Background: an optimization exercise with open tools, aiming at small area, a short achievable clock period and few clock cycles per item. Do not read the settings as production practice.
At most, simulation tests tie the RTL to the original design; equivalence was not proved.
Not every run is shown, and edits may drop behaviour that the tests do not exercise.
Function not checked in runs 2 to 4 and 7 to 10: the RTL went through the layout flow alone.
Power is estimated from default activity; no workload was simulated.

## flow/design.v

```verilog
module qoi_compressor (
    input  wire        rstn,
    input  wire        clk,
    output wire        ctrl_ready,
    input  wire        ctrl_start,
    input  wire [15:0] ctrl_width,
    input  wire [15:0] ctrl_height,
    output wire        i_tready,
    input  wire        i_tvalid,
    input  wire        i_tlast,
    input  wire [ 7:0] i_R, i_G, i_B,
    input  wire        o_tready,
    output reg         o_tvalid,
    output reg         o_tlast,
    output reg  [ 3:0] o_tkeep,
    output reg  [31:0] o_tdata       
);
localparam [2:0] S_INIT  = 3'd0,
                 S_HDR   = 3'd1,
                 S_WAIT  = 3'd2,
                 S_WORK  = 3'd3,
                 S_FLUSH = 3'd4;
reg  [ 2:0] state;
reg  [ 6:0] cnt;
reg  [ 8:0] pipe_shift;
reg  [15:0] width, xpos, ypos;
reg         width_e1, xpos_e1;
wire   pipe_ready =  ~o_tvalid | o_tready;
wire   pipe_flow  = ((state == S_WORK && i_tvalid) || state==S_FLUSH) & pipe_ready;
reg    pipe_flow_r1, pipe_flow_r2;
always @ (posedge clk) {pipe_flow_r1, pipe_flow_r2} <= {pipe_flow, pipe_flow_r1};
assign ctrl_ready =  (state == S_WAIT);
assign i_tready   =  (state == S_WORK) & pipe_ready;
always @ (posedge clk or negedge rstn)
    if (~rstn) begin
        state <= S_INIT;
        cnt   <= 7'd0;
        pipe_shift <= 9'h0;
    end else begin
        case (state)
            S_INIT :     
                if (cnt < 7'd72) begin
                    cnt <= cnt + 7'd1;
                end else begin
                    cnt <= 7'd0;
                    state <= S_WAIT;
                end
            S_WAIT :
                state  <= ctrl_start ? S_HDR : S_WAIT;
            S_HDR  :
                if (pipe_ready) begin
                    if (cnt < 7'd2) begin
                        cnt <= cnt + 7'd1;
                    end else begin
                        cnt <= 7'd0;
                        state <= S_WORK;
                    end
                end
            S_WORK :
                if (pipe_ready & i_tvalid) begin
                    state <= ((xpos==16'd1 && ypos==16'd1) || i_tlast) ? S_FLUSH : S_WORK;
                    pipe_shift <= {1'b1, pipe_shift[8:1]};
                end
            default   : begin
                state <= (pipe_shift == 9'h0) ? S_INIT : S_FLUSH;
                if (pipe_ready)
                    pipe_shift <= {1'b0, pipe_shift[8:1]};
            end
        endcase
    end
always @ (posedge clk)
    case (state)
        S_WAIT : begin
            width   <= (ctrl_width == 16'd0) ? 16'd1 : ctrl_width;
            xpos    <= (ctrl_width == 16'd0) ? 16'd1 : ctrl_width;
            width_e1<= (ctrl_width <= 16'd1);
            xpos_e1 <= (ctrl_width <= 16'd1);
            ypos    <= (ctrl_height== 16'd0) ? 16'd1 : ctrl_height;
        end
        S_WORK :
            if (pipe_ready & i_tvalid) begin
                if (xpos_e1) begin
                    xpos    <= width;
                    xpos_e1 <= width_e1;
                    ypos    <= ypos - 16'd1;
                end else begin
                    xpos    <= xpos - 16'd1;
                    xpos_e1 <=(xpos ==16'd2);
                end
            end
    endcase
wire    a_e, b_e, c_e, d_e, e_e, f_e, g_e, h_e, j_e;                  
assign {a_e, b_e, c_e, d_e, e_e, f_e, g_e, h_e, j_e} = pipe_shift;    
reg  [23:0] a_BGR, b_BGR, c_BGR, d_BGR, e_BGR, f_BGR;
reg         d_same_as_previous;
reg  [ 5:0] e_run   , f_run_m1;
reg         e_run_nz, f_run_nz;
reg  [ 7:0] d_dB, d_dG, d_dR;
reg  [ 7:0] e_xB, e_xG, e_xR;
reg         e_diff;
reg  [ 5:0] e_diff_d;
reg         f_diff;
reg  [ 5:0] f_diff_d;
reg         f_luma;
reg  [13:0] f_luma_d;
reg  [ 5:0] a_hash_5G, a_hash_7B, b_hash_5G7B, b_hash_3R;
reg  [ 5:0] c_hash, d_hash, e_hash, f_hash;
reg  [24:0] HASH_TAB [63:0];     
reg  [24:0] rd1, rd2, rd4;
wire [24:0] rd3, rd5;
always @ (posedge clk)  HASH_TAB[c_hash] <= {c_e, c_BGR};  
always @ (posedge clk)  rd1 <= HASH_TAB[c_hash];           
always @ (posedge clk)  if (pipe_flow_r2) rd2 <= rd1;
assign                                    rd3  = pipe_flow_r2 ? rd1 : rd2;
always @ (posedge clk)  if (pipe_flow_r1) rd4 <= rd3;
assign                                    rd5  = pipe_flow_r1 ? rd3 : rd4;
reg         e_hash_BGR_e;
reg  [23:0] e_hash_BGR;
reg         f_hash_match;
reg  [ 1:0] g_type;       
reg  [31:0] g_bytes;
reg  [ 1:0] g_rem_cnt;    
reg  [23:0] g_rem_bytes;
wire [ 2:0] g_merge_cnt   = (g_type<2'd3) ?  ({1'b0,g_type}+{1'b0,g_rem_cnt}) : {1'b1,g_rem_cnt} ;
wire [55:0] g_merge_bytes = (g_rem_cnt==2'd0) ? {24'h0, g_bytes                   } :
                            (g_rem_cnt==2'd1) ? {16'h0, g_bytes, g_rem_bytes[ 7:0]} :
                            (g_rem_cnt==2'd2) ? { 8'h0, g_bytes, g_rem_bytes[15:0]} :
                                                {       g_bytes, g_rem_bytes      } ;
reg         h_tvalid;
reg         h_tlast;
reg  [ 3:0] h_tkeep;
reg  [31:0] h_tdata;
always @ (posedge clk)
    if (pipe_flow) begin
        {a_BGR, b_BGR, c_BGR, d_BGR, e_BGR, f_BGR} <= {i_B,i_G,i_R, a_BGR, b_BGR, c_BGR, d_BGR, e_BGR};
        d_same_as_previous <= c_e && d_e && (c_BGR == d_BGR);
        e_run    <= (d_same_as_previous && (e_run < 6'd62)) ? (e_run + 6'd1) : 6'd0;
        e_run_nz <= (d_same_as_previous && (e_run < 6'd62));
        f_run_m1 <= e_run - 6'd1;
        f_run_nz <= e_run_nz;
        d_dB <= c_BGR[23:16] - d_BGR[23:16] + 8'd2;
        d_dG <= c_BGR[15: 8] - d_BGR[15: 8] + 8'd2;
        d_dR <= c_BGR[ 7: 0] - d_BGR[ 7: 0] + 8'd2;
        e_xB <= d_dB - d_dG + 8'd8;
        e_xG <= d_dG        + 8'd30;
        e_xR <= d_dR - d_dG + 8'd8;
        e_diff   <= (d_dR<8'd4  && d_dG<8'd4  && d_dB<8'd4 ) && e_e;
        e_diff_d <= {d_dR[1:0],    d_dG[1:0],    d_dB[1:0]};
        f_diff   <= e_diff;
        f_diff_d <= e_diff_d;
        f_luma   <= (e_xR<8'd16 && e_xB<8'd16 && e_xG<8'd64) && f_e;
        f_luma_d <= {e_xR[3:0],    e_xB[3:0],    e_xG[5:0]};
        a_hash_5G  <= i_G[5:0] + {i_G[3:0],2'b0};
        a_hash_7B  <= i_B[5:0] + {i_B[4:0],1'b0} + {i_B[3:0],2'b0};
        b_hash_5G7B <= a_hash_5G + a_hash_7B;
        b_hash_3R   <= a_BGR[5:0] + {a_BGR[4:0],1'b0} + 6'd53;
        c_hash <= b_hash_3R + b_hash_5G7B;
        d_hash <= c_hash;
        e_hash <= d_hash;
        f_hash <= e_hash;
        {e_hash_BGR_e, e_hash_BGR} <= rd5;
        f_hash_match <= (e_hash_BGR_e && (e_hash_BGR == e_BGR));
        if (~f_e) begin
            g_type  <= 2'd0;
            g_bytes <= 0;
        end else if (f_run_nz) begin
            g_type  <= e_run_nz ? 2'd0 : 2'd1;             
            g_bytes <= {24'h0, 2'b11, f_run_m1};
        end else if (f_hash_match) begin                   
            g_type  <= 2'd1;
            g_bytes <= {24'h0, 2'b00, f_hash};
        end else if (f_diff) begin                         
            g_type  <= 2'd1;
            g_bytes <= {24'h0, 2'b01, f_diff_d};
        end else if (f_luma) begin                         
            g_type  <= 2'd2;
            g_bytes <= {16'h0, f_luma_d[13:6], 2'b10, f_luma_d[5:0]};
        end else begin                                     
            g_type  <= 2'd3;
            g_bytes <= {f_BGR, 8'hFE};
        end
        if (g_e) begin
            if (g_merge_cnt[2]) begin
                g_rem_cnt   <= g_merge_cnt[1:0];
                g_rem_bytes <= g_merge_bytes[55:32];
                h_tvalid <= 1'b1;
                h_tlast  <= (~f_e) && (g_merge_cnt[1:0]==2'd0);
                h_tkeep  <= 4'b1111;
                h_tdata  <= g_merge_bytes[31:0];
            end else begin
                g_rem_cnt   <= g_merge_cnt[1:0];
                g_rem_bytes <= g_merge_bytes[23:0];
                h_tvalid <= 1'b0;
            end
        end else if (h_e) begin        
            h_tvalid <= (g_rem_cnt > 2'd0) ? 1'b1 : 1'b0;
            h_tlast  <= (g_rem_cnt > 2'd0) ? 1'b1 : 1'b0;
            h_tkeep  <= (g_rem_cnt== 2'd3) ? 4'b0111 : (g_rem_cnt==2'd2) ? 4'b0011 : 4'b0001 ;
            h_tdata  <= {8'h0, g_rem_bytes};
        end else begin
            h_tvalid <= 1'b0;
            h_tlast  <= 1'b0;
        end
    end else if (state == S_INIT) begin
        c_hash <= c_hash + 6'd1;
        g_rem_cnt   <= 2'd2;        
        g_rem_bytes <= 24'h00_03;   
        h_tvalid <= 1'b0;
    end
always @ (posedge clk or negedge rstn)
    if (~rstn) begin
        {o_tvalid, o_tlast, o_tkeep, o_tdata} <= 38'h0;
    end else begin
        if (state==S_HDR && pipe_ready) begin
            o_tvalid <= 1'b1;
            o_tlast  <= 1'b0;
            o_tkeep  <= 4'b1111;
            o_tdata  <= (cnt==7'd0) ? 32'h66_69_6f_71                :   
                        (cnt==7'd1) ? {xpos[7:0], xpos[15:8], 16'd0} :   
                                      {ypos[7:0], ypos[15:8], 16'd0} ;   
        end else if (pipe_flow) begin
            o_tvalid <= h_tvalid;
            o_tlast  <= h_tlast;
            o_tkeep  <= h_tkeep;
            o_tdata  <= h_tdata;
        end else if (o_tready) begin
            o_tvalid <= 1'b0;
            o_tlast  <= 1'b0;
        end
    end
endmodule
```

## flow/run.sh

```bash
#!/bin/bash
# synth_recipe.tcl (not shown) runs the flow's synth.tcl, then flattens the netlist and writes it again
# the make line also repeats each setting of config.mk as NAME=value (left out here)
make -C /OpenROAD-flow-scripts/flow DESIGN_CONFIG=/design/flow/config.mk WORK_HOME=/design/flow/orfs CLKGATE_MAP_FILE= SYNTH_SCRIPT=/design/flow/synth_recipe.tcl finish
```

## flow/config.mk

```make
export PLATFORM = sky130hd
export DESIGN_NAME = qoi_compressor
export DESIGN_NICKNAME = qoi_compressor
export VERILOG_FILES = /design/flow/design.v
export SDC_FILE = /design/flow/constraint.sdc
export NUM_CORES = 4
export LEC_CHECK = 0
export CAP_MARGIN = 20
export CORE_MARGIN = 2
export CORE_UTILIZATION = 40
export SLEW_MARGIN = 20
```

## flow/constraint.sdc

```tcl
create_clock -name core_clock -period 5.0 [get_ports {clk}]
set_input_delay 1.0000 -clock core_clock [delete_from_list [all_inputs] [get_ports {clk}]]
set_output_delay 1.0000 -clock core_clock [all_outputs]
set_load 0.01 [all_outputs]
```

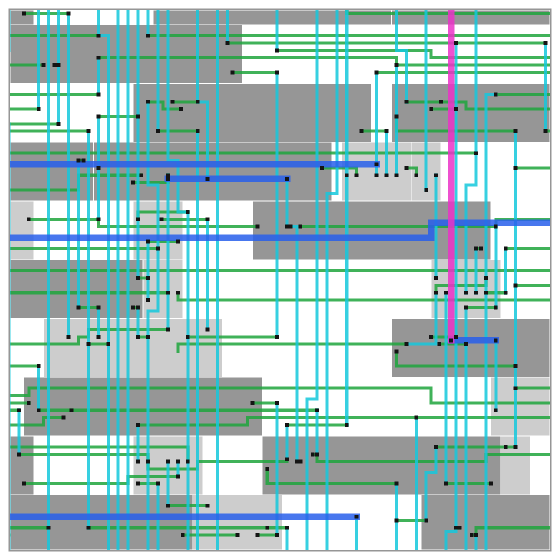
Figure 1: run 1, a small window of the routed layout.
Window x 222 to 247, y 128 to 153 microns. Cells in grey, sequential cells in the stronger grey; small squares are vias.
Blue stands for M3. Cyan stands for M2. Green stands for M1. Magenta stands for M4.
20 logic cells have their middle in the window. Sequential cells in the window: 11. Most frequent: edfxtp_1 (11), a221oi_1 (3). Netlist names of flops here include `HASH_TAB` (11).

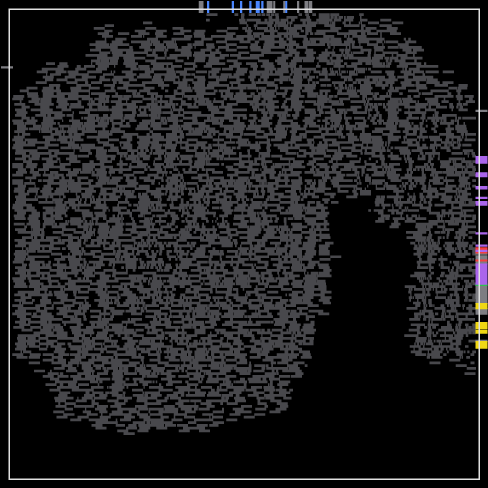
Figure 2: run 1, pin placement.
Scale: 1 px per micron. Pins as bars across the die edge, other pins in grey.
Green stands for `i_tready`, pins 1, direction output, edge right. Blue stands for `i_B`, pins 8, direction input, edge top. Red stands for `o_tkeep`, pins 4, direction output, edge right. Purple stands for `o_tdata`, pins 32, direction output, edge right. Yellow stands for `ctrl_width`, pins 16, direction input, edge right.
All pins by edge: 78 right, 23 top, 1 left.

==> results.ini, run 1 <==
[status]
outcome=finished clean

[setup_path]
rr_endpoint=rd1[6]
cp_data_arrival_time_ns=4.98
worstReg2RegStart=c_hash[0]
crit_path_max_fanout=11
timing.reg2reg.setup_slack_ns=0.56
end_kind=flop
cp_num_buf_inv=2
endpoint=rd1[6]
critical_path.cell_chain=buf_4 > nand2b_1 > buf_4 > o22ai_1 > a221oi_1 > a21oi_1 > a2111oi_0 > nand4_1
worst-path-stages=8
setup.worst_path.class=reg -> reg
worst_path_most_repeated_cell=buf_4
critical-path-top-delay-family=compound AO/OA/AOI/OAI gates

[global_route]
grt_antenna_before_repair=24
grt_overflow=0
use_met3=0.0502
met1_usage_grt=0.309
grt-busiest-layer=met2
largest_net_degree_at_the_start_of_global_routing=125

[timing]
worst_slew_pin_slew_ns=1.22
finalCritPeriodShare=0.889
post-route-worst-setup-slack_ns=0.557
rsz0062_at_grt=false
max_slew_margin=0.179
setup-violations-final=0
post-route-min-period_ns=4.44

[synth]
most_common_cell_in_the_netlist=edfxtp_1
yosys.area_share.simple=0.0361
post_synth_main_area_contributors=edfxtp_1 71%, mux4_2 3.4%, mux2i_1 2.8%
yosys-mux-area-fraction=0.0863
yosys-top-cells-count=2052 x edfxtp_1, 240 x mux2i_1, 216 x nand2_1, 212 x nor2_1, 193 x a21oi_1
post_synth.cell_area_avg_sq_um=17.1
synth_sequential_area_ratio=0.749
synth_xor_xnor_area_share=0.0124
synth-adder-area-share=0.0182
synth_top_cell_by_area=edfxtp_1
synth_compound_gate_area_share=0.0769

[clock_tree]
cts.htree.levels=4
cts_repair_resize_count=0
clk-insertion-delay-late_ns=0.88
cts_root_buffer=clkbuf_16
tritoncts=done

[die]
num_rows=170
dieArea_sq_um=219000
start_util=0.402
coreArea_sq_um=214000

[pwr]
switching_share=0.355
p_total_w=0.0602
total_leakage_power_nw=32.9
dominant_power_group=registers
internal_power_w=0.0388
comb_power_w=0.0193

[layout]
clkbuf_count=272
layout.cells.largest_class=flip-flops and latches
layout.nonclk_buf_frac=0.0296
nNonClkBuffers=330
layout.comb_gates.multi_input=2440
stdcell_area_sq_um=98800
multi_input_comb_area_sq_um=20100
antenna_cells_inserted=9
top_register=HASH_TAB
seq_share=0.654
nFlopsAndLatches=2186
largest_register_ffs=1600

[routing]
first_pass_iters=6
wl_met1_microns=100000
route.top_layer_used=met5
route.antenna.remaining_nets=0
post_drt_wl_per_cell_microns=31.3

[placement]
globalplace.congestion=0.929
post-dp-hpwl_microns=160000

Testbench counts for the RTL of run 1, summed over its fixed seeds: cycles 56,851, pixels 48,510.
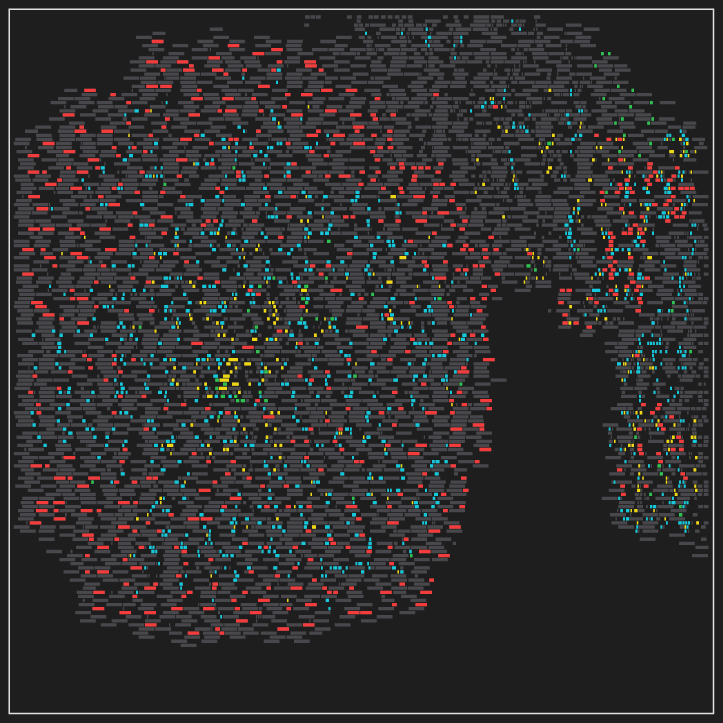
Figure 3: run 1, gate families picked out.
Scale: 1.5 px per micron.
Red stands for mux cells, cells 559, most used mux2i_1, where spread over the die. Green stands for and/or cells, cells 66, most used and2_1. Cyan stands for aoi and oai cells, cells 871, most used a21oi_1. Yellow stands for nor cells, cells 299, most used nor2_1.

## Run 2: files that changed since run 1, shown whole
==> flow/design.v <==
module qoi_compressor (
    input  wire        rstn,
    input  wire        clk,
    output reg         ctrl_ready,
    input  wire        ctrl_start,
    input  wire [15:0] ctrl_width,
    input  wire [15:0] ctrl_height,
    output reg         i_tready,
    input  wire        i_tvalid,
    input  wire        i_tlast,
    input  wire [ 7:0] i_R, i_G, i_B,
    input  wire        o_tready,
    output reg         o_tvalid,
    output reg         o_tlast,
    output reg  [ 3:0] o_tkeep,
    output reg  [31:0] o_tdata
);
localparam [1:0] K_PIX = 2'd0, K_H0 = 2'd1, K_H1 = 2'd2, K_H2 = 2'd3;
localparam [2:0] S_IDLE = 3'd0, S_H0 = 3'd1, S_H1 = 3'd2, S_H2 = 3'd3, S_PIX = 3'd4;
reg  [ 2:0] state;
reg  [15:0] img_w, img_h;
reg         first_pend;           
reg         I_v, I_first, I_last;
reg  [ 1:0] I_k;
reg  [23:0] I_px;                 
reg         A_v, A_first, A_last, A_same;
reg  [ 1:0] A_k;
reg  [23:0] A_px;
reg  [ 5:0] A_h;
reg  [ 7:0] A_dR, A_dG, A_dB;
reg         S_v;                  
wire        out_ok = ~S_v;
wire A_hold = A_v & (A_k == K_PIX) & ~A_last;
wire A_lpix = A_v & (A_k == K_PIX) & A_last;    
wire adv    = out_ok & (I_v | ~A_hold);
wire I_cons = adv & ~A_lpix;
wire I_free = ~I_v | (out_ok & ~A_lpix);         
wire take = i_tvalid & i_tready;
wire inj  = (state == S_H0 || state == S_H1 || state == S_H2) & I_free;
reg  [2:0] state_n;
always @* begin
    state_n = state;
    case (state)
        S_IDLE: if (ctrl_start & ctrl_ready) state_n = S_H0;
        S_H0:   if (I_free) state_n = S_H1;
        S_H1:   if (I_free) state_n = S_H2;
        S_H2:   if (I_free) state_n = S_PIX;
        default: if (take & i_tlast) state_n = S_IDLE;
    endcase
end
wire I_v_n = take | inj | (I_v & ~I_cons);
wire        W_v;
wire        W_last;
wire [ 3:0] W_keep;
wire [31:0] W_data;
wire push  = adv & W_v;
wire o_cons = o_tvalid & o_tready;
wire S_v_n = S_v ? ~o_tready : (o_tvalid & ~o_tready & push);
always @(posedge clk or negedge rstn)
    if (~rstn) begin
        state      <= S_IDLE;
        ctrl_ready <= 1'b0;
        i_tready   <= 1'b0;
        I_v        <= 1'b0;
        S_v        <= 1'b0;
    end else begin
        state      <= state_n;
        ctrl_ready <= (state_n == S_IDLE);
        i_tready   <= (state_n == S_PIX) & (~I_v_n | ~S_v_n);
        I_v        <= I_v_n;
        S_v        <= S_v_n;
    end
always @(posedge clk) begin
    if (ctrl_start && ctrl_ready) begin
        img_w <= ctrl_width;
        img_w[0] <= ctrl_width[0] | (ctrl_width == 16'd0);
        img_h <= ctrl_height;
        img_h[0] <= ctrl_height[0] | (ctrl_height == 16'd0);
    end
    if (inj) first_pend <= 1'b1;
    else if (take) first_pend <= 1'b0;
end
always @(posedge clk)
    if (take) begin
        I_k     <= K_PIX;
        I_first <= first_pend;
        I_last  <= i_tlast;
        I_px    <= {i_R, i_G, i_B};
    end else if (inj) begin
        I_first <= 1'b0;
        I_last  <= 1'b0;
        case (state)
            S_H0:    begin I_k <= K_H0; I_px <= 24'h6F_69_66; end         
            S_H1:    begin I_k <= K_H1; I_px <= {8'h00, img_w[15:8], img_w[7:0]}; end
            default: begin I_k <= K_H2; I_px <= {8'h00, img_h[15:8], img_h[7:0]}; end
        endcase
    end
wire [7:0] iR = I_px[23:16], iG = I_px[15:8], iB = I_px[7:0];
wire [5:0] hash = {iR[5:0], 1'b0} + iR[5:0]
                + {iG[3:0], 2'b0} + iG[5:0]
                + {iB[2:0], 3'b0} - iB[5:0] + 6'd53;
always @(posedge clk or negedge rstn)
    if (~rstn) A_v <= 1'b0;
    else if (adv) A_v <= I_v & ~A_lpix;
always @(posedge clk)
    if (adv) begin
        A_k     <= I_k;
        A_first <= I_first;
        A_last  <= I_last;
        A_px    <= I_px;
        A_h     <= hash;
        A_same  <= (I_px == A_px);
        A_dR    <= iR - A_px[23:16];
        A_dG    <= iG - A_px[15: 8];
        A_dB    <= iB - A_px[ 7: 0];
    end
reg  [17:0] tab_d [0:63];
reg  [63:0] tab_v;
wire        A_pix = A_v & (A_k == K_PIX);
wire        A_clr = A_v & (A_k == K_H0);
wire [17:0] A_key = {A_px[23:22], A_px[15:0]};
genvar gi;
generate
    for (gi = 0; gi < 64; gi = gi + 1) begin : g_tab
        always @(posedge clk) begin
            if (adv & A_pix & (A_h == gi)) tab_d[gi] <= A_key;
            if (adv & A_clr) tab_v[gi] <= 1'b0;
            else if (adv & A_pix & (A_h == gi)) tab_v[gi] <= 1'b1;
        end
    end
endgenerate
wire [18:0] l1 [0:15];
wire [18:0] l2 [0:3];
generate
    for (gi = 0; gi < 16; gi = gi + 1) begin : g_l1
        wire [18:0] e0 = {tab_v[4*gi+0], tab_d[4*gi+0]};
        wire [18:0] e1 = {tab_v[4*gi+1], tab_d[4*gi+1]};
        wire [18:0] e2 = {tab_v[4*gi+2], tab_d[4*gi+2]};
        wire [18:0] e3 = {tab_v[4*gi+3], tab_d[4*gi+3]};
        assign l1[gi] = A_h[1] ? (A_h[0] ? e3 : e2) : (A_h[0] ? e1 : e0);
    end
    for (gi = 0; gi < 4; gi = gi + 1) begin : g_l2
        assign l2[gi] = A_h[3] ? (A_h[2] ? l1[4*gi+3] : l1[4*gi+2]) : (A_h[2] ? l1[4*gi+1] : l1[4*gi+0]);
    end
endgenerate
wire [18:0] rd = A_h[5] ? (A_h[4] ? l2[3] : l2[2]) : (A_h[4] ? l2[1] : l2[0]);
reg         B_v, B_first, B_last, B_run;
reg  [ 1:0] B_k;
reg  [23:0] B_px;
reg  [ 5:0] B_h, B_q;             
reg  [18:0] B_rd;
reg         B_diff, B_luma;
reg  [ 5:0] B_dcode;
reg  [13:0] B_lcode;
wire A_run = A_pix & A_same & ~A_first & ~(B_run & (B_q == 6'd61));
wire [7:0] dR2 = A_dR + 8'd2, dG2 = A_dG + 8'd2, dB2 = A_dB + 8'd2;
wire [7:0] lG  = A_dG + 8'd32;
wire [7:0] lR  = A_dR - A_dG + 8'd8;
wire [7:0] lB  = A_dB - A_dG + 8'd8;
always @(posedge clk or negedge rstn)
    if (~rstn) B_v <= 1'b0;
    else if (adv) B_v <= A_v;
always @(posedge clk)
    if (adv) begin
        B_k     <= A_k;
        B_first <= A_first;
        B_last  <= A_last;
        B_px    <= A_px;
        B_h     <= A_h;
        B_rd    <= rd;
        B_run   <= A_run;
        B_q     <= B_run ? B_q + 6'd1 : 6'd0;
        B_diff  <= (dR2[7:2] == 6'd0) & (dG2[7:2] == 6'd0) & (dB2[7:2] == 6'd0);
        B_dcode <= {dR2[1:0], dG2[1:0], dB2[1:0]};
        B_luma  <= (lG[7:6] == 2'd0) & (lR[7:4] == 4'd0) & (lB[7:4] == 4'd0);
        B_lcode <= {lR[3:0], lB[3:0], lG[5:0]};
    end
reg         C_v, C_last, C_h2;
reg  [ 2:0] C_n;
reg  [31:0] C_bytes;
wire B_pix   = B_v & (B_k == K_PIX);
wire B_match = B_rd[18] & (B_rd[17:0] == {B_px[23:22], B_px[15:0]});
always @(posedge clk or negedge rstn)
    if (~rstn) C_v <= 1'b0;
    else if (adv) C_v <= B_v;
always @(posedge clk)
    if (adv) begin
        C_last <= B_pix & B_last;
        C_h2   <= B_v & (B_k == K_H2);
        if (~B_v) begin
            C_n     <= 3'd0;
            C_bytes <= 32'hx;
        end else if (B_pix & B_run) begin
            C_n     <= (A_run & ~B_last) ? 3'd0 : 3'd1;
            C_bytes <= {24'hx, 2'b11, B_q};
        end else if (B_pix & ~B_first & B_match) begin
            C_n     <= 3'd1;
            C_bytes <= {24'hx, 2'b00, B_h};
        end else if (B_pix & ~B_first & B_diff) begin
            C_n     <= 3'd1;
            C_bytes <= {24'hx, 2'b01, B_dcode};
        end else if (B_pix & ~B_first & B_luma) begin
            C_n     <= 3'd2;
            C_bytes <= {16'hx, B_lcode[13:6], 2'b10, B_lcode[5:0]};
        end else begin
            C_n     <= 3'd4;
            C_bytes <= {B_px[7:0], B_px[15:8], B_px[23:16],
                        (B_k == K_PIX) ? 8'hFE : (B_k == K_H0) ? 8'h71 : 8'h00};
        end
    end
reg  [ 1:0] P_cnt;
reg  [23:0] P_rem;
reg         P_flush;
wire [ 3:0] tot = {2'b0, P_cnt} + {1'b0, C_n};
reg  [55:0] merged;
always @*
    case (P_cnt)
        2'd0: merged = {24'hx, C_bytes};
        2'd1: merged = {16'hx, C_bytes, P_rem[7:0]};
        2'd2: merged = { 8'hx, C_bytes, P_rem[15:0]};
        default: merged = {C_bytes, P_rem};
    endcase
wire cv = C_v;
assign W_v    = P_flush | (cv & (tot[2] | C_last));
assign W_last = P_flush | (C_last & ~tot[3] & ~(tot[2] & |tot[1:0]));
wire [2:0] kcnt = P_flush ? {1'b0, P_cnt} : (C_last & ~tot[2]) ? tot[2:0] : 3'd4;
assign W_keep = (kcnt == 3'd1) ? 4'b0001 : (kcnt == 3'd2) ? 4'b0011 : (kcnt == 3'd3) ? 4'b0111 : 4'b1111;
assign W_data = P_flush ? {8'hx, P_rem} : merged[31:0];
always @(posedge clk or negedge rstn)
    if (~rstn) begin
        P_cnt   <= 2'd0;
        P_flush <= 1'b0;
    end else if (adv) begin
        if (P_flush) begin
            P_cnt   <= 2'd0;
            P_flush <= 1'b0;
        end else if (cv & C_h2) begin
            P_cnt   <= 2'd2;
        end else if (cv & C_last) begin
            P_cnt   <= (tot > 4'd4) ? tot[1:0] : 2'd0;
            P_flush <= (tot > 4'd4);
        end else if (cv) begin
            P_cnt   <= tot[1:0];
        end
    end
always @(posedge clk)
    if (adv & ~P_flush & cv) begin
        if (C_h2)        P_rem <= 24'h00_03;         
        else if (tot[2]) P_rem <= merged[55:32];
        else             P_rem <= merged[23:0];
    end
reg        S_last;
reg [ 3:0] S_keep;
reg [31:0] S_data;
always @(posedge clk or negedge rstn)
    if (~rstn) o_tvalid <= 1'b0;
    else if (~o_tvalid | o_tready) o_tvalid <= S_v | push;
always @(posedge clk) begin
    if (~o_tvalid | o_tready) begin
        if (S_v) begin
            o_tlast <= S_last; o_tkeep <= S_keep; o_tdata <= S_data;
        end else begin
            o_tlast <= W_last; o_tkeep <= W_keep; o_tdata <= W_data;
        end
    end
    if (~S_v) begin
        S_last <= W_last; S_keep <= W_keep; S_data <= W_data;
    end
end
endmodule
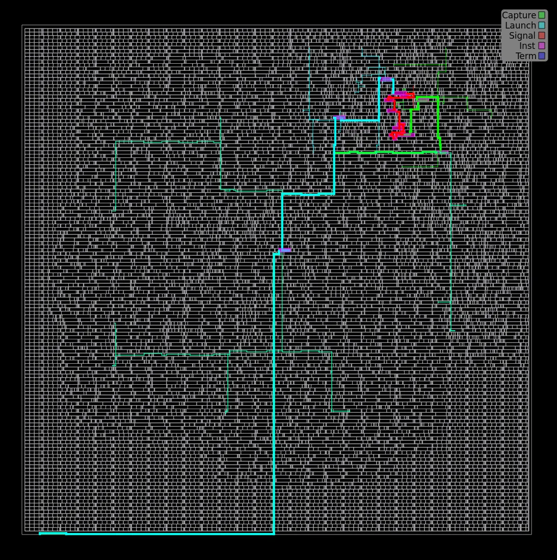
Figure 4: run 2, worst path highlighted.
Setup TNS Final: 0 ns
Finished Core Util: 0.463
final critical-path setup slack: 1.33 ns
Finished Layout Cells: 5698

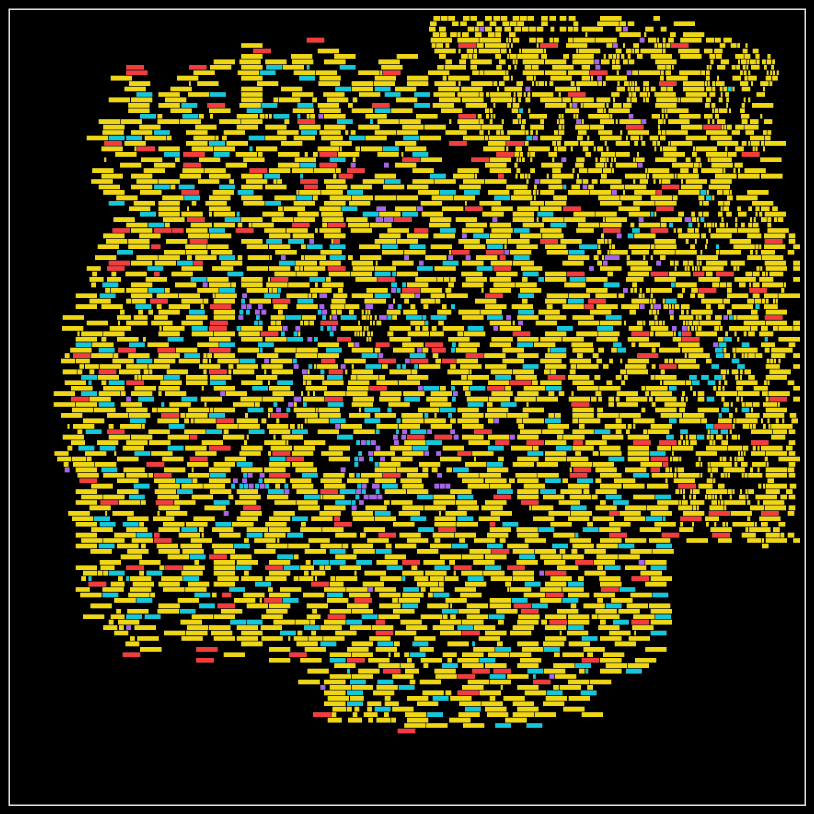
Figure 5: run 2, sizing map.
Scale: 2 px per micron.
Yellow stands for x1 and smaller, cells 2872, share 79%. Purple stands for x3 and x4, cells 135, share 3.7%. Cyan stands for x2, cells 435, share 12%. Red stands for x6 and larger, cells 210, share 5.8%.

==> run 2 against run 1 <==
Against the previous run:
- clock power is 28% lower
- largest cell class unchanged
- worst hold slack improved by 0.12 ns
- total power shrank 21%
==> results.ini, run 2 <==
[status]
outcome=finished clean

[layout]
seq_share=0.644
nNonClkBuffers=230
nFlopsAndLatches=1566
layout.nonclk_buf_frac=0.0298
stdcell_area_sq_um=71300
layout.comb_gates.multi_input=1465
top_register=tab_d
clock_area_frac=0.0729
largest_register_ffs=1152
clkbuf_count=211
antenna_cells_inserted=2

[setup_path]
crit_path_max_fanout=4
setup.worst_path.class=reg -> reg
timing.reg2reg.setup_slack_ns=1.33
cp_data_arrival_time_ns=4.20
endpoint=A_h[5]
worst-path-stages=11
critical_path.cell_chain=fa_1 > inv_1 > fa_1 > fa_1 > fa_1 > inv_1 > ha_1 > xnor2_1 > xnor2_1 > xnor2_1 > xnor2_1
end_kind=flop

[pwr]
internal_power_w=0.0314
sequentialPowerShare=0.411
total_leakage_power_nw=23.4
dominant_power_group=registers
comb_power_w=0.0162
switching_share=0.341

[clock_tree]
cts_repair_resize_count=0
cts.htree.levels=4
cts.path.max_buffers=3
tritoncts=done

[timing]
setup-violations-final=0
max_slew_margin=0.271
finalCritPeriodShare=0.735
post-route-min-period_ns=3.67

[global_route]
grt_antenna_before_repair=1
grt-busiest-layer=met2
largest_net_degree_at_the_start_of_global_routing=75
met1_usage_grt=0.265
grt_overflow=0

[synth]
synth-adder-area-share=0.0185
post_synth_main_area_contributors=edfxtp_1 70%, mux4_2 11%, dfxtp_1 3.4%
post_synth.cell_area_avg_sq_um=18.8
yosys-top-cells-count=1448 x edfxtp_1, 304 x mux4_2, 190 x nor2_1, 113 x nand2_1, 104 x dfxtp_1
most_common_cell_in_the_netlist=edfxtp_1
synth_compound_gate_area_share=0.0579
synth_xor_xnor_area_share=0.00878
synth_top_cell_by_area=edfxtp_1
synth_sequential_area_ratio=0.742
yosys-mux-area-fraction=0.122

[routing]
post_drt_wl_per_cell_microns=26.8
wl_met1_microns=64200
route.antenna.remaining_nets=0
first_pass_iters=5

[die]
dieArea_sq_um=158000
start_util=0.402
num_rows=144

[placement]
globalplace.congestion=0.833
post-dp-hpwl_microns=90900

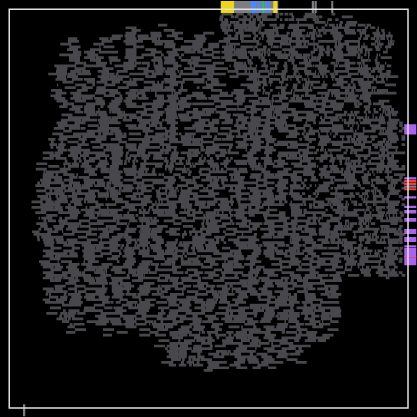
Figure 6: run 2, pin placement.
Scale: 1 px per micron. Pins as bars across the die edge, other pins in grey.
Purple stands for `o_tdata`, pins 32, direction output, edge right. Red stands for `o_tkeep`, pins 4, direction output, edge right. Green stands for `i_tready`, pins 1, direction output, edge top. Yellow stands for `ctrl_width`, pins 16, direction input, edge top. Blue stands for `i_B`, pins 8, direction input, edge top.
All pins by edge: 64 top, 37 right, 1 bottom.

==> run 3, diff against run 2 <==
--- a/flow/config.mk
+++ b/flow/config.mk
@@ -5,7 +5,9 @@
 export SDC_FILE = /design/flow/constraint.sdc
 export NUM_CORES = 4
 export LEC_CHECK = 0
+export ABC_CLOCK_PERIOD_IN_PS = 2500
 export CAP_MARGIN = 20
 export CORE_MARGIN = 2
 export CORE_UTILIZATION = 40
+export SETUP_SLACK_MARGIN = 2.5
 export SLEW_MARGIN = 20
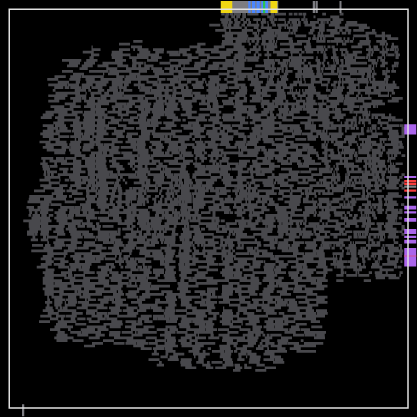
Figure 7: run 3, pin placement.
Scale: 1 px per micron. Pins as bars across the die edge, other pins in grey.
Purple stands for `o_tdata`, pins 32, direction output, edge right. Blue stands for `i_B`, pins 8, direction input, edge top. Yellow stands for `ctrl_width`, pins 16, direction input, edge top. Green stands for `i_tready`, pins 1, direction output, edge top. Red stands for `o_tkeep`, pins 4, direction output, edge right.

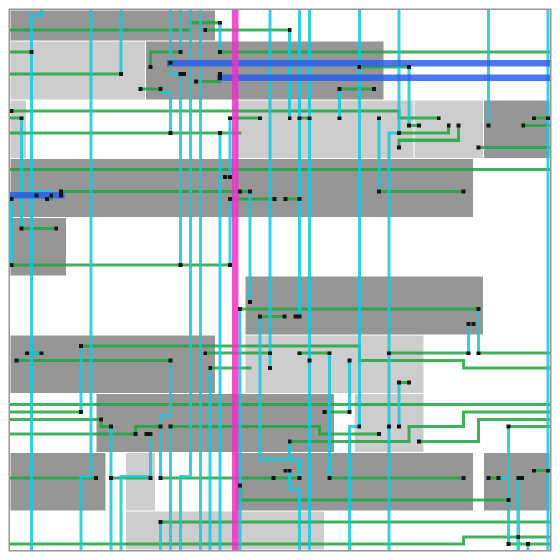
Figure 8: run 3, a small window of the routed layout.
Window x 186 to 211, y 107 to 132 microns. Cells in grey, sequential cells in the stronger grey; small squares are vias.
Blue stands for M3. Magenta stands for M4. Cyan stands for M2. Green stands for M1.
15 logic cells have their middle in the window. Most frequent: edfxtp_1 (8), mux4_2 (2), a22o_1 (2). Sequential cells in the window: 8. Netlist names of flops here include `tab_d` (8).

==> run 3 against run 2 <==
Against the previous run:
- non-clock buffer count up 135
- clock skew up 0.0073 ns
- sequential cell count unchanged
- combinational power up 25%
- via count up 2.3%
- final cell count up 2.3%
- maximum frequency up 3.4%
- setup slack better by 0.12 ns
- routed wire length up 2.9%
- critical endpoint unchanged
==> results.ini, run 3 <==
[die]
start_util=0.402
dieArea_sq_um=158000
num_rows=144
coreArea_sq_um=154000

[placement]
post-dp-hpwl_microns=88500
globalplace.congestion=0.825

[synth]
synth-adder-area-share=0.0185
yosys-mux-area-fraction=0.122
yosys-top-cells-count=1448 x edfxtp_1, 304 x mux4_2, 190 x nor2_1, 113 x nand2_1, 104 x dfxtp_1
synth_sequential_area_ratio=0.742
post_synth_main_area_contributors=edfxtp_1 70%, mux4_2 11%, dfxtp_1 3.4%
synth_compound_gate_area_share=0.0579
yosys.area_share.simple=0.0330
most_common_cell_in_the_netlist=edfxtp_1
post_synth.cell_area_avg_sq_um=18.8

[setup_path]
worst-path-stages=11
timing.reg2reg.setup_slack_ns=1.45
end_kind=flop
endpoint=A_h[5]
critical-path-top-delay-family=adder cells
critical_path.cell_chain=fa_1 > inv_1 > fa_1 > fa_1 > fa_1 > inv_2 > ha_4 > xnor2_1 > xnor2_1 > xnor2_1 > xnor2_1
cp_num_buf_inv=2

[timing]
max_slew_margin=0.195
fin_tns_setup_ns=0
post-route-worst-setup-slack_ns=1.45
worst_slew_pin_slew_ns=1.21

[global_route]
use_met3=0.0327
grt_antenna_before_repair=4
grt_overflow=0
met1_usage_grt=0.276

[routing]
route.top_layer_used=met5
wl_met1_microns=66200
first_pass_iters=5

[layout]
layout.comb_gates.multi_input=1470
top_register=tab_d
multi_input_comb_area_sq_um=16600
clock_area_frac=0.0686
nNonClkBuffers=365
stdcell_area_sq_um=74900
layout.cells.largest_class=flip-flops and latches
post-route-util=0.487
antenna_cells_inserted=2
largest_register_ffs=1152
layout.nonclk_buf_frac=0.0582

[clock_tree]
tritoncts=done
cts_root_buffer=clkbuf_16
cts_repair_resize_count=395
cts.htree.levels=4
cts.path.max_buffers=3

[status]
outcome=finished clean

[pwr]
comb_power_w=0.0202
switching_share=0.348

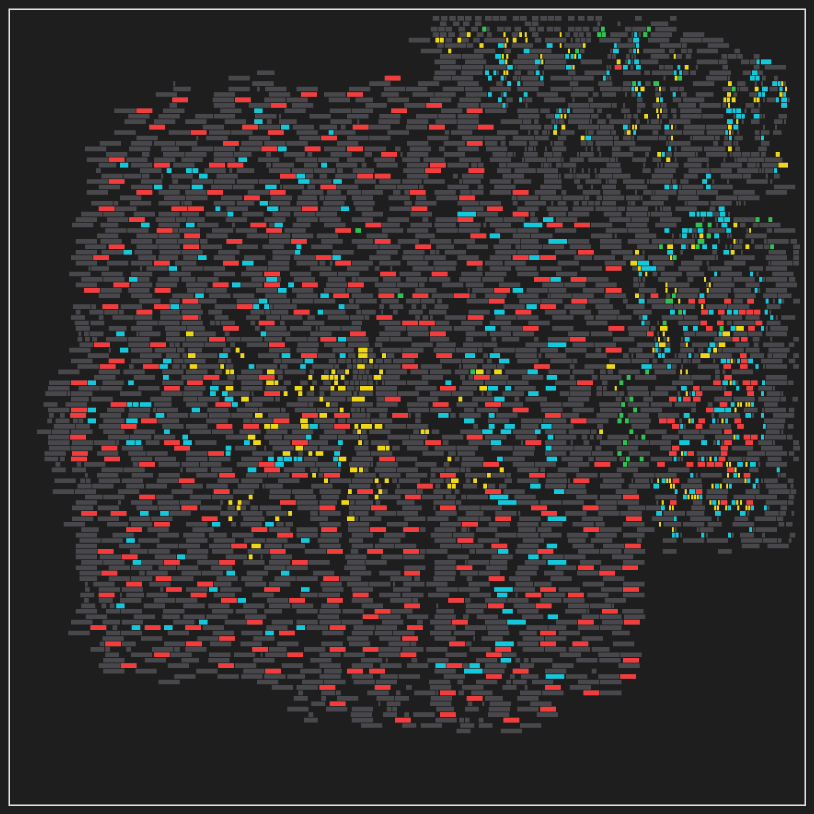
Figure 9: run 3, gate families picked out.
Scale: 2 px per micron.
Red stands for mux cells, cells 371, most used mux4_2. Cyan stands for aoi and oai cells, cells 380, most used a22oi_2. Yellow stands for nor cells, cells 249, most used nor2_1. Green stands for and/or cells, cells 45, most used and2_1.

==> run 4, diff against run 3 <==
==> flow/config.mk (replaced) <==
export PLATFORM = sky130hd
export DESIGN_NAME = qoi_compressor
export DESIGN_NICKNAME = qoi_compressor
export VERILOG_FILES = /design/flow/design.v
export SDC_FILE = /design/flow/constraint.sdc
export NUM_CORES = 4
export LEC_CHECK = 0
export ABC_CLOCK_PERIOD_IN_PS = 2000
export CAP_MARGIN = 20
export CORE_MARGIN = 2
export CORE_UTILIZATION = 55
export SETUP_SLACK_MARGIN = 3.0
export SLEW_MARGIN = 20
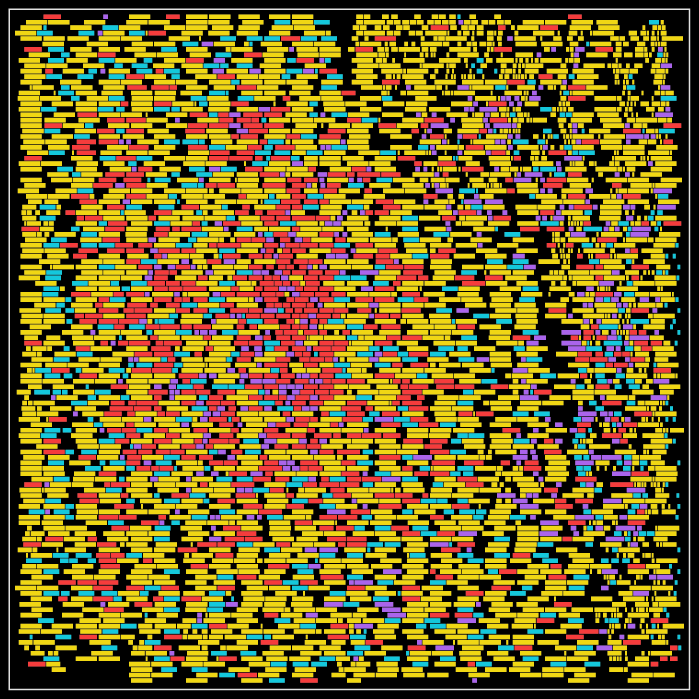
Figure 10: run 4, sizing map.
Scale: 2 px per micron.
Yellow stands for x1 and smaller, cells 2448, share 57%. Red stands for x6 and larger, cells 777, share 18%. Purple stands for x3 and x4, cells 460, share 11%. Cyan stands for x2, cells 618, share 14%.

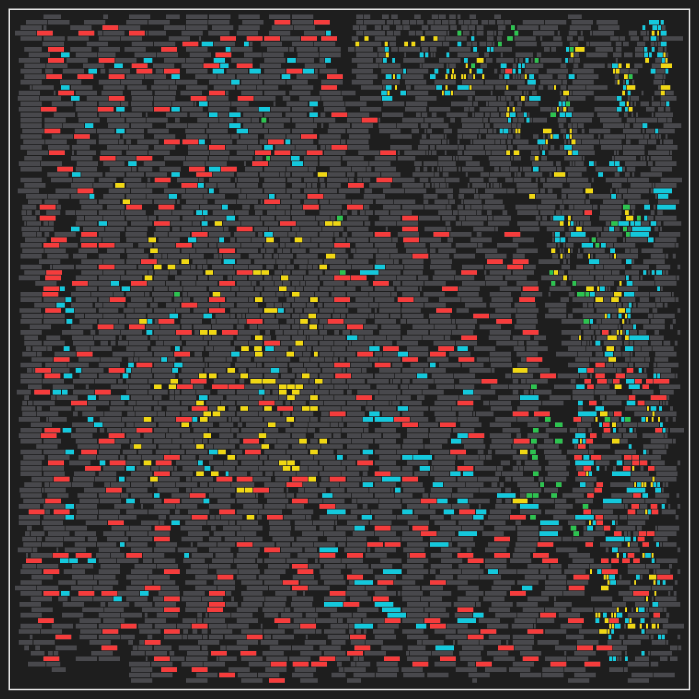
Figure 11: run 4, gate families picked out.
Scale: 2 px per micron.
Green stands for and/or cells, cells 49, most used and2_4. Red stands for mux cells, cells 371, most used mux4_2, where spread over the die. Cyan stands for aoi and oai cells, cells 381, most used a22oi_2, where spread over the die. Yellow stands for nor cells, cells 248, most used nor2_4, where spread over the die.
share of cell area taken by multi-input logic gates: 0.216
Finished Layout Cells: 5806

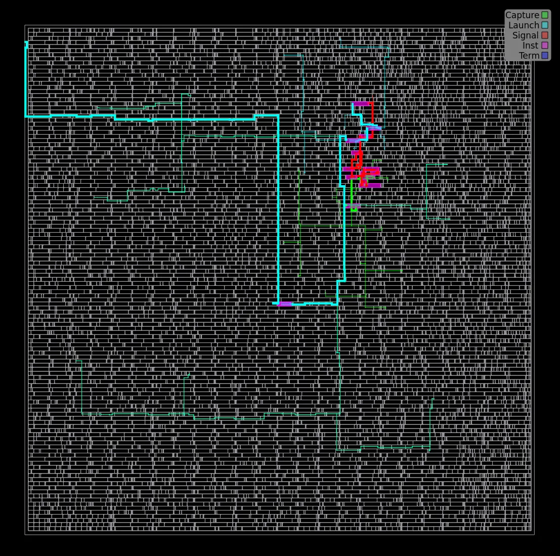
Figure 12: run 4, worst path highlighted.
final critical-path setup slack: 1.48 ns
minimum period implied by the final worst setup slack: 3.52 ns
Finished Core Util: 0.761

==> run 4 against run 3 <==
Against the previous run:
- still clean
- global-route usage grew 15 points
- routed wire length up 37%
- die area decreased by 27%
- final cell count fell by 0.36%
- worst hold slack improved by 0.0052 ns
- sequential cell count unchanged
- total power rose by 12%
- synthesized area is the same
- clock skew grew 0.0088 ns
- clock power about the same
==> results.ini, run 4 <==
[global_route]
largest_net_degree_at_the_start_of_global_routing=75
grt_pass1_wl_microns=279000
use_met3=0.0590
global_route.usage.met2=0.561
met1_usage_grt=0.457
grt_antenna_before_repair=7
grt_overflow=0
grt-busiest-layer=met2
grt_pass1_vias=37100

[routing]
met2WireLength_microns=104000
via_density_per_instance=6.67
route.antenna.remaining_nets=0
vias=38700
wl_met1_microns=73100
first_pass_iters=5
met3_length_microns=23800
drc_violation_total_after_the_first_tritonroute_iteration=5339
post_drt_wl_per_cell_microns=37.0
route.top_layer_used=met5

[synth]
synth_compound_gate_area_share=0.0579
synth_enable_flop_cells=1448
synth-adder-area-share=0.0185
yosys.area_share.simple=0.0330
synth_top_cell_by_area=edfxtp_1
post_synth.cell_area_avg_sq_um=18.8
most_common_cell_in_the_netlist=edfxtp_1
synth.lib_cells_used.distinct=66
synth_xor_xnor_area_share=0.00878
yosys_register_bits=1566
yosys-top-cells-count=1448 x edfxtp_1, 304 x mux4_2, 190 x nor2_1, 113 x nand2_1, 104 x dfxtp_1
ys_warn_count=2
yosys-mux-area-fraction=0.122
post_synth_main_area_contributors=edfxtp_1 70%, mux4_2 11%, dfxtp_1 3.4%
synth_sequential_area_ratio=0.742
async_set_reset_flop_share_out_of_synthesis=0.00894

[die]
num_rows=123
fp.dieH_microns=339
dieArea_sq_um=115000
coreArea_sq_um=112000
tapcells_inserted=1500
count_of_boundary_i_o_pins=102
start_util=0.552

[timing]
finalCritPeriodShare=0.703
setup-violations-final=0
worst_slew_pin_slew_ns=1.21
max_slew_margin=0.195
max_slew_violation_total_from_the_final_report=0
fmax_mhz=284
fin_tns_setup_ns=0
rsz0062_at_grt=true

[clock_tree]
cts_root_buffer=clkbuf_16
worst_setup_hold_path_clk_slew_ns=0.06
cts_repair_resize_count=905
numCtsBuffers=162
clk-insertion-delay-late_ns=0.79
cts.htree.levels=4
cts.sinks=1566
tritoncts=done
cts.path.max_buffers=3
post_cts.repair.setup_buffers=367

[setup_path]
worstReg2RegStart=I_px[12]
cp_num_buf_inv=2
cp_data_arrival_time_ns=4.05
worst_path_largest_cell_delay_ns=0.58
end_kind=flop
worst-path-stages=11
setup.worst_path.class=reg -> reg
critical-path-top-delay-family=adder cells
timing.reg2reg.setup_slack_ns=1.48
rr_endpoint=A_h[5]
endpoint=A_h[5]
crit_path_max_fanout=2
worst_path_most_repeated_cell=fa_1
critical_path.cell_chain=fa_1 > inv_2 > fa_1 > fa_1 > fa_1 > inv_2 > ha_4 > xnor2_2 > xnor2_1 > xnor2_1 > xnor2_1

[layout]
nNonClkBuffers=863
clock_area_frac=0.0617
antenna_cells_inserted=3
top_register=tab_d
largest_register_ffs=1152
seq_share=0.539
layout.comb_gates.multi_input=1479
nFlopsAndLatches=1566
layout.nonclk_buf_frac=0.157
layout.cells.largest_class=flip-flops and latches
clkbuf_count=202
multi_input_comb_area_sq_um=18400
largest_registers=tab_d: 1152 flops, tab_v: 64 flops
layout.cells.most_common=edfxtp_1
stdcell_area_sq_um=85200

[pwr]
internal_power_w=0.0363
p_total_w=0.0575
dominant_power_group=combinational logic
switching_share=0.368
sequentialPowerShare=0.340
share_comb_of_total_power=0.450
p_clk_w=0.0121
power.clock.fraction=0.210
total_leakage_power_nw=29.4
seq-power_w=0.0196
comb_power_w=0.0258

[worst_hold_path]
worst_hold_path_type=reg -> reg
hold_path.startpoint=S_keep[0]

[placement]
placement.setup.worst_slack_ns=1.39
dpl_cell_area_sq_um=65500
post-dp-hpwl_microns=93200
globalplace.congestion=0.840
place.port_buffers=101

[status]
outcome=finished clean

==> run 5, diff against run 4 <==
--- a/flow/design.v
+++ b/flow/design.v
@@ -23,7 +23,7 @@
 reg         I_v, I_first, I_last;
 reg  [ 1:0] I_k;
 reg  [23:0] I_px;                 
-reg         A_v, A_first, A_last, A_same;
+reg         A_v, A_first, A_last;
 reg  [ 1:0] A_k;
 reg  [23:0] A_px;
 reg  [ 5:0] A_h;
@@ -80,6 +80,18 @@
     if (inj) first_pend <= 1'b1;
     else if (take) first_pend <= 1'b0;
 end
+reg  [5:0] I_hs, I_hc;
+wire [5:0] o1 = i_R[5:0], o2 = {i_R[4:0], 1'b0}, o3 = i_G[5:0];
+wire [5:0] o4 = {i_G[3:0], 2'b0}, o5 = {i_B[2:0], 3'b0}, o6 = ~i_B[5:0];
+wire [5:0] s1 = o1 ^ o2 ^ o3, c1 = {(o1[4:0] & o2[4:0]) | (o1[4:0] & o3[4:0]) | (o2[4:0] & o3[4:0]), 1'b0};
+wire [5:0] s2 = o4 ^ o5 ^ o6, c2 = {(o4[4:0] & o5[4:0]) | (o4[4:0] & o6[4:0]) | (o5[4:0] & o6[4:0]), 1'b0};
+wire [5:0] s3 = s1 ^ c1 ^ s2, c3 = {(s1[4:0] & c1[4:0]) | (s1[4:0] & s2[4:0]) | (c1[4:0] & s2[4:0]), 1'b0};
+wire [5:0] s4 = s3 ^ c3 ^ c2, c4 = {(s3[4:0] & c3[4:0]) | (s3[4:0] & c2[4:0]) | (c3[4:0] & c2[4:0]), 1'b0};
+always @(posedge clk)
+    if (take) begin
+        I_hs <= s4;
+        I_hc <= c4;
+    end
 always @(posedge clk)
     if (take) begin
         I_k     <= K_PIX;
@@ -96,9 +108,7 @@
         endcase
     end
 wire [7:0] iR = I_px[23:16], iG = I_px[15:8], iB = I_px[7:0];
-wire [5:0] hash = {iR[5:0], 1'b0} + iR[5:0]
-                + {iG[3:0], 2'b0} + iG[5:0]
-                + {iB[2:0], 3'b0} - iB[5:0] + 6'd53;
+wire [5:0] hash = I_hs + I_hc + 6'd54;
 always @(posedge clk or negedge rstn)
     if (~rstn) A_v <= 1'b0;
     else if (adv) A_v <= I_v & ~A_lpix;
@@ -109,11 +119,11 @@
         A_last  <= I_last;
         A_px    <= I_px;
         A_h     <= hash;
-        A_same  <= (I_px == A_px);
         A_dR    <= iR - A_px[23:16];
         A_dG    <= iG - A_px[15: 8];
         A_dB    <= iB - A_px[ 7: 0];
     end
+wire A_same = ~|{A_dR, A_dG, A_dB};
 reg  [17:0] tab_d [0:63];
 reg  [63:0] tab_v;
 wire        A_pix = A_v & (A_k == K_PIX);
==> flow/config.mk (replaced) <==
export PLATFORM = sky130hd
export DESIGN_NAME = qoi_compressor
export DESIGN_NICKNAME = qoi_compressor
export VERILOG_FILES = /design/flow/design.v
export SDC_FILE = /design/flow/constraint.sdc
export NUM_CORES = 4
export LEC_CHECK = 0
export CAP_MARGIN = 20
export CORE_MARGIN = 2
export CORE_UTILIZATION = 40
export SLEW_MARGIN = 20
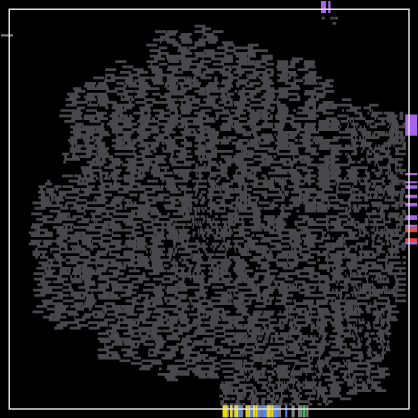
Figure 13: run 5, pin placement.
Scale: 1 px per micron. Pins as bars across the die edge, other pins in grey.
Purple stands for `o_tdata`, pins 32, direction output, edge 28 right, 4 top. Blue stands for `i_B`, pins 8, direction input, edge bottom. Red stands for `o_tkeep`, pins 4, direction output, edge right. Yellow stands for `ctrl_width`, pins 16, direction input, edge bottom. Green stands for `i_tready`, pins 1, direction output, edge bottom.
port bufs: 101
Die Y: 398 microns
floorplan die width: 398 microns

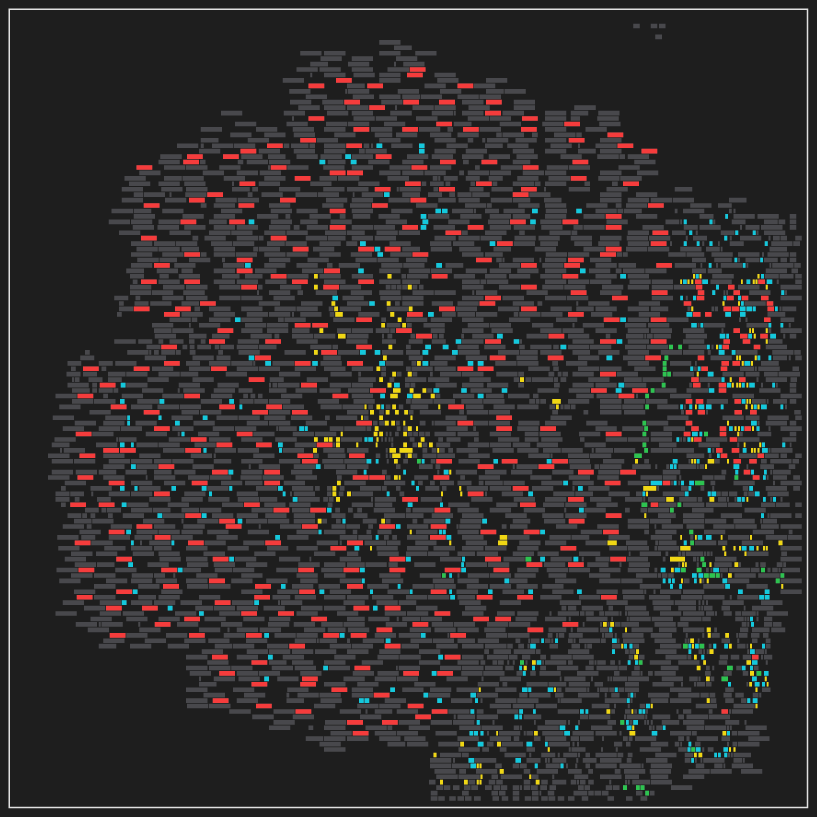
Figure 14: run 5, gate families picked out.
Scale: 2 px per micron.
Green stands for and/or cells, cells 51, most used and2_1. Cyan stands for aoi and oai cells, cells 382, most used a21oi_1. Yellow stands for nor cells, cells 232, most used nor2_1. Red stands for mux cells, cells 366, most used mux4_2.
Finished Layout Cells: 5709
most common cell after layout, fill and taps aside: edfxtp_1
share of cell area taken by multi-input logic gates: 0.213

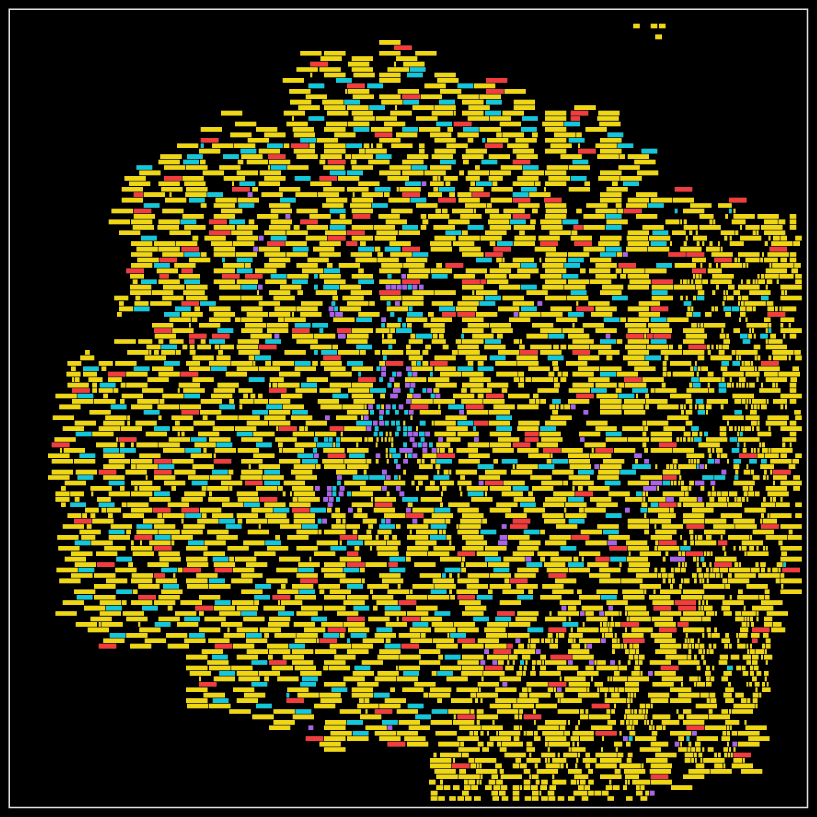
Figure 15: run 5, sizing map.
Scale: 2 px per micron.
Yellow stands for x1 and smaller, cells 2902, share 79%. Purple stands for x3 and x4, cells 131, share 3.6%. Cyan stands for x2, cells 431, share 12%. Red stands for x6 and larger, cells 199, share 5.4%.
final non-filler cell area: 71400 sq um
final critical-path setup slack: 1.37 ns
Area Overhead vs Synth: 14.8%
buffers outside the clock class: 221

==> run 5 against run 4 <==
Against the previous run:
- first-iteration DRC count fell by 37%
- count of clock-buffer cells in the layout rose by 32
- synthesized cell count rose by 0.76%
- die area rose by 38%
- worst hold slack got worse by 0.0075 ns
- final cell count fell by 1.7%
- largest power group is now registers
==> results.ini, run 5 <==
[status]
outcome=finished clean

[setup_path]
timing.reg2reg.setup_slack_ns=1.37
cp_data_arrival_time_ns=4.09
worstReg2RegStart=A_h[0]
crit_path_max_fanout=72
rr_endpoint=B_rd[2]
end_kind=flop
worst-path-stages=6
cp_num_buf_inv=1
critical-path-top-delay-family=flip-flops
setup.worst_path.class=reg -> reg
critical_path.cell_chain=buf_12 > mux4_2 > a22oi_1 > a21oi_1 > nor2_1 > o221ai_1
endpoint=B_rd[2]
worst_path_largest_cell_delay_ns=0.90

[pwr]
p_clk_w=0.0116
internal_power_w=0.0298
seq-power_w=0.0196
dominant_power_group=registers
switching_share=0.329
share_comb_of_total_power=0.298

[layout]
top_register=tab_d
nFlopsAndLatches=1575
clock_area_frac=0.0706
post-route-util=0.463
largest_register_ffs=1152
multi_input_comb_area_sq_um=15200
clkbuf_count=234
antenna_cells_inserted=2
largest_registers=tab_d: 1152 flops, tab_v: 64 flops

[placement]
globalplace.congestion=0.828
dpl_cell_area_sq_um=66400
post-dp-hpwl_microns=88700

[clock_tree]
cts.htree.levels=4
cts.sinks=1575
clk-insertion-delay-late_ns=0.77
numCtsBuffers=162
worst_setup_hold_path_clk_slew_ns=0.06
post_cts.repair.setup_buffers=0
tritoncts=done
cts_root_buffer=clkbuf_16

[global_route]
grt_pass1_wl_microns=222000
grt-busiest-layer=met2
met1_usage_grt=0.266
grt_overflow=0
largest_net_degree_at_the_start_of_global_routing=184

[synth]
synth_compound_gate_area_share=0.0575
synth-adder-area-share=0.0194
synth_sequential_area_ratio=0.743
synth_enable_flop_cells=1457
ys_warn_count=2
most_common_cell_in_the_netlist=edfxtp_1
yosys.area_share.simple=0.0331
yosys-mux-area-fraction=0.121
yosys-top-cells-count=1457 x edfxtp_1, 304 x mux4_2, 180 x nor2_1, 109 x clkbuf_1, 106 x nand2_1

[timing]
post-route-min-period_ns=3.63
worst_slew_pin_slew_ns=1.08
max_slew_margin=0.280
fin_tns_setup_ns=0
rsz0062_at_grt=false
finalCritPeriodShare=0.726
max_slew_violation_total_from_the_final_report=0
fmax_mhz=275
setup-violations-final=0

[die]
count_of_boundary_i_o_pins=102
tapcells_inserted=2044
start_util=0.403

[routing]
met2WireLength_microns=73900
vias=31600
wl_met1_microns=64900
first_pass_iters=5
via_density_per_instance=5.54
post_drt_wl_per_cell_microns=26.4

[worst_hold_path]
hold_path.startpoint=I_first
worst_hold_path_type=reg -> reg

Testbench counts for the RTL of run 5, summed over its fixed seeds: cycles 48,935, pixels 48,510.
==> run 6, diff against run 5 <==
--- a/flow/config.mk
+++ b/flow/config.mk
@@ -8,4 +8,7 @@
 export CAP_MARGIN = 20
 export CORE_MARGIN = 2
 export CORE_UTILIZATION = 40
+export CTS_BUF_LIST = sky130_fd_sc_hd__clkbuf_4 sky130_fd_sc_hd__clkbuf_8
+export CTS_CLUSTER_SIZE = 25
+export SETUP_SLACK_MARGIN = 2.3
 export SLEW_MARGIN = 20
==> run 6 against run 5 <==
Against the previous run:
- synthesized cell count is the same
- non-clock buffer count grew 110
- global-route usage grew 1.4 points
- setup slack gained 0.87 ns
==> results.ini, run 6 <==
[global_route]
grt_overflow=0
grt_antenna_before_repair=4
met1_usage_grt=0.282
grt-busiest-layer=met2
use_met3=0.0468
grt_pass1_wl_microns=237000
largest_net_degree_at_the_start_of_global_routing=93
grt_pass1_vias=34300
global_route.usage.met2=0.326

[timing]
max_slew_violation_total_from_the_final_report=0
rsz0062_at_grt=true
fmax_mhz=363
max_slew_margin=0.261
setup-violations-final=0
fin_tns_setup_ns=0
worst_slew_pin_slew_ns=1.11

[status]
outcome=finished clean

[setup_path]
critical-path-top-delay-family=simple AND/OR/NAND/NOR gates
critical_path.cell_chain=or3b_4 > or3_4 > nor3b_4 > buf_6 > nand2_8 > nor2_4 > buf_12
end_kind=flop
cp_num_buf_inv=2
crit_path_max_fanout=17
cp_data_arrival_time_ns=3.41
worstReg2RegStart=A_k[1]
timing.reg2reg.setup_slack_ns=2.24
endpoint=tab_d[50][6]
worst-path-stages=7
setup.worst_path.class=reg -> reg

[clock_tree]
clk-insertion-delay-late_ns=1.00
cts.htree.levels=5
post_cts.repair.setup_buffers=83
cts.sinks=1575
cts.path.max_buffers=4
tritoncts=done
cts_root_buffer=clkbuf_8
cts_repair_resize_count=214
numCtsBuffers=278

[pwr]
dominant_power_group=registers
total_leakage_power_nw=24.9
share_comb_of_total_power=0.323
power.clock.fraction=0.250
sequentialPowerShare=0.428
internal_power_w=0.0304
seq-power_w=0.0196
p_clk_w=0.0114
switching_share=0.337
comb_power_w=0.0148

[placement]
post-dp-hpwl_microns=89700
place.port_buffers=101
globalplace.congestion=0.816
placement.setup.worst_slack_ns=1.38

[die]
coreArea_sq_um=154000
tapcells_inserted=2044
die_width_microns=398
count_of_boundary_i_o_pins=102
start_util=0.403
dieArea_sq_um=159000
fp.dieH_microns=398

[synth]
post_synth_inst_count=3320
synth_compound_gate_area_share=0.0575
synth_top_cell_by_area=edfxtp_1
synth_xor_xnor_area_share=0.00958
post_synth_main_area_contributors=edfxtp_1 70%, mux4_2 11%, dfxtp_1 3.3%
most_common_cell_in_the_netlist=edfxtp_1
synth_enable_flop_cells=1457
async_set_reset_flop_share_out_of_synthesis=0.00889
yosys-mux-area-fraction=0.121
yosys.area_share.simple=0.0331
ys_warn_count=2
post_synth.cell_area_avg_sq_um=18.7
synth-adder-area-share=0.0194

[routing]
vias=33800
drc_violation_total_after_the_first_tritonroute_iteration=3885
wl_met1_microns=67700
met2WireLength_microns=78300
met3_length_microns=12900
first_pass_iters=7

[layout]
top_register=tab_d
layout.cells.largest_class=flip-flops and latches
seq_share=0.622
clkbuf_count=382
multi_input_comb_area_sq_um=15800
antenna_cells_inserted=4
layout.cells.most_common=edfxtp_1
stdcell_area_sq_um=74300
largest_register_ffs=1152
clock_area_frac=0.0707
layout.nonclk_buf_frac=0.0554
layout.comb_gates.multi_input=1470
nNonClkBuffers=331

[worst_hold_path]
hold_path.startpoint=I_first
worst_hold_path_type=reg -> reg

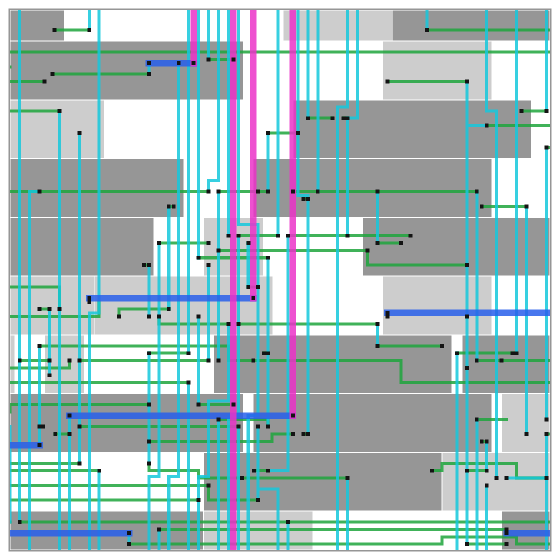
Figure 16: run 6, a small window of the routed layout.
Window x 187 to 212, y 107 to 132 microns. Cells in grey, sequential cells in the stronger grey; small squares are vias.
Green stands for M1. Magenta stands for M4. Cyan stands for M2. Blue stands for M3.
22 logic cells have their middle in the window. Sequential cells in the window: 12. Most frequent: edfxtp_1 (12), clkbuf_8 (4), mux4_2 (2). Netlist names of flops here include `tab_d` (12).

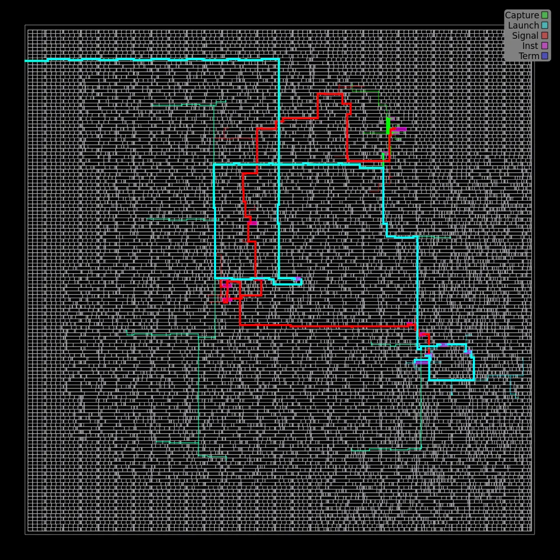
Figure 17: run 6, worst path highlighted.
minimum period implied by the final worst setup slack: 2.76 ns
final critical-path setup slack: 2.24 ns
Finished Core Util: 0.482
Finished Layout Cells: 5994

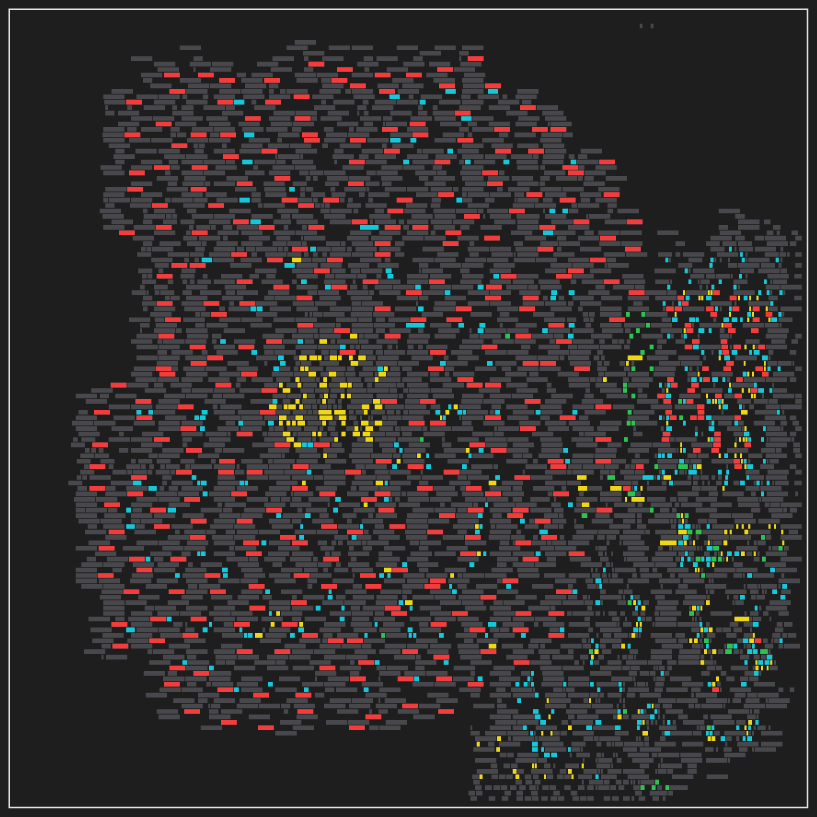
Figure 18: run 6, gate families picked out.
Scale: 2 px per micron.
Yellow stands for nor cells, cells 233, most used nor2_1. Cyan stands for aoi and oai cells, cells 382, most used a21oi_1. Red stands for mux cells, cells 366, most used mux4_2, where spread over the die. Green stands for and/or cells, cells 52, most used and2_1.
share of cell area taken by multi-input logic gates: 0.213

==> run 7, diff against run 6 <==
--- a/flow/design.v
+++ b/flow/design.v
@@ -26,7 +26,7 @@
 reg         A_v, A_first, A_last;
 reg  [ 1:0] A_k;
 reg  [23:0] A_px;
-reg  [ 5:0] A_h;
+reg  [ 3:0] A_h0, A_h1, A_h2;        
 reg  [ 7:0] A_dR, A_dG, A_dB;
 reg         S_v;                  
 wire        out_ok = ~S_v;
@@ -88,12 +88,12 @@
 wire [5:0] s3 = s1 ^ c1 ^ s2, c3 = {(s1[4:0] & c1[4:0]) | (s1[4:0] & s2[4:0]) | (c1[4:0] & s2[4:0]), 1'b0};
 wire [5:0] s4 = s3 ^ c3 ^ c2, c4 = {(s3[4:0] & c3[4:0]) | (s3[4:0] & c2[4:0]) | (c3[4:0] & c2[4:0]), 1'b0};
 always @(posedge clk)
-    if (take) begin
+    if (i_tready) begin
         I_hs <= s4;
         I_hc <= c4;
     end
 always @(posedge clk)
-    if (take) begin
+    if (i_tready) begin
         I_k     <= K_PIX;
         I_first <= first_pend;
         I_last  <= i_tlast;
@@ -118,7 +118,9 @@
         A_first <= I_first;
         A_last  <= I_last;
         A_px    <= I_px;
-        A_h     <= hash;
+        A_h0    <= 4'b1 << hash[1:0];
+        A_h1    <= 4'b1 << hash[3:2];
+        A_h2    <= 4'b1 << hash[5:4];
         A_dR    <= iR - A_px[23:16];
         A_dG    <= iG - A_px[15: 8];
         A_dB    <= iB - A_px[ 7: 0];
@@ -133,27 +135,25 @@
 generate
     for (gi = 0; gi < 64; gi = gi + 1) begin : g_tab
         always @(posedge clk) begin
-            if (adv & A_pix & (A_h == gi)) tab_d[gi] <= A_key;
+            if (adv & A_pix & A_sel[gi]) tab_d[gi] <= A_key;
             if (adv & A_clr) tab_v[gi] <= 1'b0;
-            else if (adv & A_pix & (A_h == gi)) tab_v[gi] <= 1'b1;
+            else if (adv & A_pix & A_sel[gi]) tab_v[gi] <= 1'b1;
         end
     end
 endgenerate
-wire [18:0] l1 [0:15];
-wire [18:0] l2 [0:3];
+wire [63:0] A_sel;
+reg  [18:0] rd;
+integer ri;
 generate
-    for (gi = 0; gi < 16; gi = gi + 1) begin : g_l1
-        wire [18:0] e0 = {tab_v[4*gi+0], tab_d[4*gi+0]};
-        wire [18:0] e1 = {tab_v[4*gi+1], tab_d[4*gi+1]};
-        wire [18:0] e2 = {tab_v[4*gi+2], tab_d[4*gi+2]};
-        wire [18:0] e3 = {tab_v[4*gi+3], tab_d[4*gi+3]};
-        assign l1[gi] = A_h[1] ? (A_h[0] ? e3 : e2) : (A_h[0] ? e1 : e0);
-    end
-    for (gi = 0; gi < 4; gi = gi + 1) begin : g_l2
-        assign l2[gi] = A_h[3] ? (A_h[2] ? l1[4*gi+3] : l1[4*gi+2]) : (A_h[2] ? l1[4*gi+1] : l1[4*gi+0]);
+    for (gi = 0; gi < 64; gi = gi + 1) begin : g_sel
+        assign A_sel[gi] = A_h2[gi / 16] & A_h1[(gi / 4) % 4] & A_h0[gi % 4];
     end
 endgenerate
-wire [18:0] rd = A_h[5] ? (A_h[4] ? l2[3] : l2[2]) : (A_h[4] ? l2[1] : l2[0]);
+always @* begin
+    rd = 19'd0;
+    for (ri = 0; ri < 64; ri = ri + 1)
+        rd = rd | ({19{A_sel[ri]}} & {tab_v[ri], tab_d[ri]});
+end
 reg         B_v, B_first, B_last, B_run;
 reg  [ 1:0] B_k;
 reg  [23:0] B_px;
@@ -176,7 +176,9 @@
         B_first <= A_first;
         B_last  <= A_last;
         B_px    <= A_px;
-        B_h     <= A_h;
+        B_h     <= {A_h2[3] | A_h2[2], A_h2[3] | A_h2[1],
+                    A_h1[3] | A_h1[2], A_h1[3] | A_h1[1],
+                    A_h0[3] | A_h0[2], A_h0[3] | A_h0[1]};
         B_rd    <= rd;
         B_run   <= A_run;
         B_q     <= B_run ? B_q + 6'd1 : 6'd0;
--- a/flow/config.mk
+++ b/flow/config.mk
@@ -8,7 +8,5 @@
 export CAP_MARGIN = 20
 export CORE_MARGIN = 2
 export CORE_UTILIZATION = 40
-export CTS_BUF_LIST = sky130_fd_sc_hd__clkbuf_4 sky130_fd_sc_hd__clkbuf_8
-export CTS_CLUSTER_SIZE = 25
-export SETUP_SLACK_MARGIN = 2.3
+export SETUP_SLACK_MARGIN = 2.5
 export SLEW_MARGIN = 20
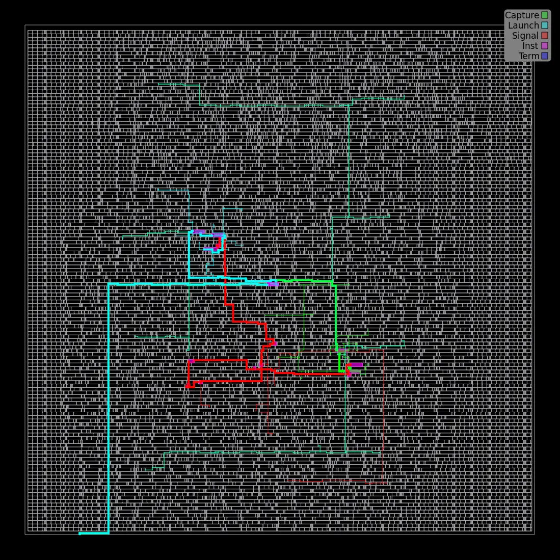
Figure 19: run 7, worst path highlighted.
final critical-path setup slack: 1.81 ns
Finished Core Util: 0.502
minimum period implied by the final worst setup slack: 3.19 ns
Finished Layout Cells: 6524

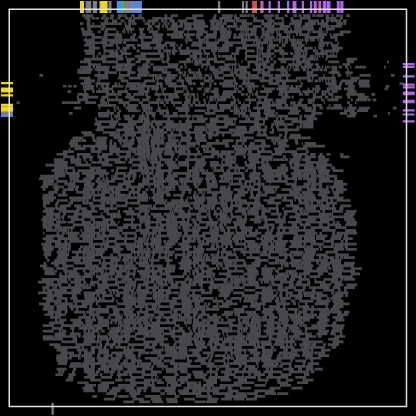
Figure 20: run 7, pin placement.
Scale: 1 px per micron. Pins as bars across the die edge, other pins in grey.
Blue stands for `i_B`, pins 8, direction input, edge 7 top, 1 left. Green stands for `i_tready`, pins 1, direction output, edge top. Yellow stands for `ctrl_width`, pins 16, direction input, edge 9 left, 7 top. Red stands for `o_tkeep`, pins 4, direction output, edge top. Purple stands for `o_tdata`, pins 32, direction output, edge 20 top, 12 right.
All pins by edge: 75 top, 14 left, 12 right, 1 bottom.

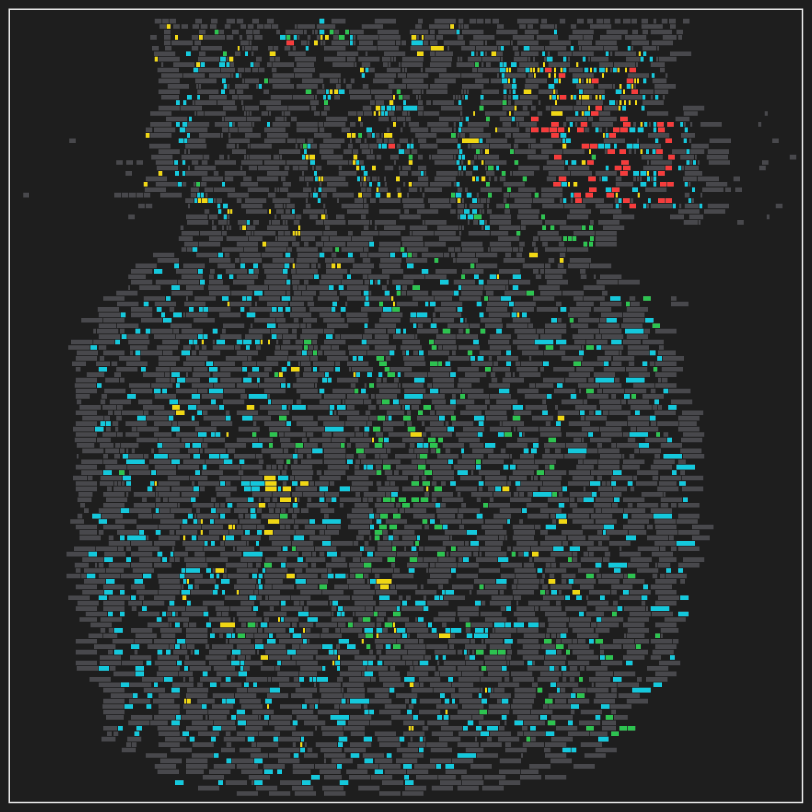
Figure 21: run 7, gate families picked out.
Scale: 2 px per micron.
Green stands for and/or cells, cells 195, most used and3_4. Red stands for mux cells, cells 58, most used mux2i_1, where upper right. Cyan stands for aoi and oai cells, cells 868, most used a22oi_1. Yellow stands for nor cells, cells 203, most used nor2_1.

==> run 7 against run 6 <==
Against the previous run:
- clock skew down 0.018 ns
- combinational power increased by 26%
- worst hold slack got worse by 0.0014 ns
- still clean on timing, DRC and antenna
- highest routed layer unchanged
==> results.ini, run 7 <==
[clock_tree]
cts_root_buffer=clkbuf_16
cts_repair_resize_count=633
worst_setup_hold_path_clk_slew_ns=0.07
cts.sinks=1581
clk-insertion-delay-late_ns=0.84
cts.path.max_buffers=3
numCtsBuffers=155
tritoncts=done

[status]
outcome=finished clean

[layout]
layout.nonclk_buf_frac=0.0759
seq_share=0.607
layout.cells.most_common=edfxtp_1
share_of_cell_area_taken_by_multi_input_logic_gates=0.213
largest_registers=tab_d: 1152 flops, tab_v: 64 flops
clock_area_frac=0.0652
largest_register_ffs=1152
layout.comb_gates.multi_input=1991
top_register=tab_d
nNonClkBuffers=532
stdcell_area_sq_um=76400

[placement]
place.port_buffers=101
post-dp-hpwl_microns=154000
globalplace.congestion=1.01
placement.setup.worst_slack_ns=1.14

[synth]
synth-adder-area-share=0.0196
most_common_cell_in_the_netlist=edfxtp_1
yosys.area_share.simple=0.0604
yosys-top-cells-count=1463 x edfxtp_1, 344 x a22oi_1, 224 x nand2_1, 154 x clkbuf_1, 146 x and3_1
async_set_reset_flop_share_out_of_synthesis=0.00886
synth_top_cell_by_area=edfxtp_1
post_synth.cell_area_avg_sq_um=15.8
yosys-mux-area-fraction=0.00996
synth_xor_xnor_area_share=0.0101
post_synth_inst_count=3896
synth_compound_gate_area_share=0.122
synth_enable_flop_cells=1463
ys_warn_count=2
synth.lib_cells_used.distinct=69
post_synth_main_area_contributors=edfxtp_1 72%, a22oi_1 4.2%, dfxtp_1 3.4%

[setup_path]
worst-path-stages=9
endpoint=B_rd[10]
cp_data_arrival_time_ns=3.76
crit_path_max_fanout=12
critical_path.cell_chain=buf_4 > buf_4 > buf_4 > and3_2 > a22oi_1 > o21ai_0 > nor4_2 > nand4_1 > or3_1
cp_num_buf_inv=3
timing.reg2reg.setup_slack_ns=1.81
setup.worst_path.class=reg -> reg
worst_path_largest_cell_delay_ns=0.47
rr_endpoint=B_rd[10]
critical-path-top-delay-family=simple AND/OR/NAND/NOR gates

[global_route]
use_met3=0.176
met1_usage_grt=0.403
grt_antenna_before_repair=23
global_route.usage.met2=0.457
grt_overflow=0
grt_pass1_wl_microns=353000
largest_net_degree_at_the_start_of_global_routing=109

[die]
count_of_boundary_i_o_pins=102
tapcells_inserted=2030
start_util=0.403
dieArea_sq_um=157000
coreArea_sq_um=152000
fp.dieH_microns=396
num_rows=143
die_width_microns=396

[pwr]
share_comb_of_total_power=0.368
power.clock.fraction=0.232
comb_power_w=0.0186
dominant_power_group=registers
power-per-cell-area_nw_per_um2=660
sequentialPowerShare=0.399
total_leakage_power_nw=26.1
seq-power_w=0.0201
switching_share=0.378

[timing]
max_slew_violation_total_from_the_final_report=0
worst_slew_pin_slew_ns=1.41
fmax_mhz=314
fin_tns_setup_ns=0
finalCritPeriodShare=0.638
setup-violations-final=0

[routing]
met2WireLength_microns=108000
route.antenna.remaining_nets=0
wl_met1_microns=88600
via_density_per_instance=6.81
met3_length_microns=47600
vias=44400
drc_violation_total_after_the_first_tritonroute_iteration=10000
first_pass_iters=10

[worst_hold_path]
hold_path.startpoint=I_first
worst_hold_path_type=reg -> reg

==> run 8, diff against run 7 <==
--- a/flow/design.v
+++ b/flow/design.v
@@ -26,7 +26,8 @@
 reg         A_v, A_first, A_last;
 reg  [ 1:0] A_k;
 reg  [23:0] A_px;
-reg  [ 3:0] A_h0, A_h1, A_h2;        
+reg  [ 5:0] A_h;
+reg  [63:0] A_sel;                  
 reg  [ 7:0] A_dR, A_dG, A_dB;
 reg         S_v;                  
 wire        out_ok = ~S_v;
@@ -118,9 +119,8 @@
         A_first <= I_first;
         A_last  <= I_last;
         A_px    <= I_px;
-        A_h0    <= 4'b1 << hash[1:0];
-        A_h1    <= 4'b1 << hash[3:2];
-        A_h2    <= 4'b1 << hash[5:4];
+        A_h     <= hash;
+        A_sel   <= 64'd1 << hash;
         A_dR    <= iR - A_px[23:16];
         A_dG    <= iG - A_px[15: 8];
         A_dB    <= iB - A_px[ 7: 0];
@@ -141,14 +141,8 @@
         end
     end
 endgenerate
-wire [63:0] A_sel;
 reg  [18:0] rd;
 integer ri;
-generate
-    for (gi = 0; gi < 64; gi = gi + 1) begin : g_sel
-        assign A_sel[gi] = A_h2[gi / 16] & A_h1[(gi / 4) % 4] & A_h0[gi % 4];
-    end
-endgenerate
 always @* begin
     rd = 19'd0;
     for (ri = 0; ri < 64; ri = ri + 1)
@@ -163,10 +157,9 @@
 reg  [ 5:0] B_dcode;
 reg  [13:0] B_lcode;
 wire A_run = A_pix & A_same & ~A_first & ~(B_run & (B_q == 6'd61));
-wire [7:0] dR2 = A_dR + 8'd2, dG2 = A_dG + 8'd2, dB2 = A_dB + 8'd2;
-wire [7:0] lG  = A_dG + 8'd32;
-wire [7:0] lR  = A_dR - A_dG + 8'd8;
-wire [7:0] lB  = A_dB - A_dG + 8'd8;
+wire [7:0] xR = A_dR - A_dG, xB = A_dB - A_dG;
+wire diff_ok = (&A_dR[7:1] | ~|A_dR[7:1]) & (&A_dG[7:1] | ~|A_dG[7:1]) & (&A_dB[7:1] | ~|A_dB[7:1]);
+wire luma_ok = (&A_dG[7:5] | ~|A_dG[7:5]) & (&xR[7:3] | ~|xR[7:3]) & (&xB[7:3] | ~|xB[7:3]);
 always @(posedge clk or negedge rstn)
     if (~rstn) B_v <= 1'b0;
     else if (adv) B_v <= A_v;
@@ -176,16 +169,14 @@
         B_first <= A_first;
         B_last  <= A_last;
         B_px    <= A_px;
-        B_h     <= {A_h2[3] | A_h2[2], A_h2[3] | A_h2[1],
-                    A_h1[3] | A_h1[2], A_h1[3] | A_h1[1],
-                    A_h0[3] | A_h0[2], A_h0[3] | A_h0[1]};
+        B_h     <= A_h;
         B_rd    <= rd;
         B_run   <= A_run;
         B_q     <= B_run ? B_q + 6'd1 : 6'd0;
-        B_diff  <= (dR2[7:2] == 6'd0) & (dG2[7:2] == 6'd0) & (dB2[7:2] == 6'd0);
-        B_dcode <= {dR2[1:0], dG2[1:0], dB2[1:0]};
-        B_luma  <= (lG[7:6] == 2'd0) & (lR[7:4] == 4'd0) & (lB[7:4] == 4'd0);
-        B_lcode <= {lR[3:0], lB[3:0], lG[5:0]};
+        B_diff  <= diff_ok;
+        B_dcode <= {~A_dR[1], A_dR[0], ~A_dG[1], A_dG[0], ~A_dB[1], A_dB[0]};    
+        B_luma  <= luma_ok;
+        B_lcode <= {~xR[3], xR[2:0], ~xB[3], xB[2:0], ~A_dG[5], A_dG[4:0]};       
     end
 reg         C_v, C_last, C_h2;
 reg  [ 2:0] C_n;
==> run 8 against run 7 <==
Against the previous run:
- final cell count is 2.6% lower
- sequential share of layout area is 2.5 points higher
- utilization is 0.69 points lower
- count of clock-buffer cells in the layout is 3 higher
- highest routed layer unchanged
- via count is 6.6% lower
==> results.ini, run 8 <==
[layout]
layout.cells.most_common=edfxtp_1
syn2layout_area_growth_pct=23.1
layout.nonclk_buf_frac=0.0665
multi_input_comb_area_sq_um=14900
nNonClkBuffers=510
layout.cells.largest_class=flip-flops and latches
seq_share=0.632

[setup_path]
cp_data_arrival_time_ns=3.35
crit_path_max_fanout=3
setup.worst_path.class=reg -> reg
end_kind=flop

[timing]
setup-violations-final=0
fin_tns_setup_ns=0
rsz0062_at_grt=true
worst_slew_pin_slew_ns=1.16
finalCritPeriodShare=0.563
max_slew_violation_total_from_the_final_report=0
fmax_mhz=355

[synth]
async_set_reset_flop_share_out_of_synthesis=0.00854
synth_sequential_area_ratio=0.777
post_synth_main_area_contributors=edfxtp_1 74%, a221oi_1 4.5%, a22o_1 4.4%
yosys-top-cells-count=1521 x edfxtp_1, 316 x a221oi_1, 314 x a22o_1, 281 x nor2_1, 185 x clkbuf_1
synth-adder-area-share=0.0163

[placement]
placement.setup.worst_slack_ns=1.32

[clock_tree]
tritoncts=done
cts_repair_resize_count=437
cts_root_buffer=clkbuf_16

[pwr]
seq-power_w=0.0216
comb_power_w=0.0179
power.clock.fraction=0.235
p_clk_w=0.0121
total_leakage_power_nw=26.3

[routing]
wl_met1_microns=82500
met2WireLength_microns=101000
route.top_layer_used=met5
met3_length_microns=38900

[global_route]
grt-busiest-layer=met2
grt_antenna_before_repair=18
use_met3=0.117

[die]
num_rows=144
count_of_boundary_i_o_pins=102
dieArea_sq_um=158000
coreArea_sq_um=154000
fp.dieH_microns=397

[status]
outcome=finished clean

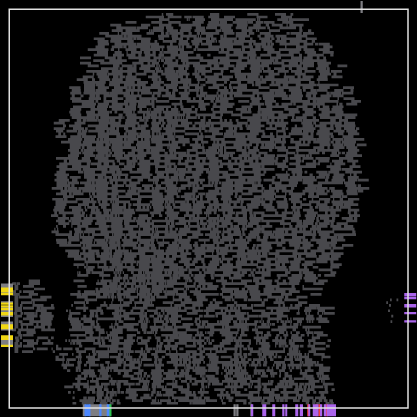
Figure 22: run 8, pin placement.
Scale: 1 px per micron. Pins as bars across the die edge, other pins in grey.
Red stands for `o_tkeep`, pins 4, direction output, edge bottom. Green stands for `i_tready`, pins 1, direction output, edge bottom. Yellow stands for `ctrl_width`, pins 16, direction input, edge left. Blue stands for `i_B`, pins 8, direction input, edge bottom. Purple stands for `o_tdata`, pins 32, direction output, edge 25 bottom, 7 right.

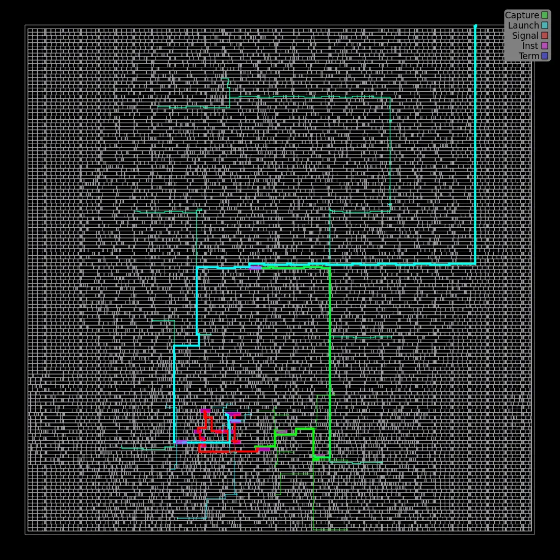
Figure 23: run 8, worst path highlighted.
Finished Core Util: 0.495
Finished Layout Cells: 6357
final critical-path setup slack: 2.19 ns
minimum period implied by the final worst setup slack: 2.81 ns

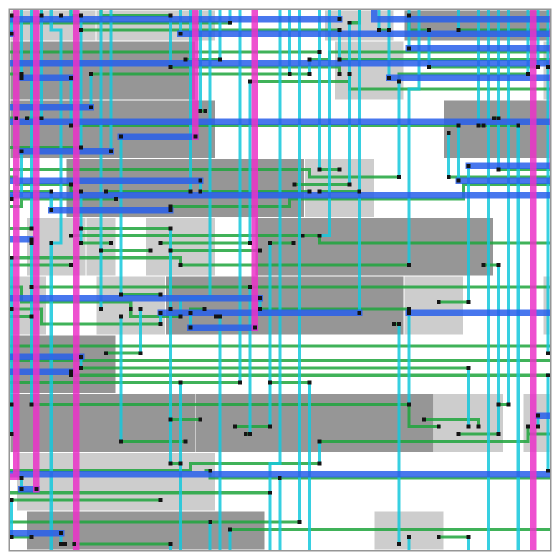
Figure 24: run 8, a small window of the routed layout.
Window x 186 to 211, y 107 to 132 microns. Cells in grey, sequential cells in the stronger grey; small squares are vias.
Blue stands for M3. Cyan stands for M2. Green stands for M1. Magenta stands for M4.
Most frequent: edfxtp_1 (9), and2_4 (3), a22o_1 (3). Sequential cells in the window: 9. Netlist names of flops here include `tab_d` (7), `B_rd` (2). 23 logic cells have their middle in the window.

==> run 9, diff against run 8 <==
--- a/flow/config.mk
+++ b/flow/config.mk
@@ -5,6 +5,7 @@
 export SDC_FILE = /design/flow/constraint.sdc
 export NUM_CORES = 4
 export LEC_CHECK = 0
+export ABC_CLOCK_PERIOD_IN_PS = 2500
 export CAP_MARGIN = 20
 export CORE_MARGIN = 2
 export CORE_UTILIZATION = 40
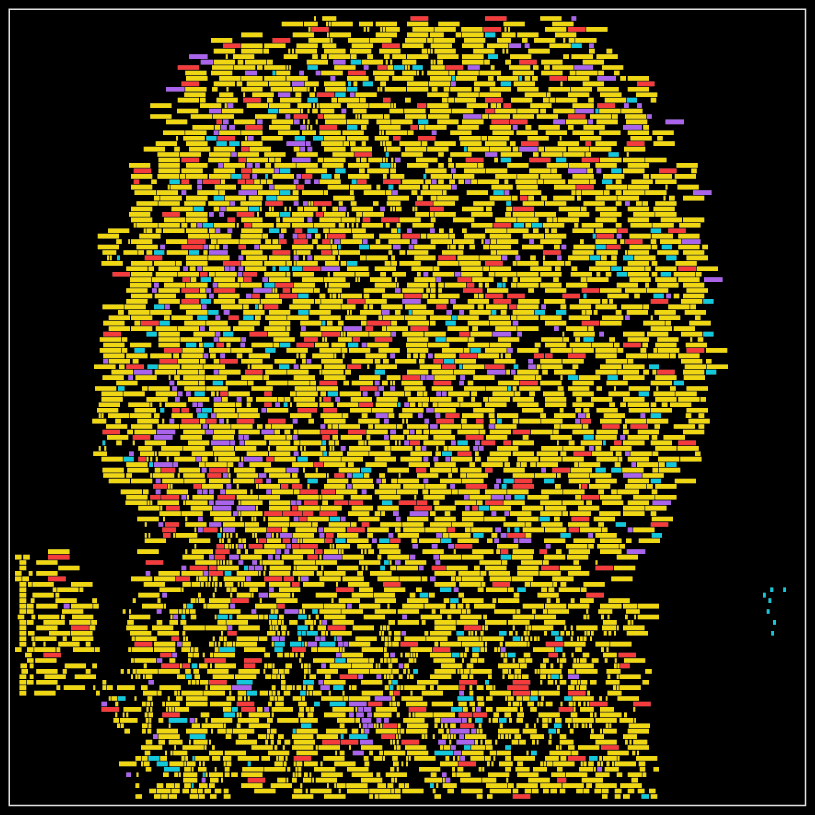
Figure 25: run 9, sizing map.
Scale: 2 px per micron.
Cyan stands for x2, cells 259, share 6.0%. Yellow stands for x1 and smaller, cells 3297, share 77%. Purple stands for x3 and x4, cells 417, share 9.7%. Red stands for x6 and larger, cells 333, share 7.7%.

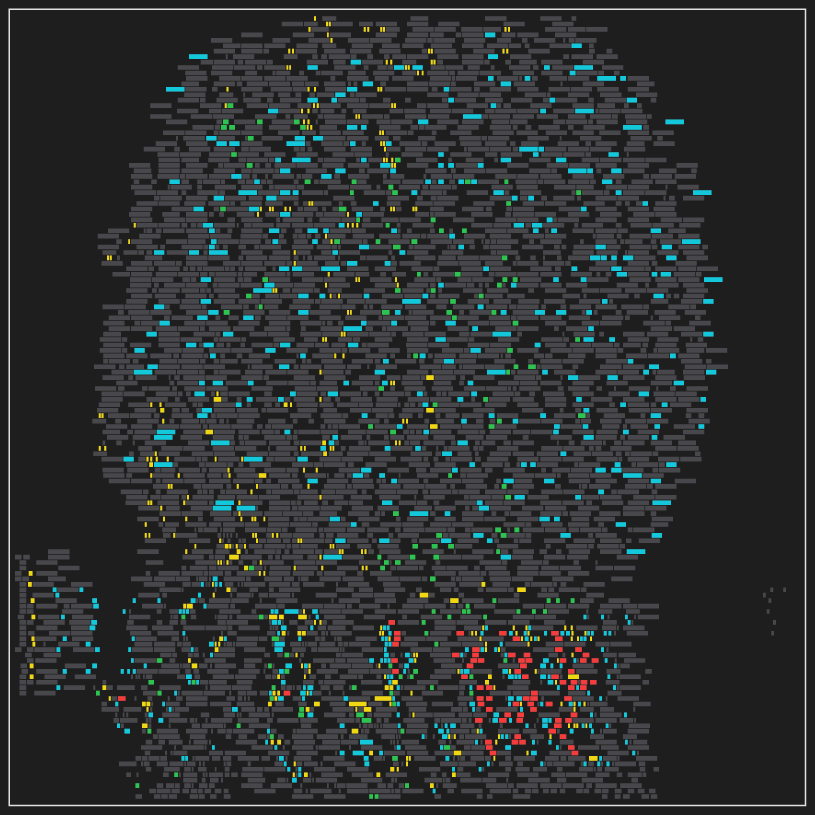
Figure 26: run 9, gate families picked out.
Scale: 2 px per micron.
Green stands for and/or cells, cells 139, most used and2_4. Yellow stands for nor cells, cells 337, most used nor2_1. Red stands for mux cells, cells 74, most used mux2i_1. Cyan stands for aoi and oai cells, cells 530, most used a221oi_1.

==> run 9 against run 8 <==
Against the previous run:
- still clean on timing, DRC and antenna
- synthesized cell count unchanged
- maximum frequency did not move
- utilization did not move
- non-clock buffer count is the same
- count of clock-buffer cells in the layout did not move
- clock skew is the same
- routed wire length is the same
- highest routed layer unchanged
==> results.ini, run 9 <==
[layout]
instances_no_fill=6357
stdcell_area_sq_um=76200
top_register=tab_d
largest_register_ffs=1152
clkbuf_count=211

[timing]
fin_tns_setup_ns=0
finalCritPeriodShare=0.563
setup-violations-final=0
post-route-worst-setup-slack_ns=2.19
fmax_mhz=355

[pwr]
total_leakage_power_nw=26.3
seq-power_w=0.0216
switching_share=0.372

[setup_path]
crit_path_max_fanout=3
worst_path_largest_cell_delay_ns=0.49
end_kind=flop

[die]
fp.dieH_microns=397
coreArea_sq_um=154000
dieArea_sq_um=158000
start_util=0.402
tapcells_inserted=2044

[clock_tree]
cts_repair_resize_count=437
cts.htree.levels=4
cts.sinks=1639

[synth]
synth-adder-area-share=0.0163
synth_xor_xnor_area_share=0.00948
yosys-top-cells-count=1521 x edfxtp_1, 316 x a221oi_1, 314 x a22o_1, 281 x nor2_1, 185 x clkbuf_1
synth_sequential_area_ratio=0.777
most_common_cell_in_the_netlist=edfxtp_1
ys_warn_count=2
post_synth_inst_count=3696
yosys.area_share.simple=0.0555
post_synth_main_area_contributors=edfxtp_1 74%, a221oi_1 4.5%, a22o_1 4.4%

[routing]
route.antenna.remaining_nets=0
drc_violation_total_after_the_first_tritonroute_iteration=8283

[status]
outcome=finished clean

[global_route]
global_route.usage.met2=0.427
use_met3=0.117

[worst_hold_path]
worst_hold_path_type=reg -> reg

[placement]
post-dp-hpwl_microns=148000
dpl_cell_area_sq_um=66200

==> run 10, diff against run 9 <==
--- a/flow/design.v
+++ b/flow/design.v
@@ -141,18 +141,21 @@
         end
     end
 endgenerate
-reg  [18:0] rd;
+reg  [18:0] rd0, rd1;
 integer ri;
 always @* begin
-    rd = 19'd0;
-    for (ri = 0; ri < 64; ri = ri + 1)
-        rd = rd | ({19{A_sel[ri]}} & {tab_v[ri], tab_d[ri]});
+    rd0 = 19'd0;
+    rd1 = 19'd0;
+    for (ri = 0; ri < 32; ri = ri + 1) begin
+        rd0 = rd0 | ({19{A_sel[ri]}}      & {tab_v[ri],      tab_d[ri]});
+        rd1 = rd1 | ({19{A_sel[ri + 32]}} & {tab_v[ri + 32], tab_d[ri + 32]});
+    end
 end
 reg         B_v, B_first, B_last, B_run;
 reg  [ 1:0] B_k;
 reg  [23:0] B_px;
 reg  [ 5:0] B_h, B_q;             
-reg  [18:0] B_rd;
+reg  [18:0] B_rd0, B_rd1;
 reg         B_diff, B_luma;
 reg  [ 5:0] B_dcode;
 reg  [13:0] B_lcode;
@@ -170,7 +173,8 @@
         B_last  <= A_last;
         B_px    <= A_px;
         B_h     <= A_h;
-        B_rd    <= rd;
+        B_rd0   <= rd0;
+        B_rd1   <= rd1;
         B_run   <= A_run;
         B_q     <= B_run ? B_q + 6'd1 : 6'd0;
         B_diff  <= diff_ok;
@@ -182,6 +186,7 @@
 reg  [ 2:0] C_n;
 reg  [31:0] C_bytes;
 wire B_pix   = B_v & (B_k == K_PIX);
+wire [18:0] B_rd = B_h[5] ? B_rd1 : B_rd0;
 wire B_match = B_rd[18] & (B_rd[17:0] == {B_px[23:22], B_px[15:0]});
 always @(posedge clk or negedge rstn)
     if (~rstn) C_v <= 1'b0;
--- a/flow/config.mk
+++ b/flow/config.mk
@@ -5,7 +5,6 @@
 export SDC_FILE = /design/flow/constraint.sdc
 export NUM_CORES = 4
 export LEC_CHECK = 0
-export ABC_CLOCK_PERIOD_IN_PS = 2500
 export CAP_MARGIN = 20
 export CORE_MARGIN = 2
 export CORE_UTILIZATION = 40
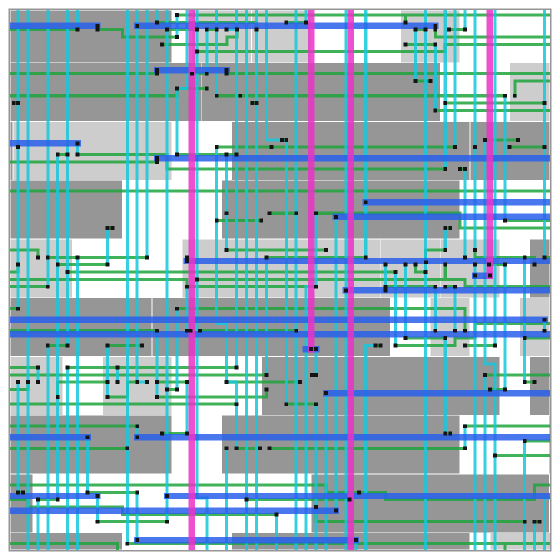
Figure 27: run 10, a small window of the routed layout.
Window x 188 to 213, y 108 to 133 microns. Cells in grey, sequential cells in the stronger grey; small squares are vias.
Magenta stands for M4. Cyan stands for M2. Blue stands for M3. Green stands for M1.
24 logic cells have their middle in the window. Sequential cells in the window: 11. Netlist names of flops here include `tab_d` (11). Most frequent: edfxtp_1 (11), a22oi_1 (4).

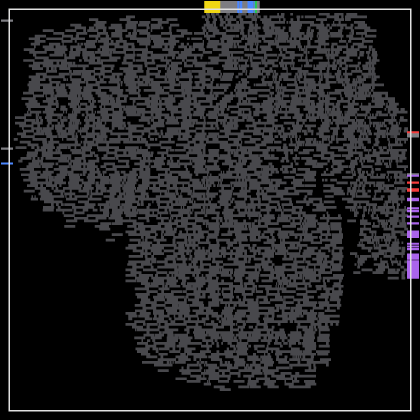
Figure 28: run 10, pin placement.
Scale: 1 px per micron. Pins as bars across the die edge, other pins in grey.
Green stands for `i_tready`, pins 1, direction output, edge top. Red stands for `o_tkeep`, pins 4, direction output, edge right. Purple stands for `o_tdata`, pins 32, direction output, edge right. Blue stands for `i_B`, pins 8, direction input, edge 7 top, 1 left. Yellow stands for `ctrl_width`, pins 16, direction input, edge top.
Die Y: 400 microns
floorplan die width: 400 microns

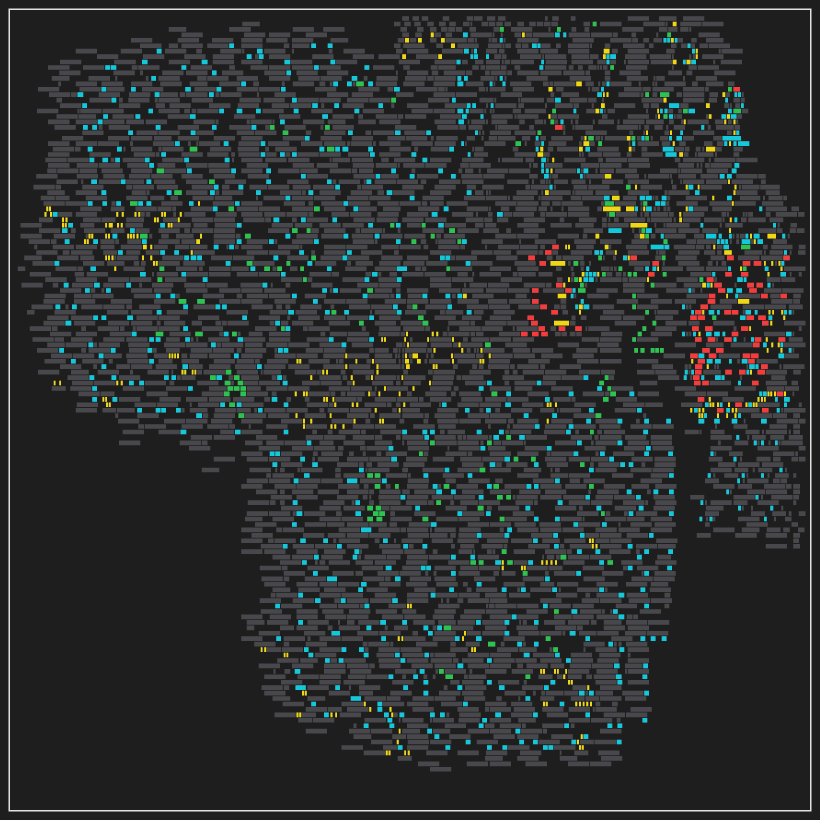
Figure 29: run 10, gate families picked out.
Scale: 2 px per micron.
Yellow stands for nor cells, cells 342, most used nor2_1, where spread over the die. Red stands for mux cells, cells 81, most used mux2i_1, where middle right. Cyan stands for aoi and oai cells, cells 760, most used a22oi_1, where spread over the die. Green stands for and/or cells, cells 163, most used and2_4.

==> run 10 against run 9 <==
Against the previous run:
- largest cell class unchanged
- total power down 4.8%
- critical endpoint unchanged
- non-clock buffer count down 166
- largest power group unchanged
- design area down 2.7%
- final cell count up 0.16%
- setup slack better by 0.19 ns
==> results.ini, run 10 <==
[status]
outcome=finished clean

[placement]
post-dp-hpwl_microns=114000
placement.setup.worst_slack_ns=1.29

[layout]
antenna_cells_inserted=2
layout.cells.largest_class=flip-flops and latches
clkbuf_count=247
layout.nonclk_buf_frac=0.0481
nFlopsAndLatches=1658
post-route-util=0.475
clock_area_frac=0.0726
multi_input_comb_area_sq_um=13600
share_of_cell_area_taken_by_multi_input_logic_gates=0.183
largest_register_ffs=1152
layout.cells.most_common=edfxtp_1
instances_no_fill=6367

[die]
start_util=0.402
dieArea_sq_um=160000
tapcells_inserted=2058
coreArea_sq_um=156000

[timing]
finalCritPeriodShare=0.525
worst_slew_pin_slew_ns=1.15
fin_tns_setup_ns=0
setup-violations-final=0
max_slew_violation_total_from_the_final_report=0
rsz0062_at_grt=true

[routing]
route.top_layer_used=met5
first_pass_iters=6

[setup_path]
end_kind=flop
cp_num_buf_inv=0
crit_path_max_fanout=3
setup.worst_path.class=reg -> reg
critical-path-top-delay-family=simple AND/OR/NAND/NOR gates
worst_path_largest_cell_delay_ns=0.54
timing.reg2reg.setup_slack_ns=2.37
cp_data_arrival_time_ns=3.23

[clock_tree]
cts.path.max_buffers=3
cts_root_buffer=clkbuf_16
cts.sinks=1658
clk-insertion-delay-late_ns=0.80
post_cts.repair.setup_buffers=64

[synth]
yosys_register_bits=1658
yosys.area_share.simple=0.0661
async_set_reset_flop_share_out_of_synthesis=0.00844
yosys-top-cells-count=1540 x edfxtp_1, 470 x a22oi_1, 290 x nor2_1, 174 x clkbuf_1, 120 x nand3_1
post_synth_inst_count=3855
synth_sequential_area_ratio=0.776
synth-adder-area-share=0.0160
synth_enable_flop_cells=1540
synth_compound_gate_area_share=0.101

[global_route]
grt_pass1_vias=36300
grt-busiest-layer=met2
grt_overflow=0
use_met3=0.0564

[pwr]
power.clock.fraction=0.251
p_clk_w=0.0123
dominant_power_group=registers
power-per-cell-area_nw_per_um2=662
switching_share=0.348
p_total_w=0.0491

==> run 11, diff against run 10 <==
--- a/flow/design.v
+++ b/flow/design.v
@@ -16,9 +16,8 @@
     output reg  [31:0] o_tdata
 );
 localparam [1:0] K_PIX = 2'd0, K_H0 = 2'd1, K_H1 = 2'd2, K_H2 = 2'd3;
-localparam [2:0] S_IDLE = 3'd0, S_H0 = 3'd1, S_H1 = 3'd2, S_H2 = 3'd3, S_PIX = 3'd4;
-reg  [ 2:0] state;
-reg  [15:0] img_w, img_h;
+localparam [1:0] S_IDLE = 2'd0, S_H1 = 2'd1, S_H2 = 2'd2, S_PIX = 2'd3;
+reg  [ 1:0] state;
 reg         first_pend;           
 reg         I_v, I_first, I_last;
 reg  [ 1:0] I_k;
@@ -31,25 +30,29 @@
 reg  [ 7:0] A_dR, A_dG, A_dB;
 reg         S_v;                  
 wire        out_ok = ~S_v;
-wire A_hold = A_v & (A_k == K_PIX) & ~A_last;
-wire A_lpix = A_v & (A_k == K_PIX) & A_last;    
+reg  A_pix;                      
+wire A_hold = A_pix & ~A_last;
+wire A_lpix = A_pix & A_last;    
 wire adv    = out_ok & (I_v | ~A_hold);
 wire I_cons = adv & ~A_lpix;
 wire I_free = ~I_v | (out_ok & ~A_lpix);         
 wire take = i_tvalid & i_tready;
-wire inj  = (state == S_H0 || state == S_H1 || state == S_H2) & I_free;
-reg  [2:0] state_n;
+wire inj  = (state == S_H1 || state == S_H2) & I_free;
+wire hs   = ctrl_start & ctrl_ready;   
+wire [15:0] ww = {ctrl_width[15:1],  ctrl_width[0]  | (ctrl_width  == 16'd0)};
+wire [15:0] hh = {ctrl_height[15:1], ctrl_height[0] | (ctrl_height == 16'd0)};
+reg  [1:0] state_n;
 always @* begin
     state_n = state;
     case (state)
-        S_IDLE: if (ctrl_start & ctrl_ready) state_n = S_H0;
-        S_H0:   if (I_free) state_n = S_H1;
+        S_IDLE: if (hs) state_n = S_H1;
         S_H1:   if (I_free) state_n = S_H2;
         S_H2:   if (I_free) state_n = S_PIX;
         default: if (take & i_tlast) state_n = S_IDLE;
     endcase
 end
-wire I_v_n = take | inj | (I_v & ~I_cons);
+wire I_v_n = take | inj | hs | (I_v & ~I_cons);
+wire A_lpix_n = adv ? (I_v & ~A_lpix & (I_k == K_PIX) & I_last) : A_lpix;
 wire        W_v;
 wire        W_last;
 wire [ 3:0] W_keep;
@@ -66,18 +69,12 @@
         S_v        <= 1'b0;
     end else begin
         state      <= state_n;
-        ctrl_ready <= (state_n == S_IDLE);
+        ctrl_ready <= (state_n == S_IDLE) & (~I_v_n | (~S_v_n & ~A_lpix_n));
         i_tready   <= (state_n == S_PIX) & (~I_v_n | ~S_v_n);
         I_v        <= I_v_n;
         S_v        <= S_v_n;
     end
 always @(posedge clk) begin
-    if (ctrl_start && ctrl_ready) begin
-        img_w <= ctrl_width;
-        img_w[0] <= ctrl_width[0] | (ctrl_width == 16'd0);
-        img_h <= ctrl_height;
-        img_h[0] <= ctrl_height[0] | (ctrl_height == 16'd0);
-    end
     if (inj) first_pend <= 1'b1;
     else if (take) first_pend <= 1'b0;
 end
@@ -92,27 +89,36 @@
     if (i_tready) begin
         I_hs <= s4;
         I_hc <= c4;
-    end
+    end else if (hs)
+        I_hs <= hh[13:8];
 always @(posedge clk)
     if (i_tready) begin
         I_k     <= K_PIX;
         I_first <= first_pend;
         I_last  <= i_tlast;
         I_px    <= {i_R, i_G, i_B};
+    end else if (hs) begin
+        I_k     <= K_H0;
+        I_px    <= {hh[7:0], ww};
+        I_first <= hh[14];
+        I_last  <= hh[15];
     end else if (inj) begin
-        I_first <= 1'b0;
-        I_last  <= 1'b0;
-        case (state)
-            S_H0:    begin I_k <= K_H0; I_px <= 24'h6F_69_66; end         
-            S_H1:    begin I_k <= K_H1; I_px <= {8'h00, img_w[15:8], img_w[7:0]}; end
-            default: begin I_k <= K_H2; I_px <= {8'h00, img_h[15:8], img_h[7:0]}; end
-        endcase
+        if (state == S_H1) I_k <= K_H1;
+        else begin
+            I_k  <= K_H2;
+            I_px <= {8'hxx, I_last, I_first, I_hs, I_px[23:16]};
+        end
     end
 wire [7:0] iR = I_px[23:16], iG = I_px[15:8], iB = I_px[7:0];
 wire [5:0] hash = I_hs + I_hc + 6'd54;
 always @(posedge clk or negedge rstn)
-    if (~rstn) A_v <= 1'b0;
-    else if (adv) A_v <= I_v & ~A_lpix;
+    if (~rstn) begin
+        A_v   <= 1'b0;
+        A_pix <= 1'b0;
+    end else if (adv) begin
+        A_v   <= I_v & ~A_lpix;
+        A_pix <= I_v & ~A_lpix & (I_k == K_PIX);
+    end
 always @(posedge clk)
     if (adv) begin
         A_k     <= I_k;
@@ -128,7 +134,6 @@
 wire A_same = ~|{A_dR, A_dG, A_dB};
 reg  [17:0] tab_d [0:63];
 reg  [63:0] tab_v;
-wire        A_pix = A_v & (A_k == K_PIX);
 wire        A_clr = A_v & (A_k == K_H0);
 wire [17:0] A_key = {A_px[23:22], A_px[15:0]};
 genvar gi;
@@ -160,9 +165,26 @@
 reg  [ 5:0] B_dcode;
 reg  [13:0] B_lcode;
 wire A_run = A_pix & A_same & ~A_first & ~(B_run & (B_q == 6'd61));
-wire [7:0] xR = A_dR - A_dG, xB = A_dB - A_dG;
+function eq5;    
+    input [4:0] a, b, k;
+    reg   [4:0] c;
+    begin
+        c = {(a[3:0] & b[3:0]) | ((a[3:0] | b[3:0]) & ~k[3:0]), 1'b0};
+        eq5 = ((a ^ b ^ k) == c);
+    end
+endfunction
+function small8;    
+    input [7:0] a, g;
+    reg   [3:0] lo;
+    begin
+        lo = {1'b0, a[2:0]} + {1'b0, ~g[2:0]} + 4'd1;
+        small8 = lo[3] ? (eq5(a[7:3], ~g[7:3], 5'd31) | eq5(a[7:3], ~g[7:3], 5'd30))
+                       : (eq5(a[7:3], ~g[7:3], 5'd0)  | eq5(a[7:3], ~g[7:3], 5'd31));
+    end
+endfunction
+wire [3:0] xR = A_dR[3:0] - A_dG[3:0], xB = A_dB[3:0] - A_dG[3:0];
 wire diff_ok = (&A_dR[7:1] | ~|A_dR[7:1]) & (&A_dG[7:1] | ~|A_dG[7:1]) & (&A_dB[7:1] | ~|A_dB[7:1]);
-wire luma_ok = (&A_dG[7:5] | ~|A_dG[7:5]) & (&xR[7:3] | ~|xR[7:3]) & (&xB[7:3] | ~|xB[7:3]);
+wire luma_ok = (&A_dG[7:5] | ~|A_dG[7:5]) & small8(A_dR, A_dG) & small8(A_dB, A_dG);
 always @(posedge clk or negedge rstn)
     if (~rstn) B_v <= 1'b0;
     else if (adv) B_v <= A_v;
@@ -212,8 +234,9 @@
             C_bytes <= {16'hx, B_lcode[13:6], 2'b10, B_lcode[5:0]};
         end else begin
             C_n     <= 3'd4;
-            C_bytes <= {B_px[7:0], B_px[15:8], B_px[23:16],
-                        (B_k == K_PIX) ? 8'hFE : (B_k == K_H0) ? 8'h71 : 8'h00};
+            C_bytes <= (B_k == K_H0)  ? 32'h66_69_6F_71 :                           
+                       (B_k == K_PIX) ? {B_px[7:0], B_px[15:8], B_px[23:16], 8'hFE} :
+                                        {B_px[7:0], B_px[15:8], 16'h0};              
         end
     end
 reg  [ 1:0] P_cnt;
--- a/flow/config.mk
+++ b/flow/config.mk
@@ -8,5 +8,7 @@
 export CAP_MARGIN = 20
 export CORE_MARGIN = 2
 export CORE_UTILIZATION = 40
+export CTS_CLUSTER_DIAMETER = 60
+export CTS_CLUSTER_SIZE = 24
 export SETUP_SLACK_MARGIN = 2.5
 export SLEW_MARGIN = 20
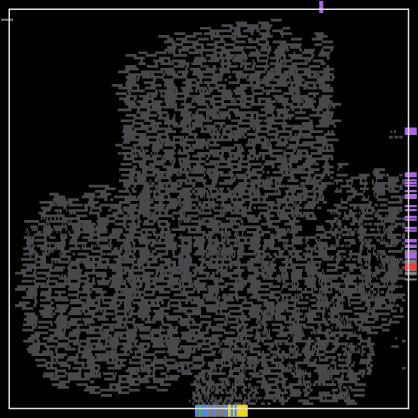
Figure 30: run 11, pin placement.
Scale: 1 px per micron. Pins as bars across the die edge, other pins in grey.
Red stands for `o_tkeep`, pins 4, direction output, edge right. Green stands for `i_tready`, pins 1, direction output, edge bottom. Yellow stands for `ctrl_width`, pins 16, direction input, edge bottom. Blue stands for `i_B`, pins 8, direction input, edge bottom. Purple stands for `o_tdata`, pins 32, direction output, edge 29 right, 3 top.
All pins by edge: 56 bottom, 42 right, 3 top, 1 left.
floorplan die width: 398 microns
Die Y: 398 microns

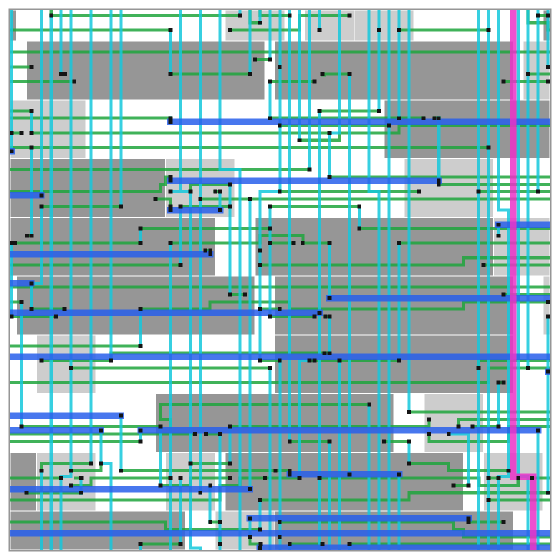
Figure 31: run 11, a small window of the routed layout.
Window x 186 to 211, y 107 to 132 microns. Cells in grey, sequential cells in the stronger grey; small squares are vias.
Blue stands for M3. Green stands for M1. Magenta stands for M4. Cyan stands for M2.
Most frequent: edfxtp_1 (13), a22oi_1 (5), nand4_1 (2). Sequential cells in the window: 13. 25 logic cells have their middle in the window. Netlist names of flops here include `tab_d` (13).

==> run 11 against run 10 <==
Against the previous run:
- still clean
- maximum frequency rose by 4.4%
- design area decreased by 3.5%
- synthesized cell count up 0.21%
- combinational power rose by 3%
- routed wire length decreased by 2.4%
- die area down 1.2%
- critical path depth fell by 3
- via count down 1.2%
- first-iteration DRC count down 2.7%
- critical path type unchanged
- critical endpoint is now tab_d[60][15]
==> results.ini, run 11 <==
[status]
outcome=finished clean

[pwr]
share_comb_of_total_power=0.326
sequentialPowerShare=0.463
power-per-cell-area_nw_per_um2=664
total_leakage_power_nw=24.0
p_clk_w=0.0100
switching_share=0.370

[synth]
yosys-mux-area-fraction=0.0168
yosys.area_share.simple=0.0660
synth-adder-area-share=0.0186
synth_compound_gate_area_share=0.0992
synth.lib_cells_used.distinct=68
post_synth.cell_area_avg_sq_um=16.0
ys_warn_count=2
synth_xor_xnor_area_share=0.0105
yosys_register_bits=1626
synth_enable_flop_cells=1508

[clock_tree]
tritoncts=done
cts_repair_resize_count=178
worst_setup_hold_path_clk_slew_ns=0.09
cts.htree.levels=3

[setup_path]
timing.reg2reg.setup_slack_ns=2.48
crit_path_max_fanout=55
cp_data_arrival_time_ns=2.92
setup.worst_path.class=reg -> reg
critical-path-top-delay-family=simple AND/OR/NAND/NOR gates

[layout]
instances_no_fill=6231
layout.comb_gates.multi_input=1925
largest_register_ffs=1152
seq_share=0.667
layout.cells.largest_class=flip-flops and latches
nFlopsAndLatches=1626
largest_registers=tab_d: 1152 flops, A_sel: 64 flops, tab_v: 64 flops

[timing]
max_slew_margin=0.301
setup-violations-final=0
fin_tns_setup_ns=0
post-route-worst-setup-slack_ns=2.48
rsz0062_at_grt=true
post-route-min-period_ns=2.52
worst_slew_pin_slew_ns=1.05

[routing]
post_drt_wl_per_cell_microns=30.9
route.antenna.remaining_nets=0
met2WireLength_microns=89100
met3_length_microns=20800
drc_violation_total_after_the_first_tritonroute_iteration=5540

[die]
count_of_boundary_i_o_pins=102
num_rows=144

[global_route]
grt_pass1_wl_microns=268000
largest_net_degree_at_the_start_of_global_routing=100
grt_pass1_vias=35400

[placement]
dpl_cell_area_sq_um=65900

[worst_hold_path]
worst_hold_path_type=reg -> reg

Testbench counts for the RTL of run 11, summed over its fixed seeds: cycles 48,927, pixels 48,510.
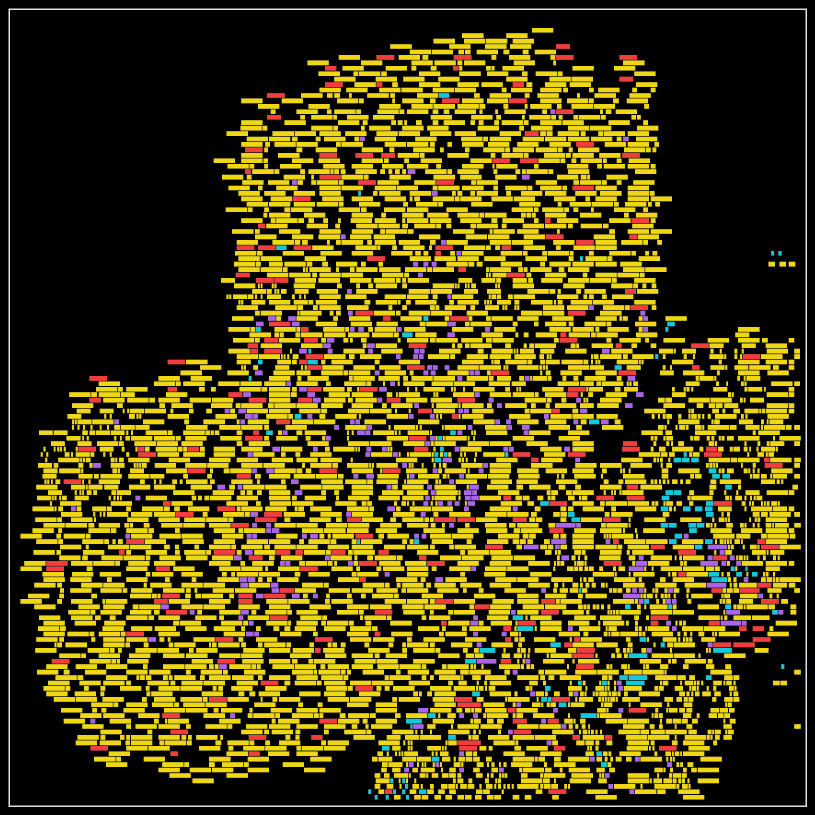
Figure 32: run 11, sizing map.
Scale: 2 px per micron.
Red stands for x6 and larger, cells 227, share 5.4%. Yellow stands for x1 and smaller, cells 3582, share 86%. Cyan stands for x2, cells 110, share 2.6%. Purple stands for x3 and x4, cells 267, share 6.4%.

==> run 12, diff against run 11 <==
--- a/flow/config.mk
+++ b/flow/config.mk
@@ -8,7 +8,7 @@
 export CAP_MARGIN = 20
 export CORE_MARGIN = 2
 export CORE_UTILIZATION = 40
-export CTS_CLUSTER_DIAMETER = 60
-export CTS_CLUSTER_SIZE = 24
+export CTS_CLUSTER_DIAMETER = 50
+export CTS_CLUSTER_SIZE = 30
 export SETUP_SLACK_MARGIN = 2.5
 export SLEW_MARGIN = 20
==> run 12 against run 11 <==
Against the previous run:
- still clean on timing, DRC and antenna
- combinational power about the same
- routed wire length is 0.23% higher
- count of clock-buffer cells in the layout increased by 38
- register-to-register slack is essentially flat
- worst hold slack lost 0.0053 ns
- highest routed layer unchanged
==> results.ini, run 12 <==
[layout]
nNonClkBuffers=306
antenna_cells_inserted=2
clkbuf_count=154
largest_registers=tab_d: 1152 flops, A_sel: 64 flops, tab_v: 64 flops
nFlopsAndLatches=1626
share_of_cell_area_taken_by_multi_input_logic_gates=0.189
top_register=tab_d
syn2layout_area_growth_pct=16.5
multi_input_comb_area_sq_um=13600
clock_area_frac=0.0697
layout.comb_gates.multi_input=1924
instances_no_fill=6267
layout.cells.most_common=edfxtp_1
layout.cells.largest_class=flip-flops and latches
seq_share=0.661
layout.nonclk_buf_frac=0.0390
stdcell_area_sq_um=72200

[synth]
synth_xor_xnor_area_share=0.0105
post_synth.cell_area_avg_sq_um=16.0
async_set_reset_flop_share_out_of_synthesis=0.00861
synth-adder-area-share=0.0186
yosys_register_bits=1626
ys_warn_count=2
yosys-mux-area-fraction=0.0168
synth_sequential_area_ratio=0.770
most_common_cell_in_the_netlist=edfxtp_1
yosys.area_share.simple=0.0660
synth_enable_flop_cells=1508
synth_top_cell_by_area=edfxtp_1

[pwr]
total_leakage_power_nw=24.3
sequentialPowerShare=0.448
seq-power_w=0.0220
switching_share=0.365
p_total_w=0.0490
comb_power_w=0.0152
power.clock.fraction=0.241
p_clk_w=0.0118
share_comb_of_total_power=0.311

[setup_path]
cp_data_arrival_time_ns=1.53
rr_endpoint=tab_d[18][2]
end_kind=output pin
worstReg2RegStart=A_pix
cp_num_buf_inv=2
timing.reg2reg.setup_slack_ns=2.48
worst_path_largest_cell_delay_ns=0.45
worst-path-stages=2
endpoint=i_tready
critical-path-top-delay-family=flip-flops

[routing]
vias=37700
route.top_layer_used=met5
met3_length_microns=20500
drc_violation_total_after_the_first_tritonroute_iteration=5551
wl_met1_microns=77300
post_drt_wl_per_cell_microns=30.8
first_pass_iters=6
route.antenna.remaining_nets=0

[timing]
fin_tns_setup_ns=0
max_slew_violation_total_from_the_final_report=0
rsz0062_at_grt=true
worst_slew_pin_slew_ns=1.08
finalCritPeriodShare=0.505
max_slew_margin=0.278
setup-violations-final=0
fmax_mhz=396

[die]
fp.dieH_microns=398
die_width_microns=398
tapcells_inserted=2044
num_rows=144
start_util=0.402
dieArea_sq_um=158000
count_of_boundary_i_o_pins=102
coreArea_sq_um=154000

[global_route]
grt-busiest-layer=met2
grt_antenna_before_repair=9
largest_net_degree_at_the_start_of_global_routing=100
met1_usage_grt=0.335
global_route.usage.met2=0.379
grt_pass1_vias=35800
use_met3=0.0517
grt_pass1_wl_microns=270000

[clock_tree]
post_cts.repair.setup_buffers=45
numCtsBuffers=140
cts.htree.levels=4
clk-insertion-delay-late_ns=0.83
cts.path.max_buffers=3
cts_repair_resize_count=223

[placement]
dpl_cell_area_sq_um=65900
post-dp-hpwl_microns=111000
globalplace.congestion=0.855
placement.setup.worst_slack_ns=1.31

[worst_hold_path]
worst_hold_path_type=reg -> reg
hold_path.startpoint=A_h[5]

[status]
outcome=finished clean

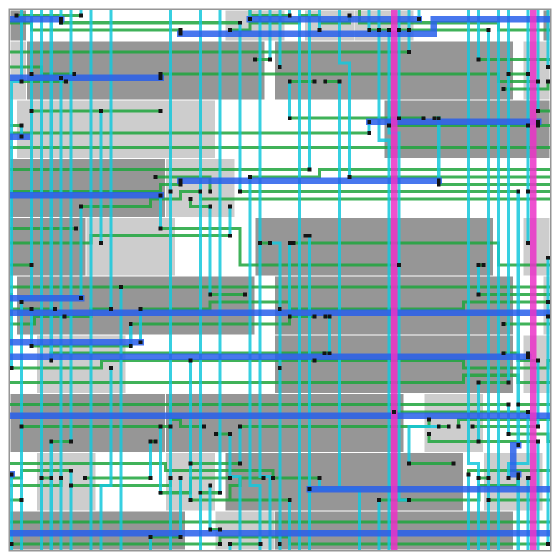
Figure 33: run 12, a small window of the routed layout.
Window x 186 to 211, y 107 to 132 microns. Cells in grey, sequential cells in the stronger grey; small squares are vias.
Green stands for M1. Magenta stands for M4. Cyan stands for M2. Blue stands for M3.
25 logic cells have their middle in the window. Most frequent: edfxtp_1 (13), a22oi_1 (5), nand4_1 (2). Sequential cells in the window: 13. Netlist names of flops here include `tab_d` (13).

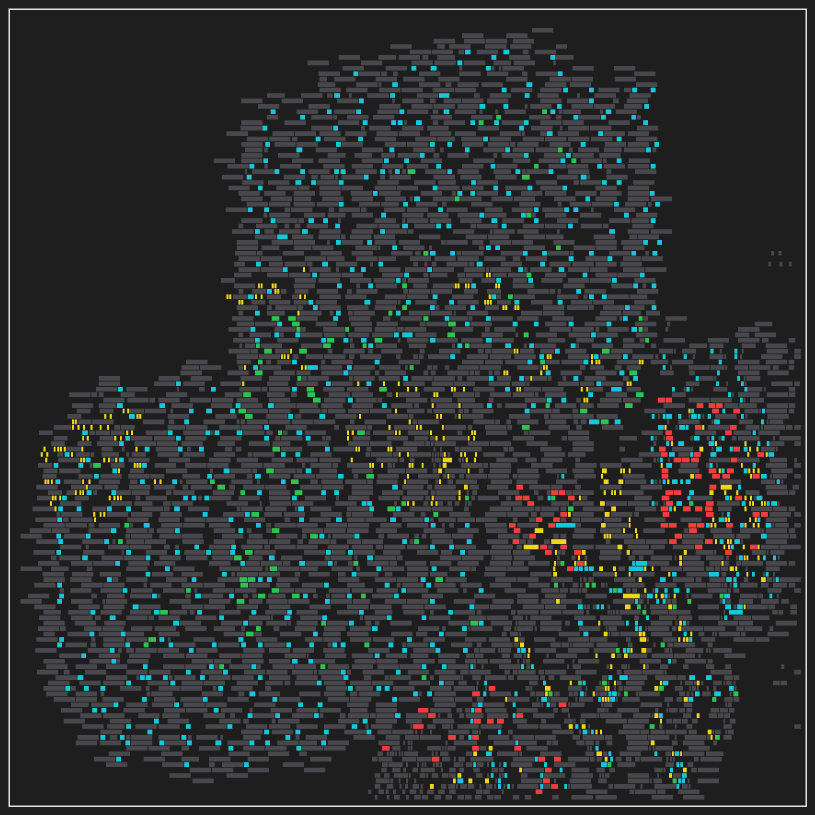
Figure 34: run 12, gate families picked out.
Scale: 2 px per micron.
Green stands for and/or cells, cells 129, most used and3_4. Red stands for mux cells, cells 100, most used mux2i_1. Yellow stands for nor cells, cells 375, most used nor2_1. Cyan stands for aoi and oai cells, cells 741, most used a22oi_1, where spread over the die.

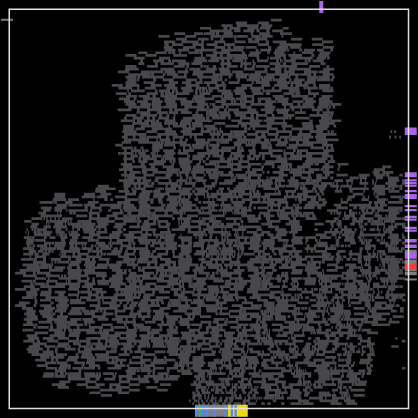
Figure 35: run 12, pin placement.
Scale: 1 px per micron. Pins as bars across the die edge, other pins in grey.
Purple stands for `o_tdata`, pins 32, direction output, edge 29 right, 3 top. Red stands for `o_tkeep`, pins 4, direction output, edge right. Yellow stands for `ctrl_width`, pins 16, direction input, edge bottom. Blue stands for `i_B`, pins 8, direction input, edge bottom. Green stands for `i_tready`, pins 1, direction output, edge bottom.

-- afterwards: timing with drivers on the ports --
Ports are ideal in the flow. The routed layouts listed here were re-timed in OpenROAD. Step 1 assumes that a clkbuf_16 drives the clock port and a buf_2 every other input. Step 2 also shifts input and output timing later by t, the mid clock arrival at the registers, as if the neighbouring blocks saw the same clock. a / b / c = ideal ports / drivers / drivers and shift; a / b = the first two.
run | t (ns) | setup slack, ns | worst hold slack (ns)
run 1 | 0.923 | 0.557 / 0.557 / 0.557 | 0.315 / 0.249 / 0.397
run 2 | 0.853 | 1.327 / 1.327 / 1.327 | 0.435 / 0.435 / 0.435
run 3 | 0.859 | 1.448 / 1.448 / 1.448 | 0.431 / 0.431 / 0.431
run 4 | 0.859 | 1.485 / 1.485 / 1.485 | 0.437 / 0.437 / 0.437
run 5 | 0.847 | 1.369 / 1.369 / 1.369 | 0.429 / 0.429 / 0.429
run 6 | 1.050 | 2.243 / 2.243 / 1.623 | 0.419 / 0.419 / 0.419
run 7 | 0.901 | 1.810 / 1.810 / 1.664 | 0.417 / 0.417 / 0.417
run 8 | 0.893 | 2.187 / 2.187 / 1.693 | 0.417 / 0.417 / 0.417
run 9 | 0.893 | 2.187 / 2.187 / 1.693 | 0.417 / 0.417 / 0.417
run 10 | 0.858 | 2.373 / 2.373 / 1.721 | 0.414 / 0.414 / 0.414
run 11 | 0.828 | 2.485 / 2.429 / 1.741 | 0.426 / 0.426 / 0.426
run 12 | 0.886 | 2.474 / 2.392 / 1.694 | 0.421 / 0.421 / 0.421
After both steps setup and hold are still met in every run listed. For run 12, which loses most, drivers alone change the setup slack by -0.082 ns; drivers and shift together by -0.780 ns.
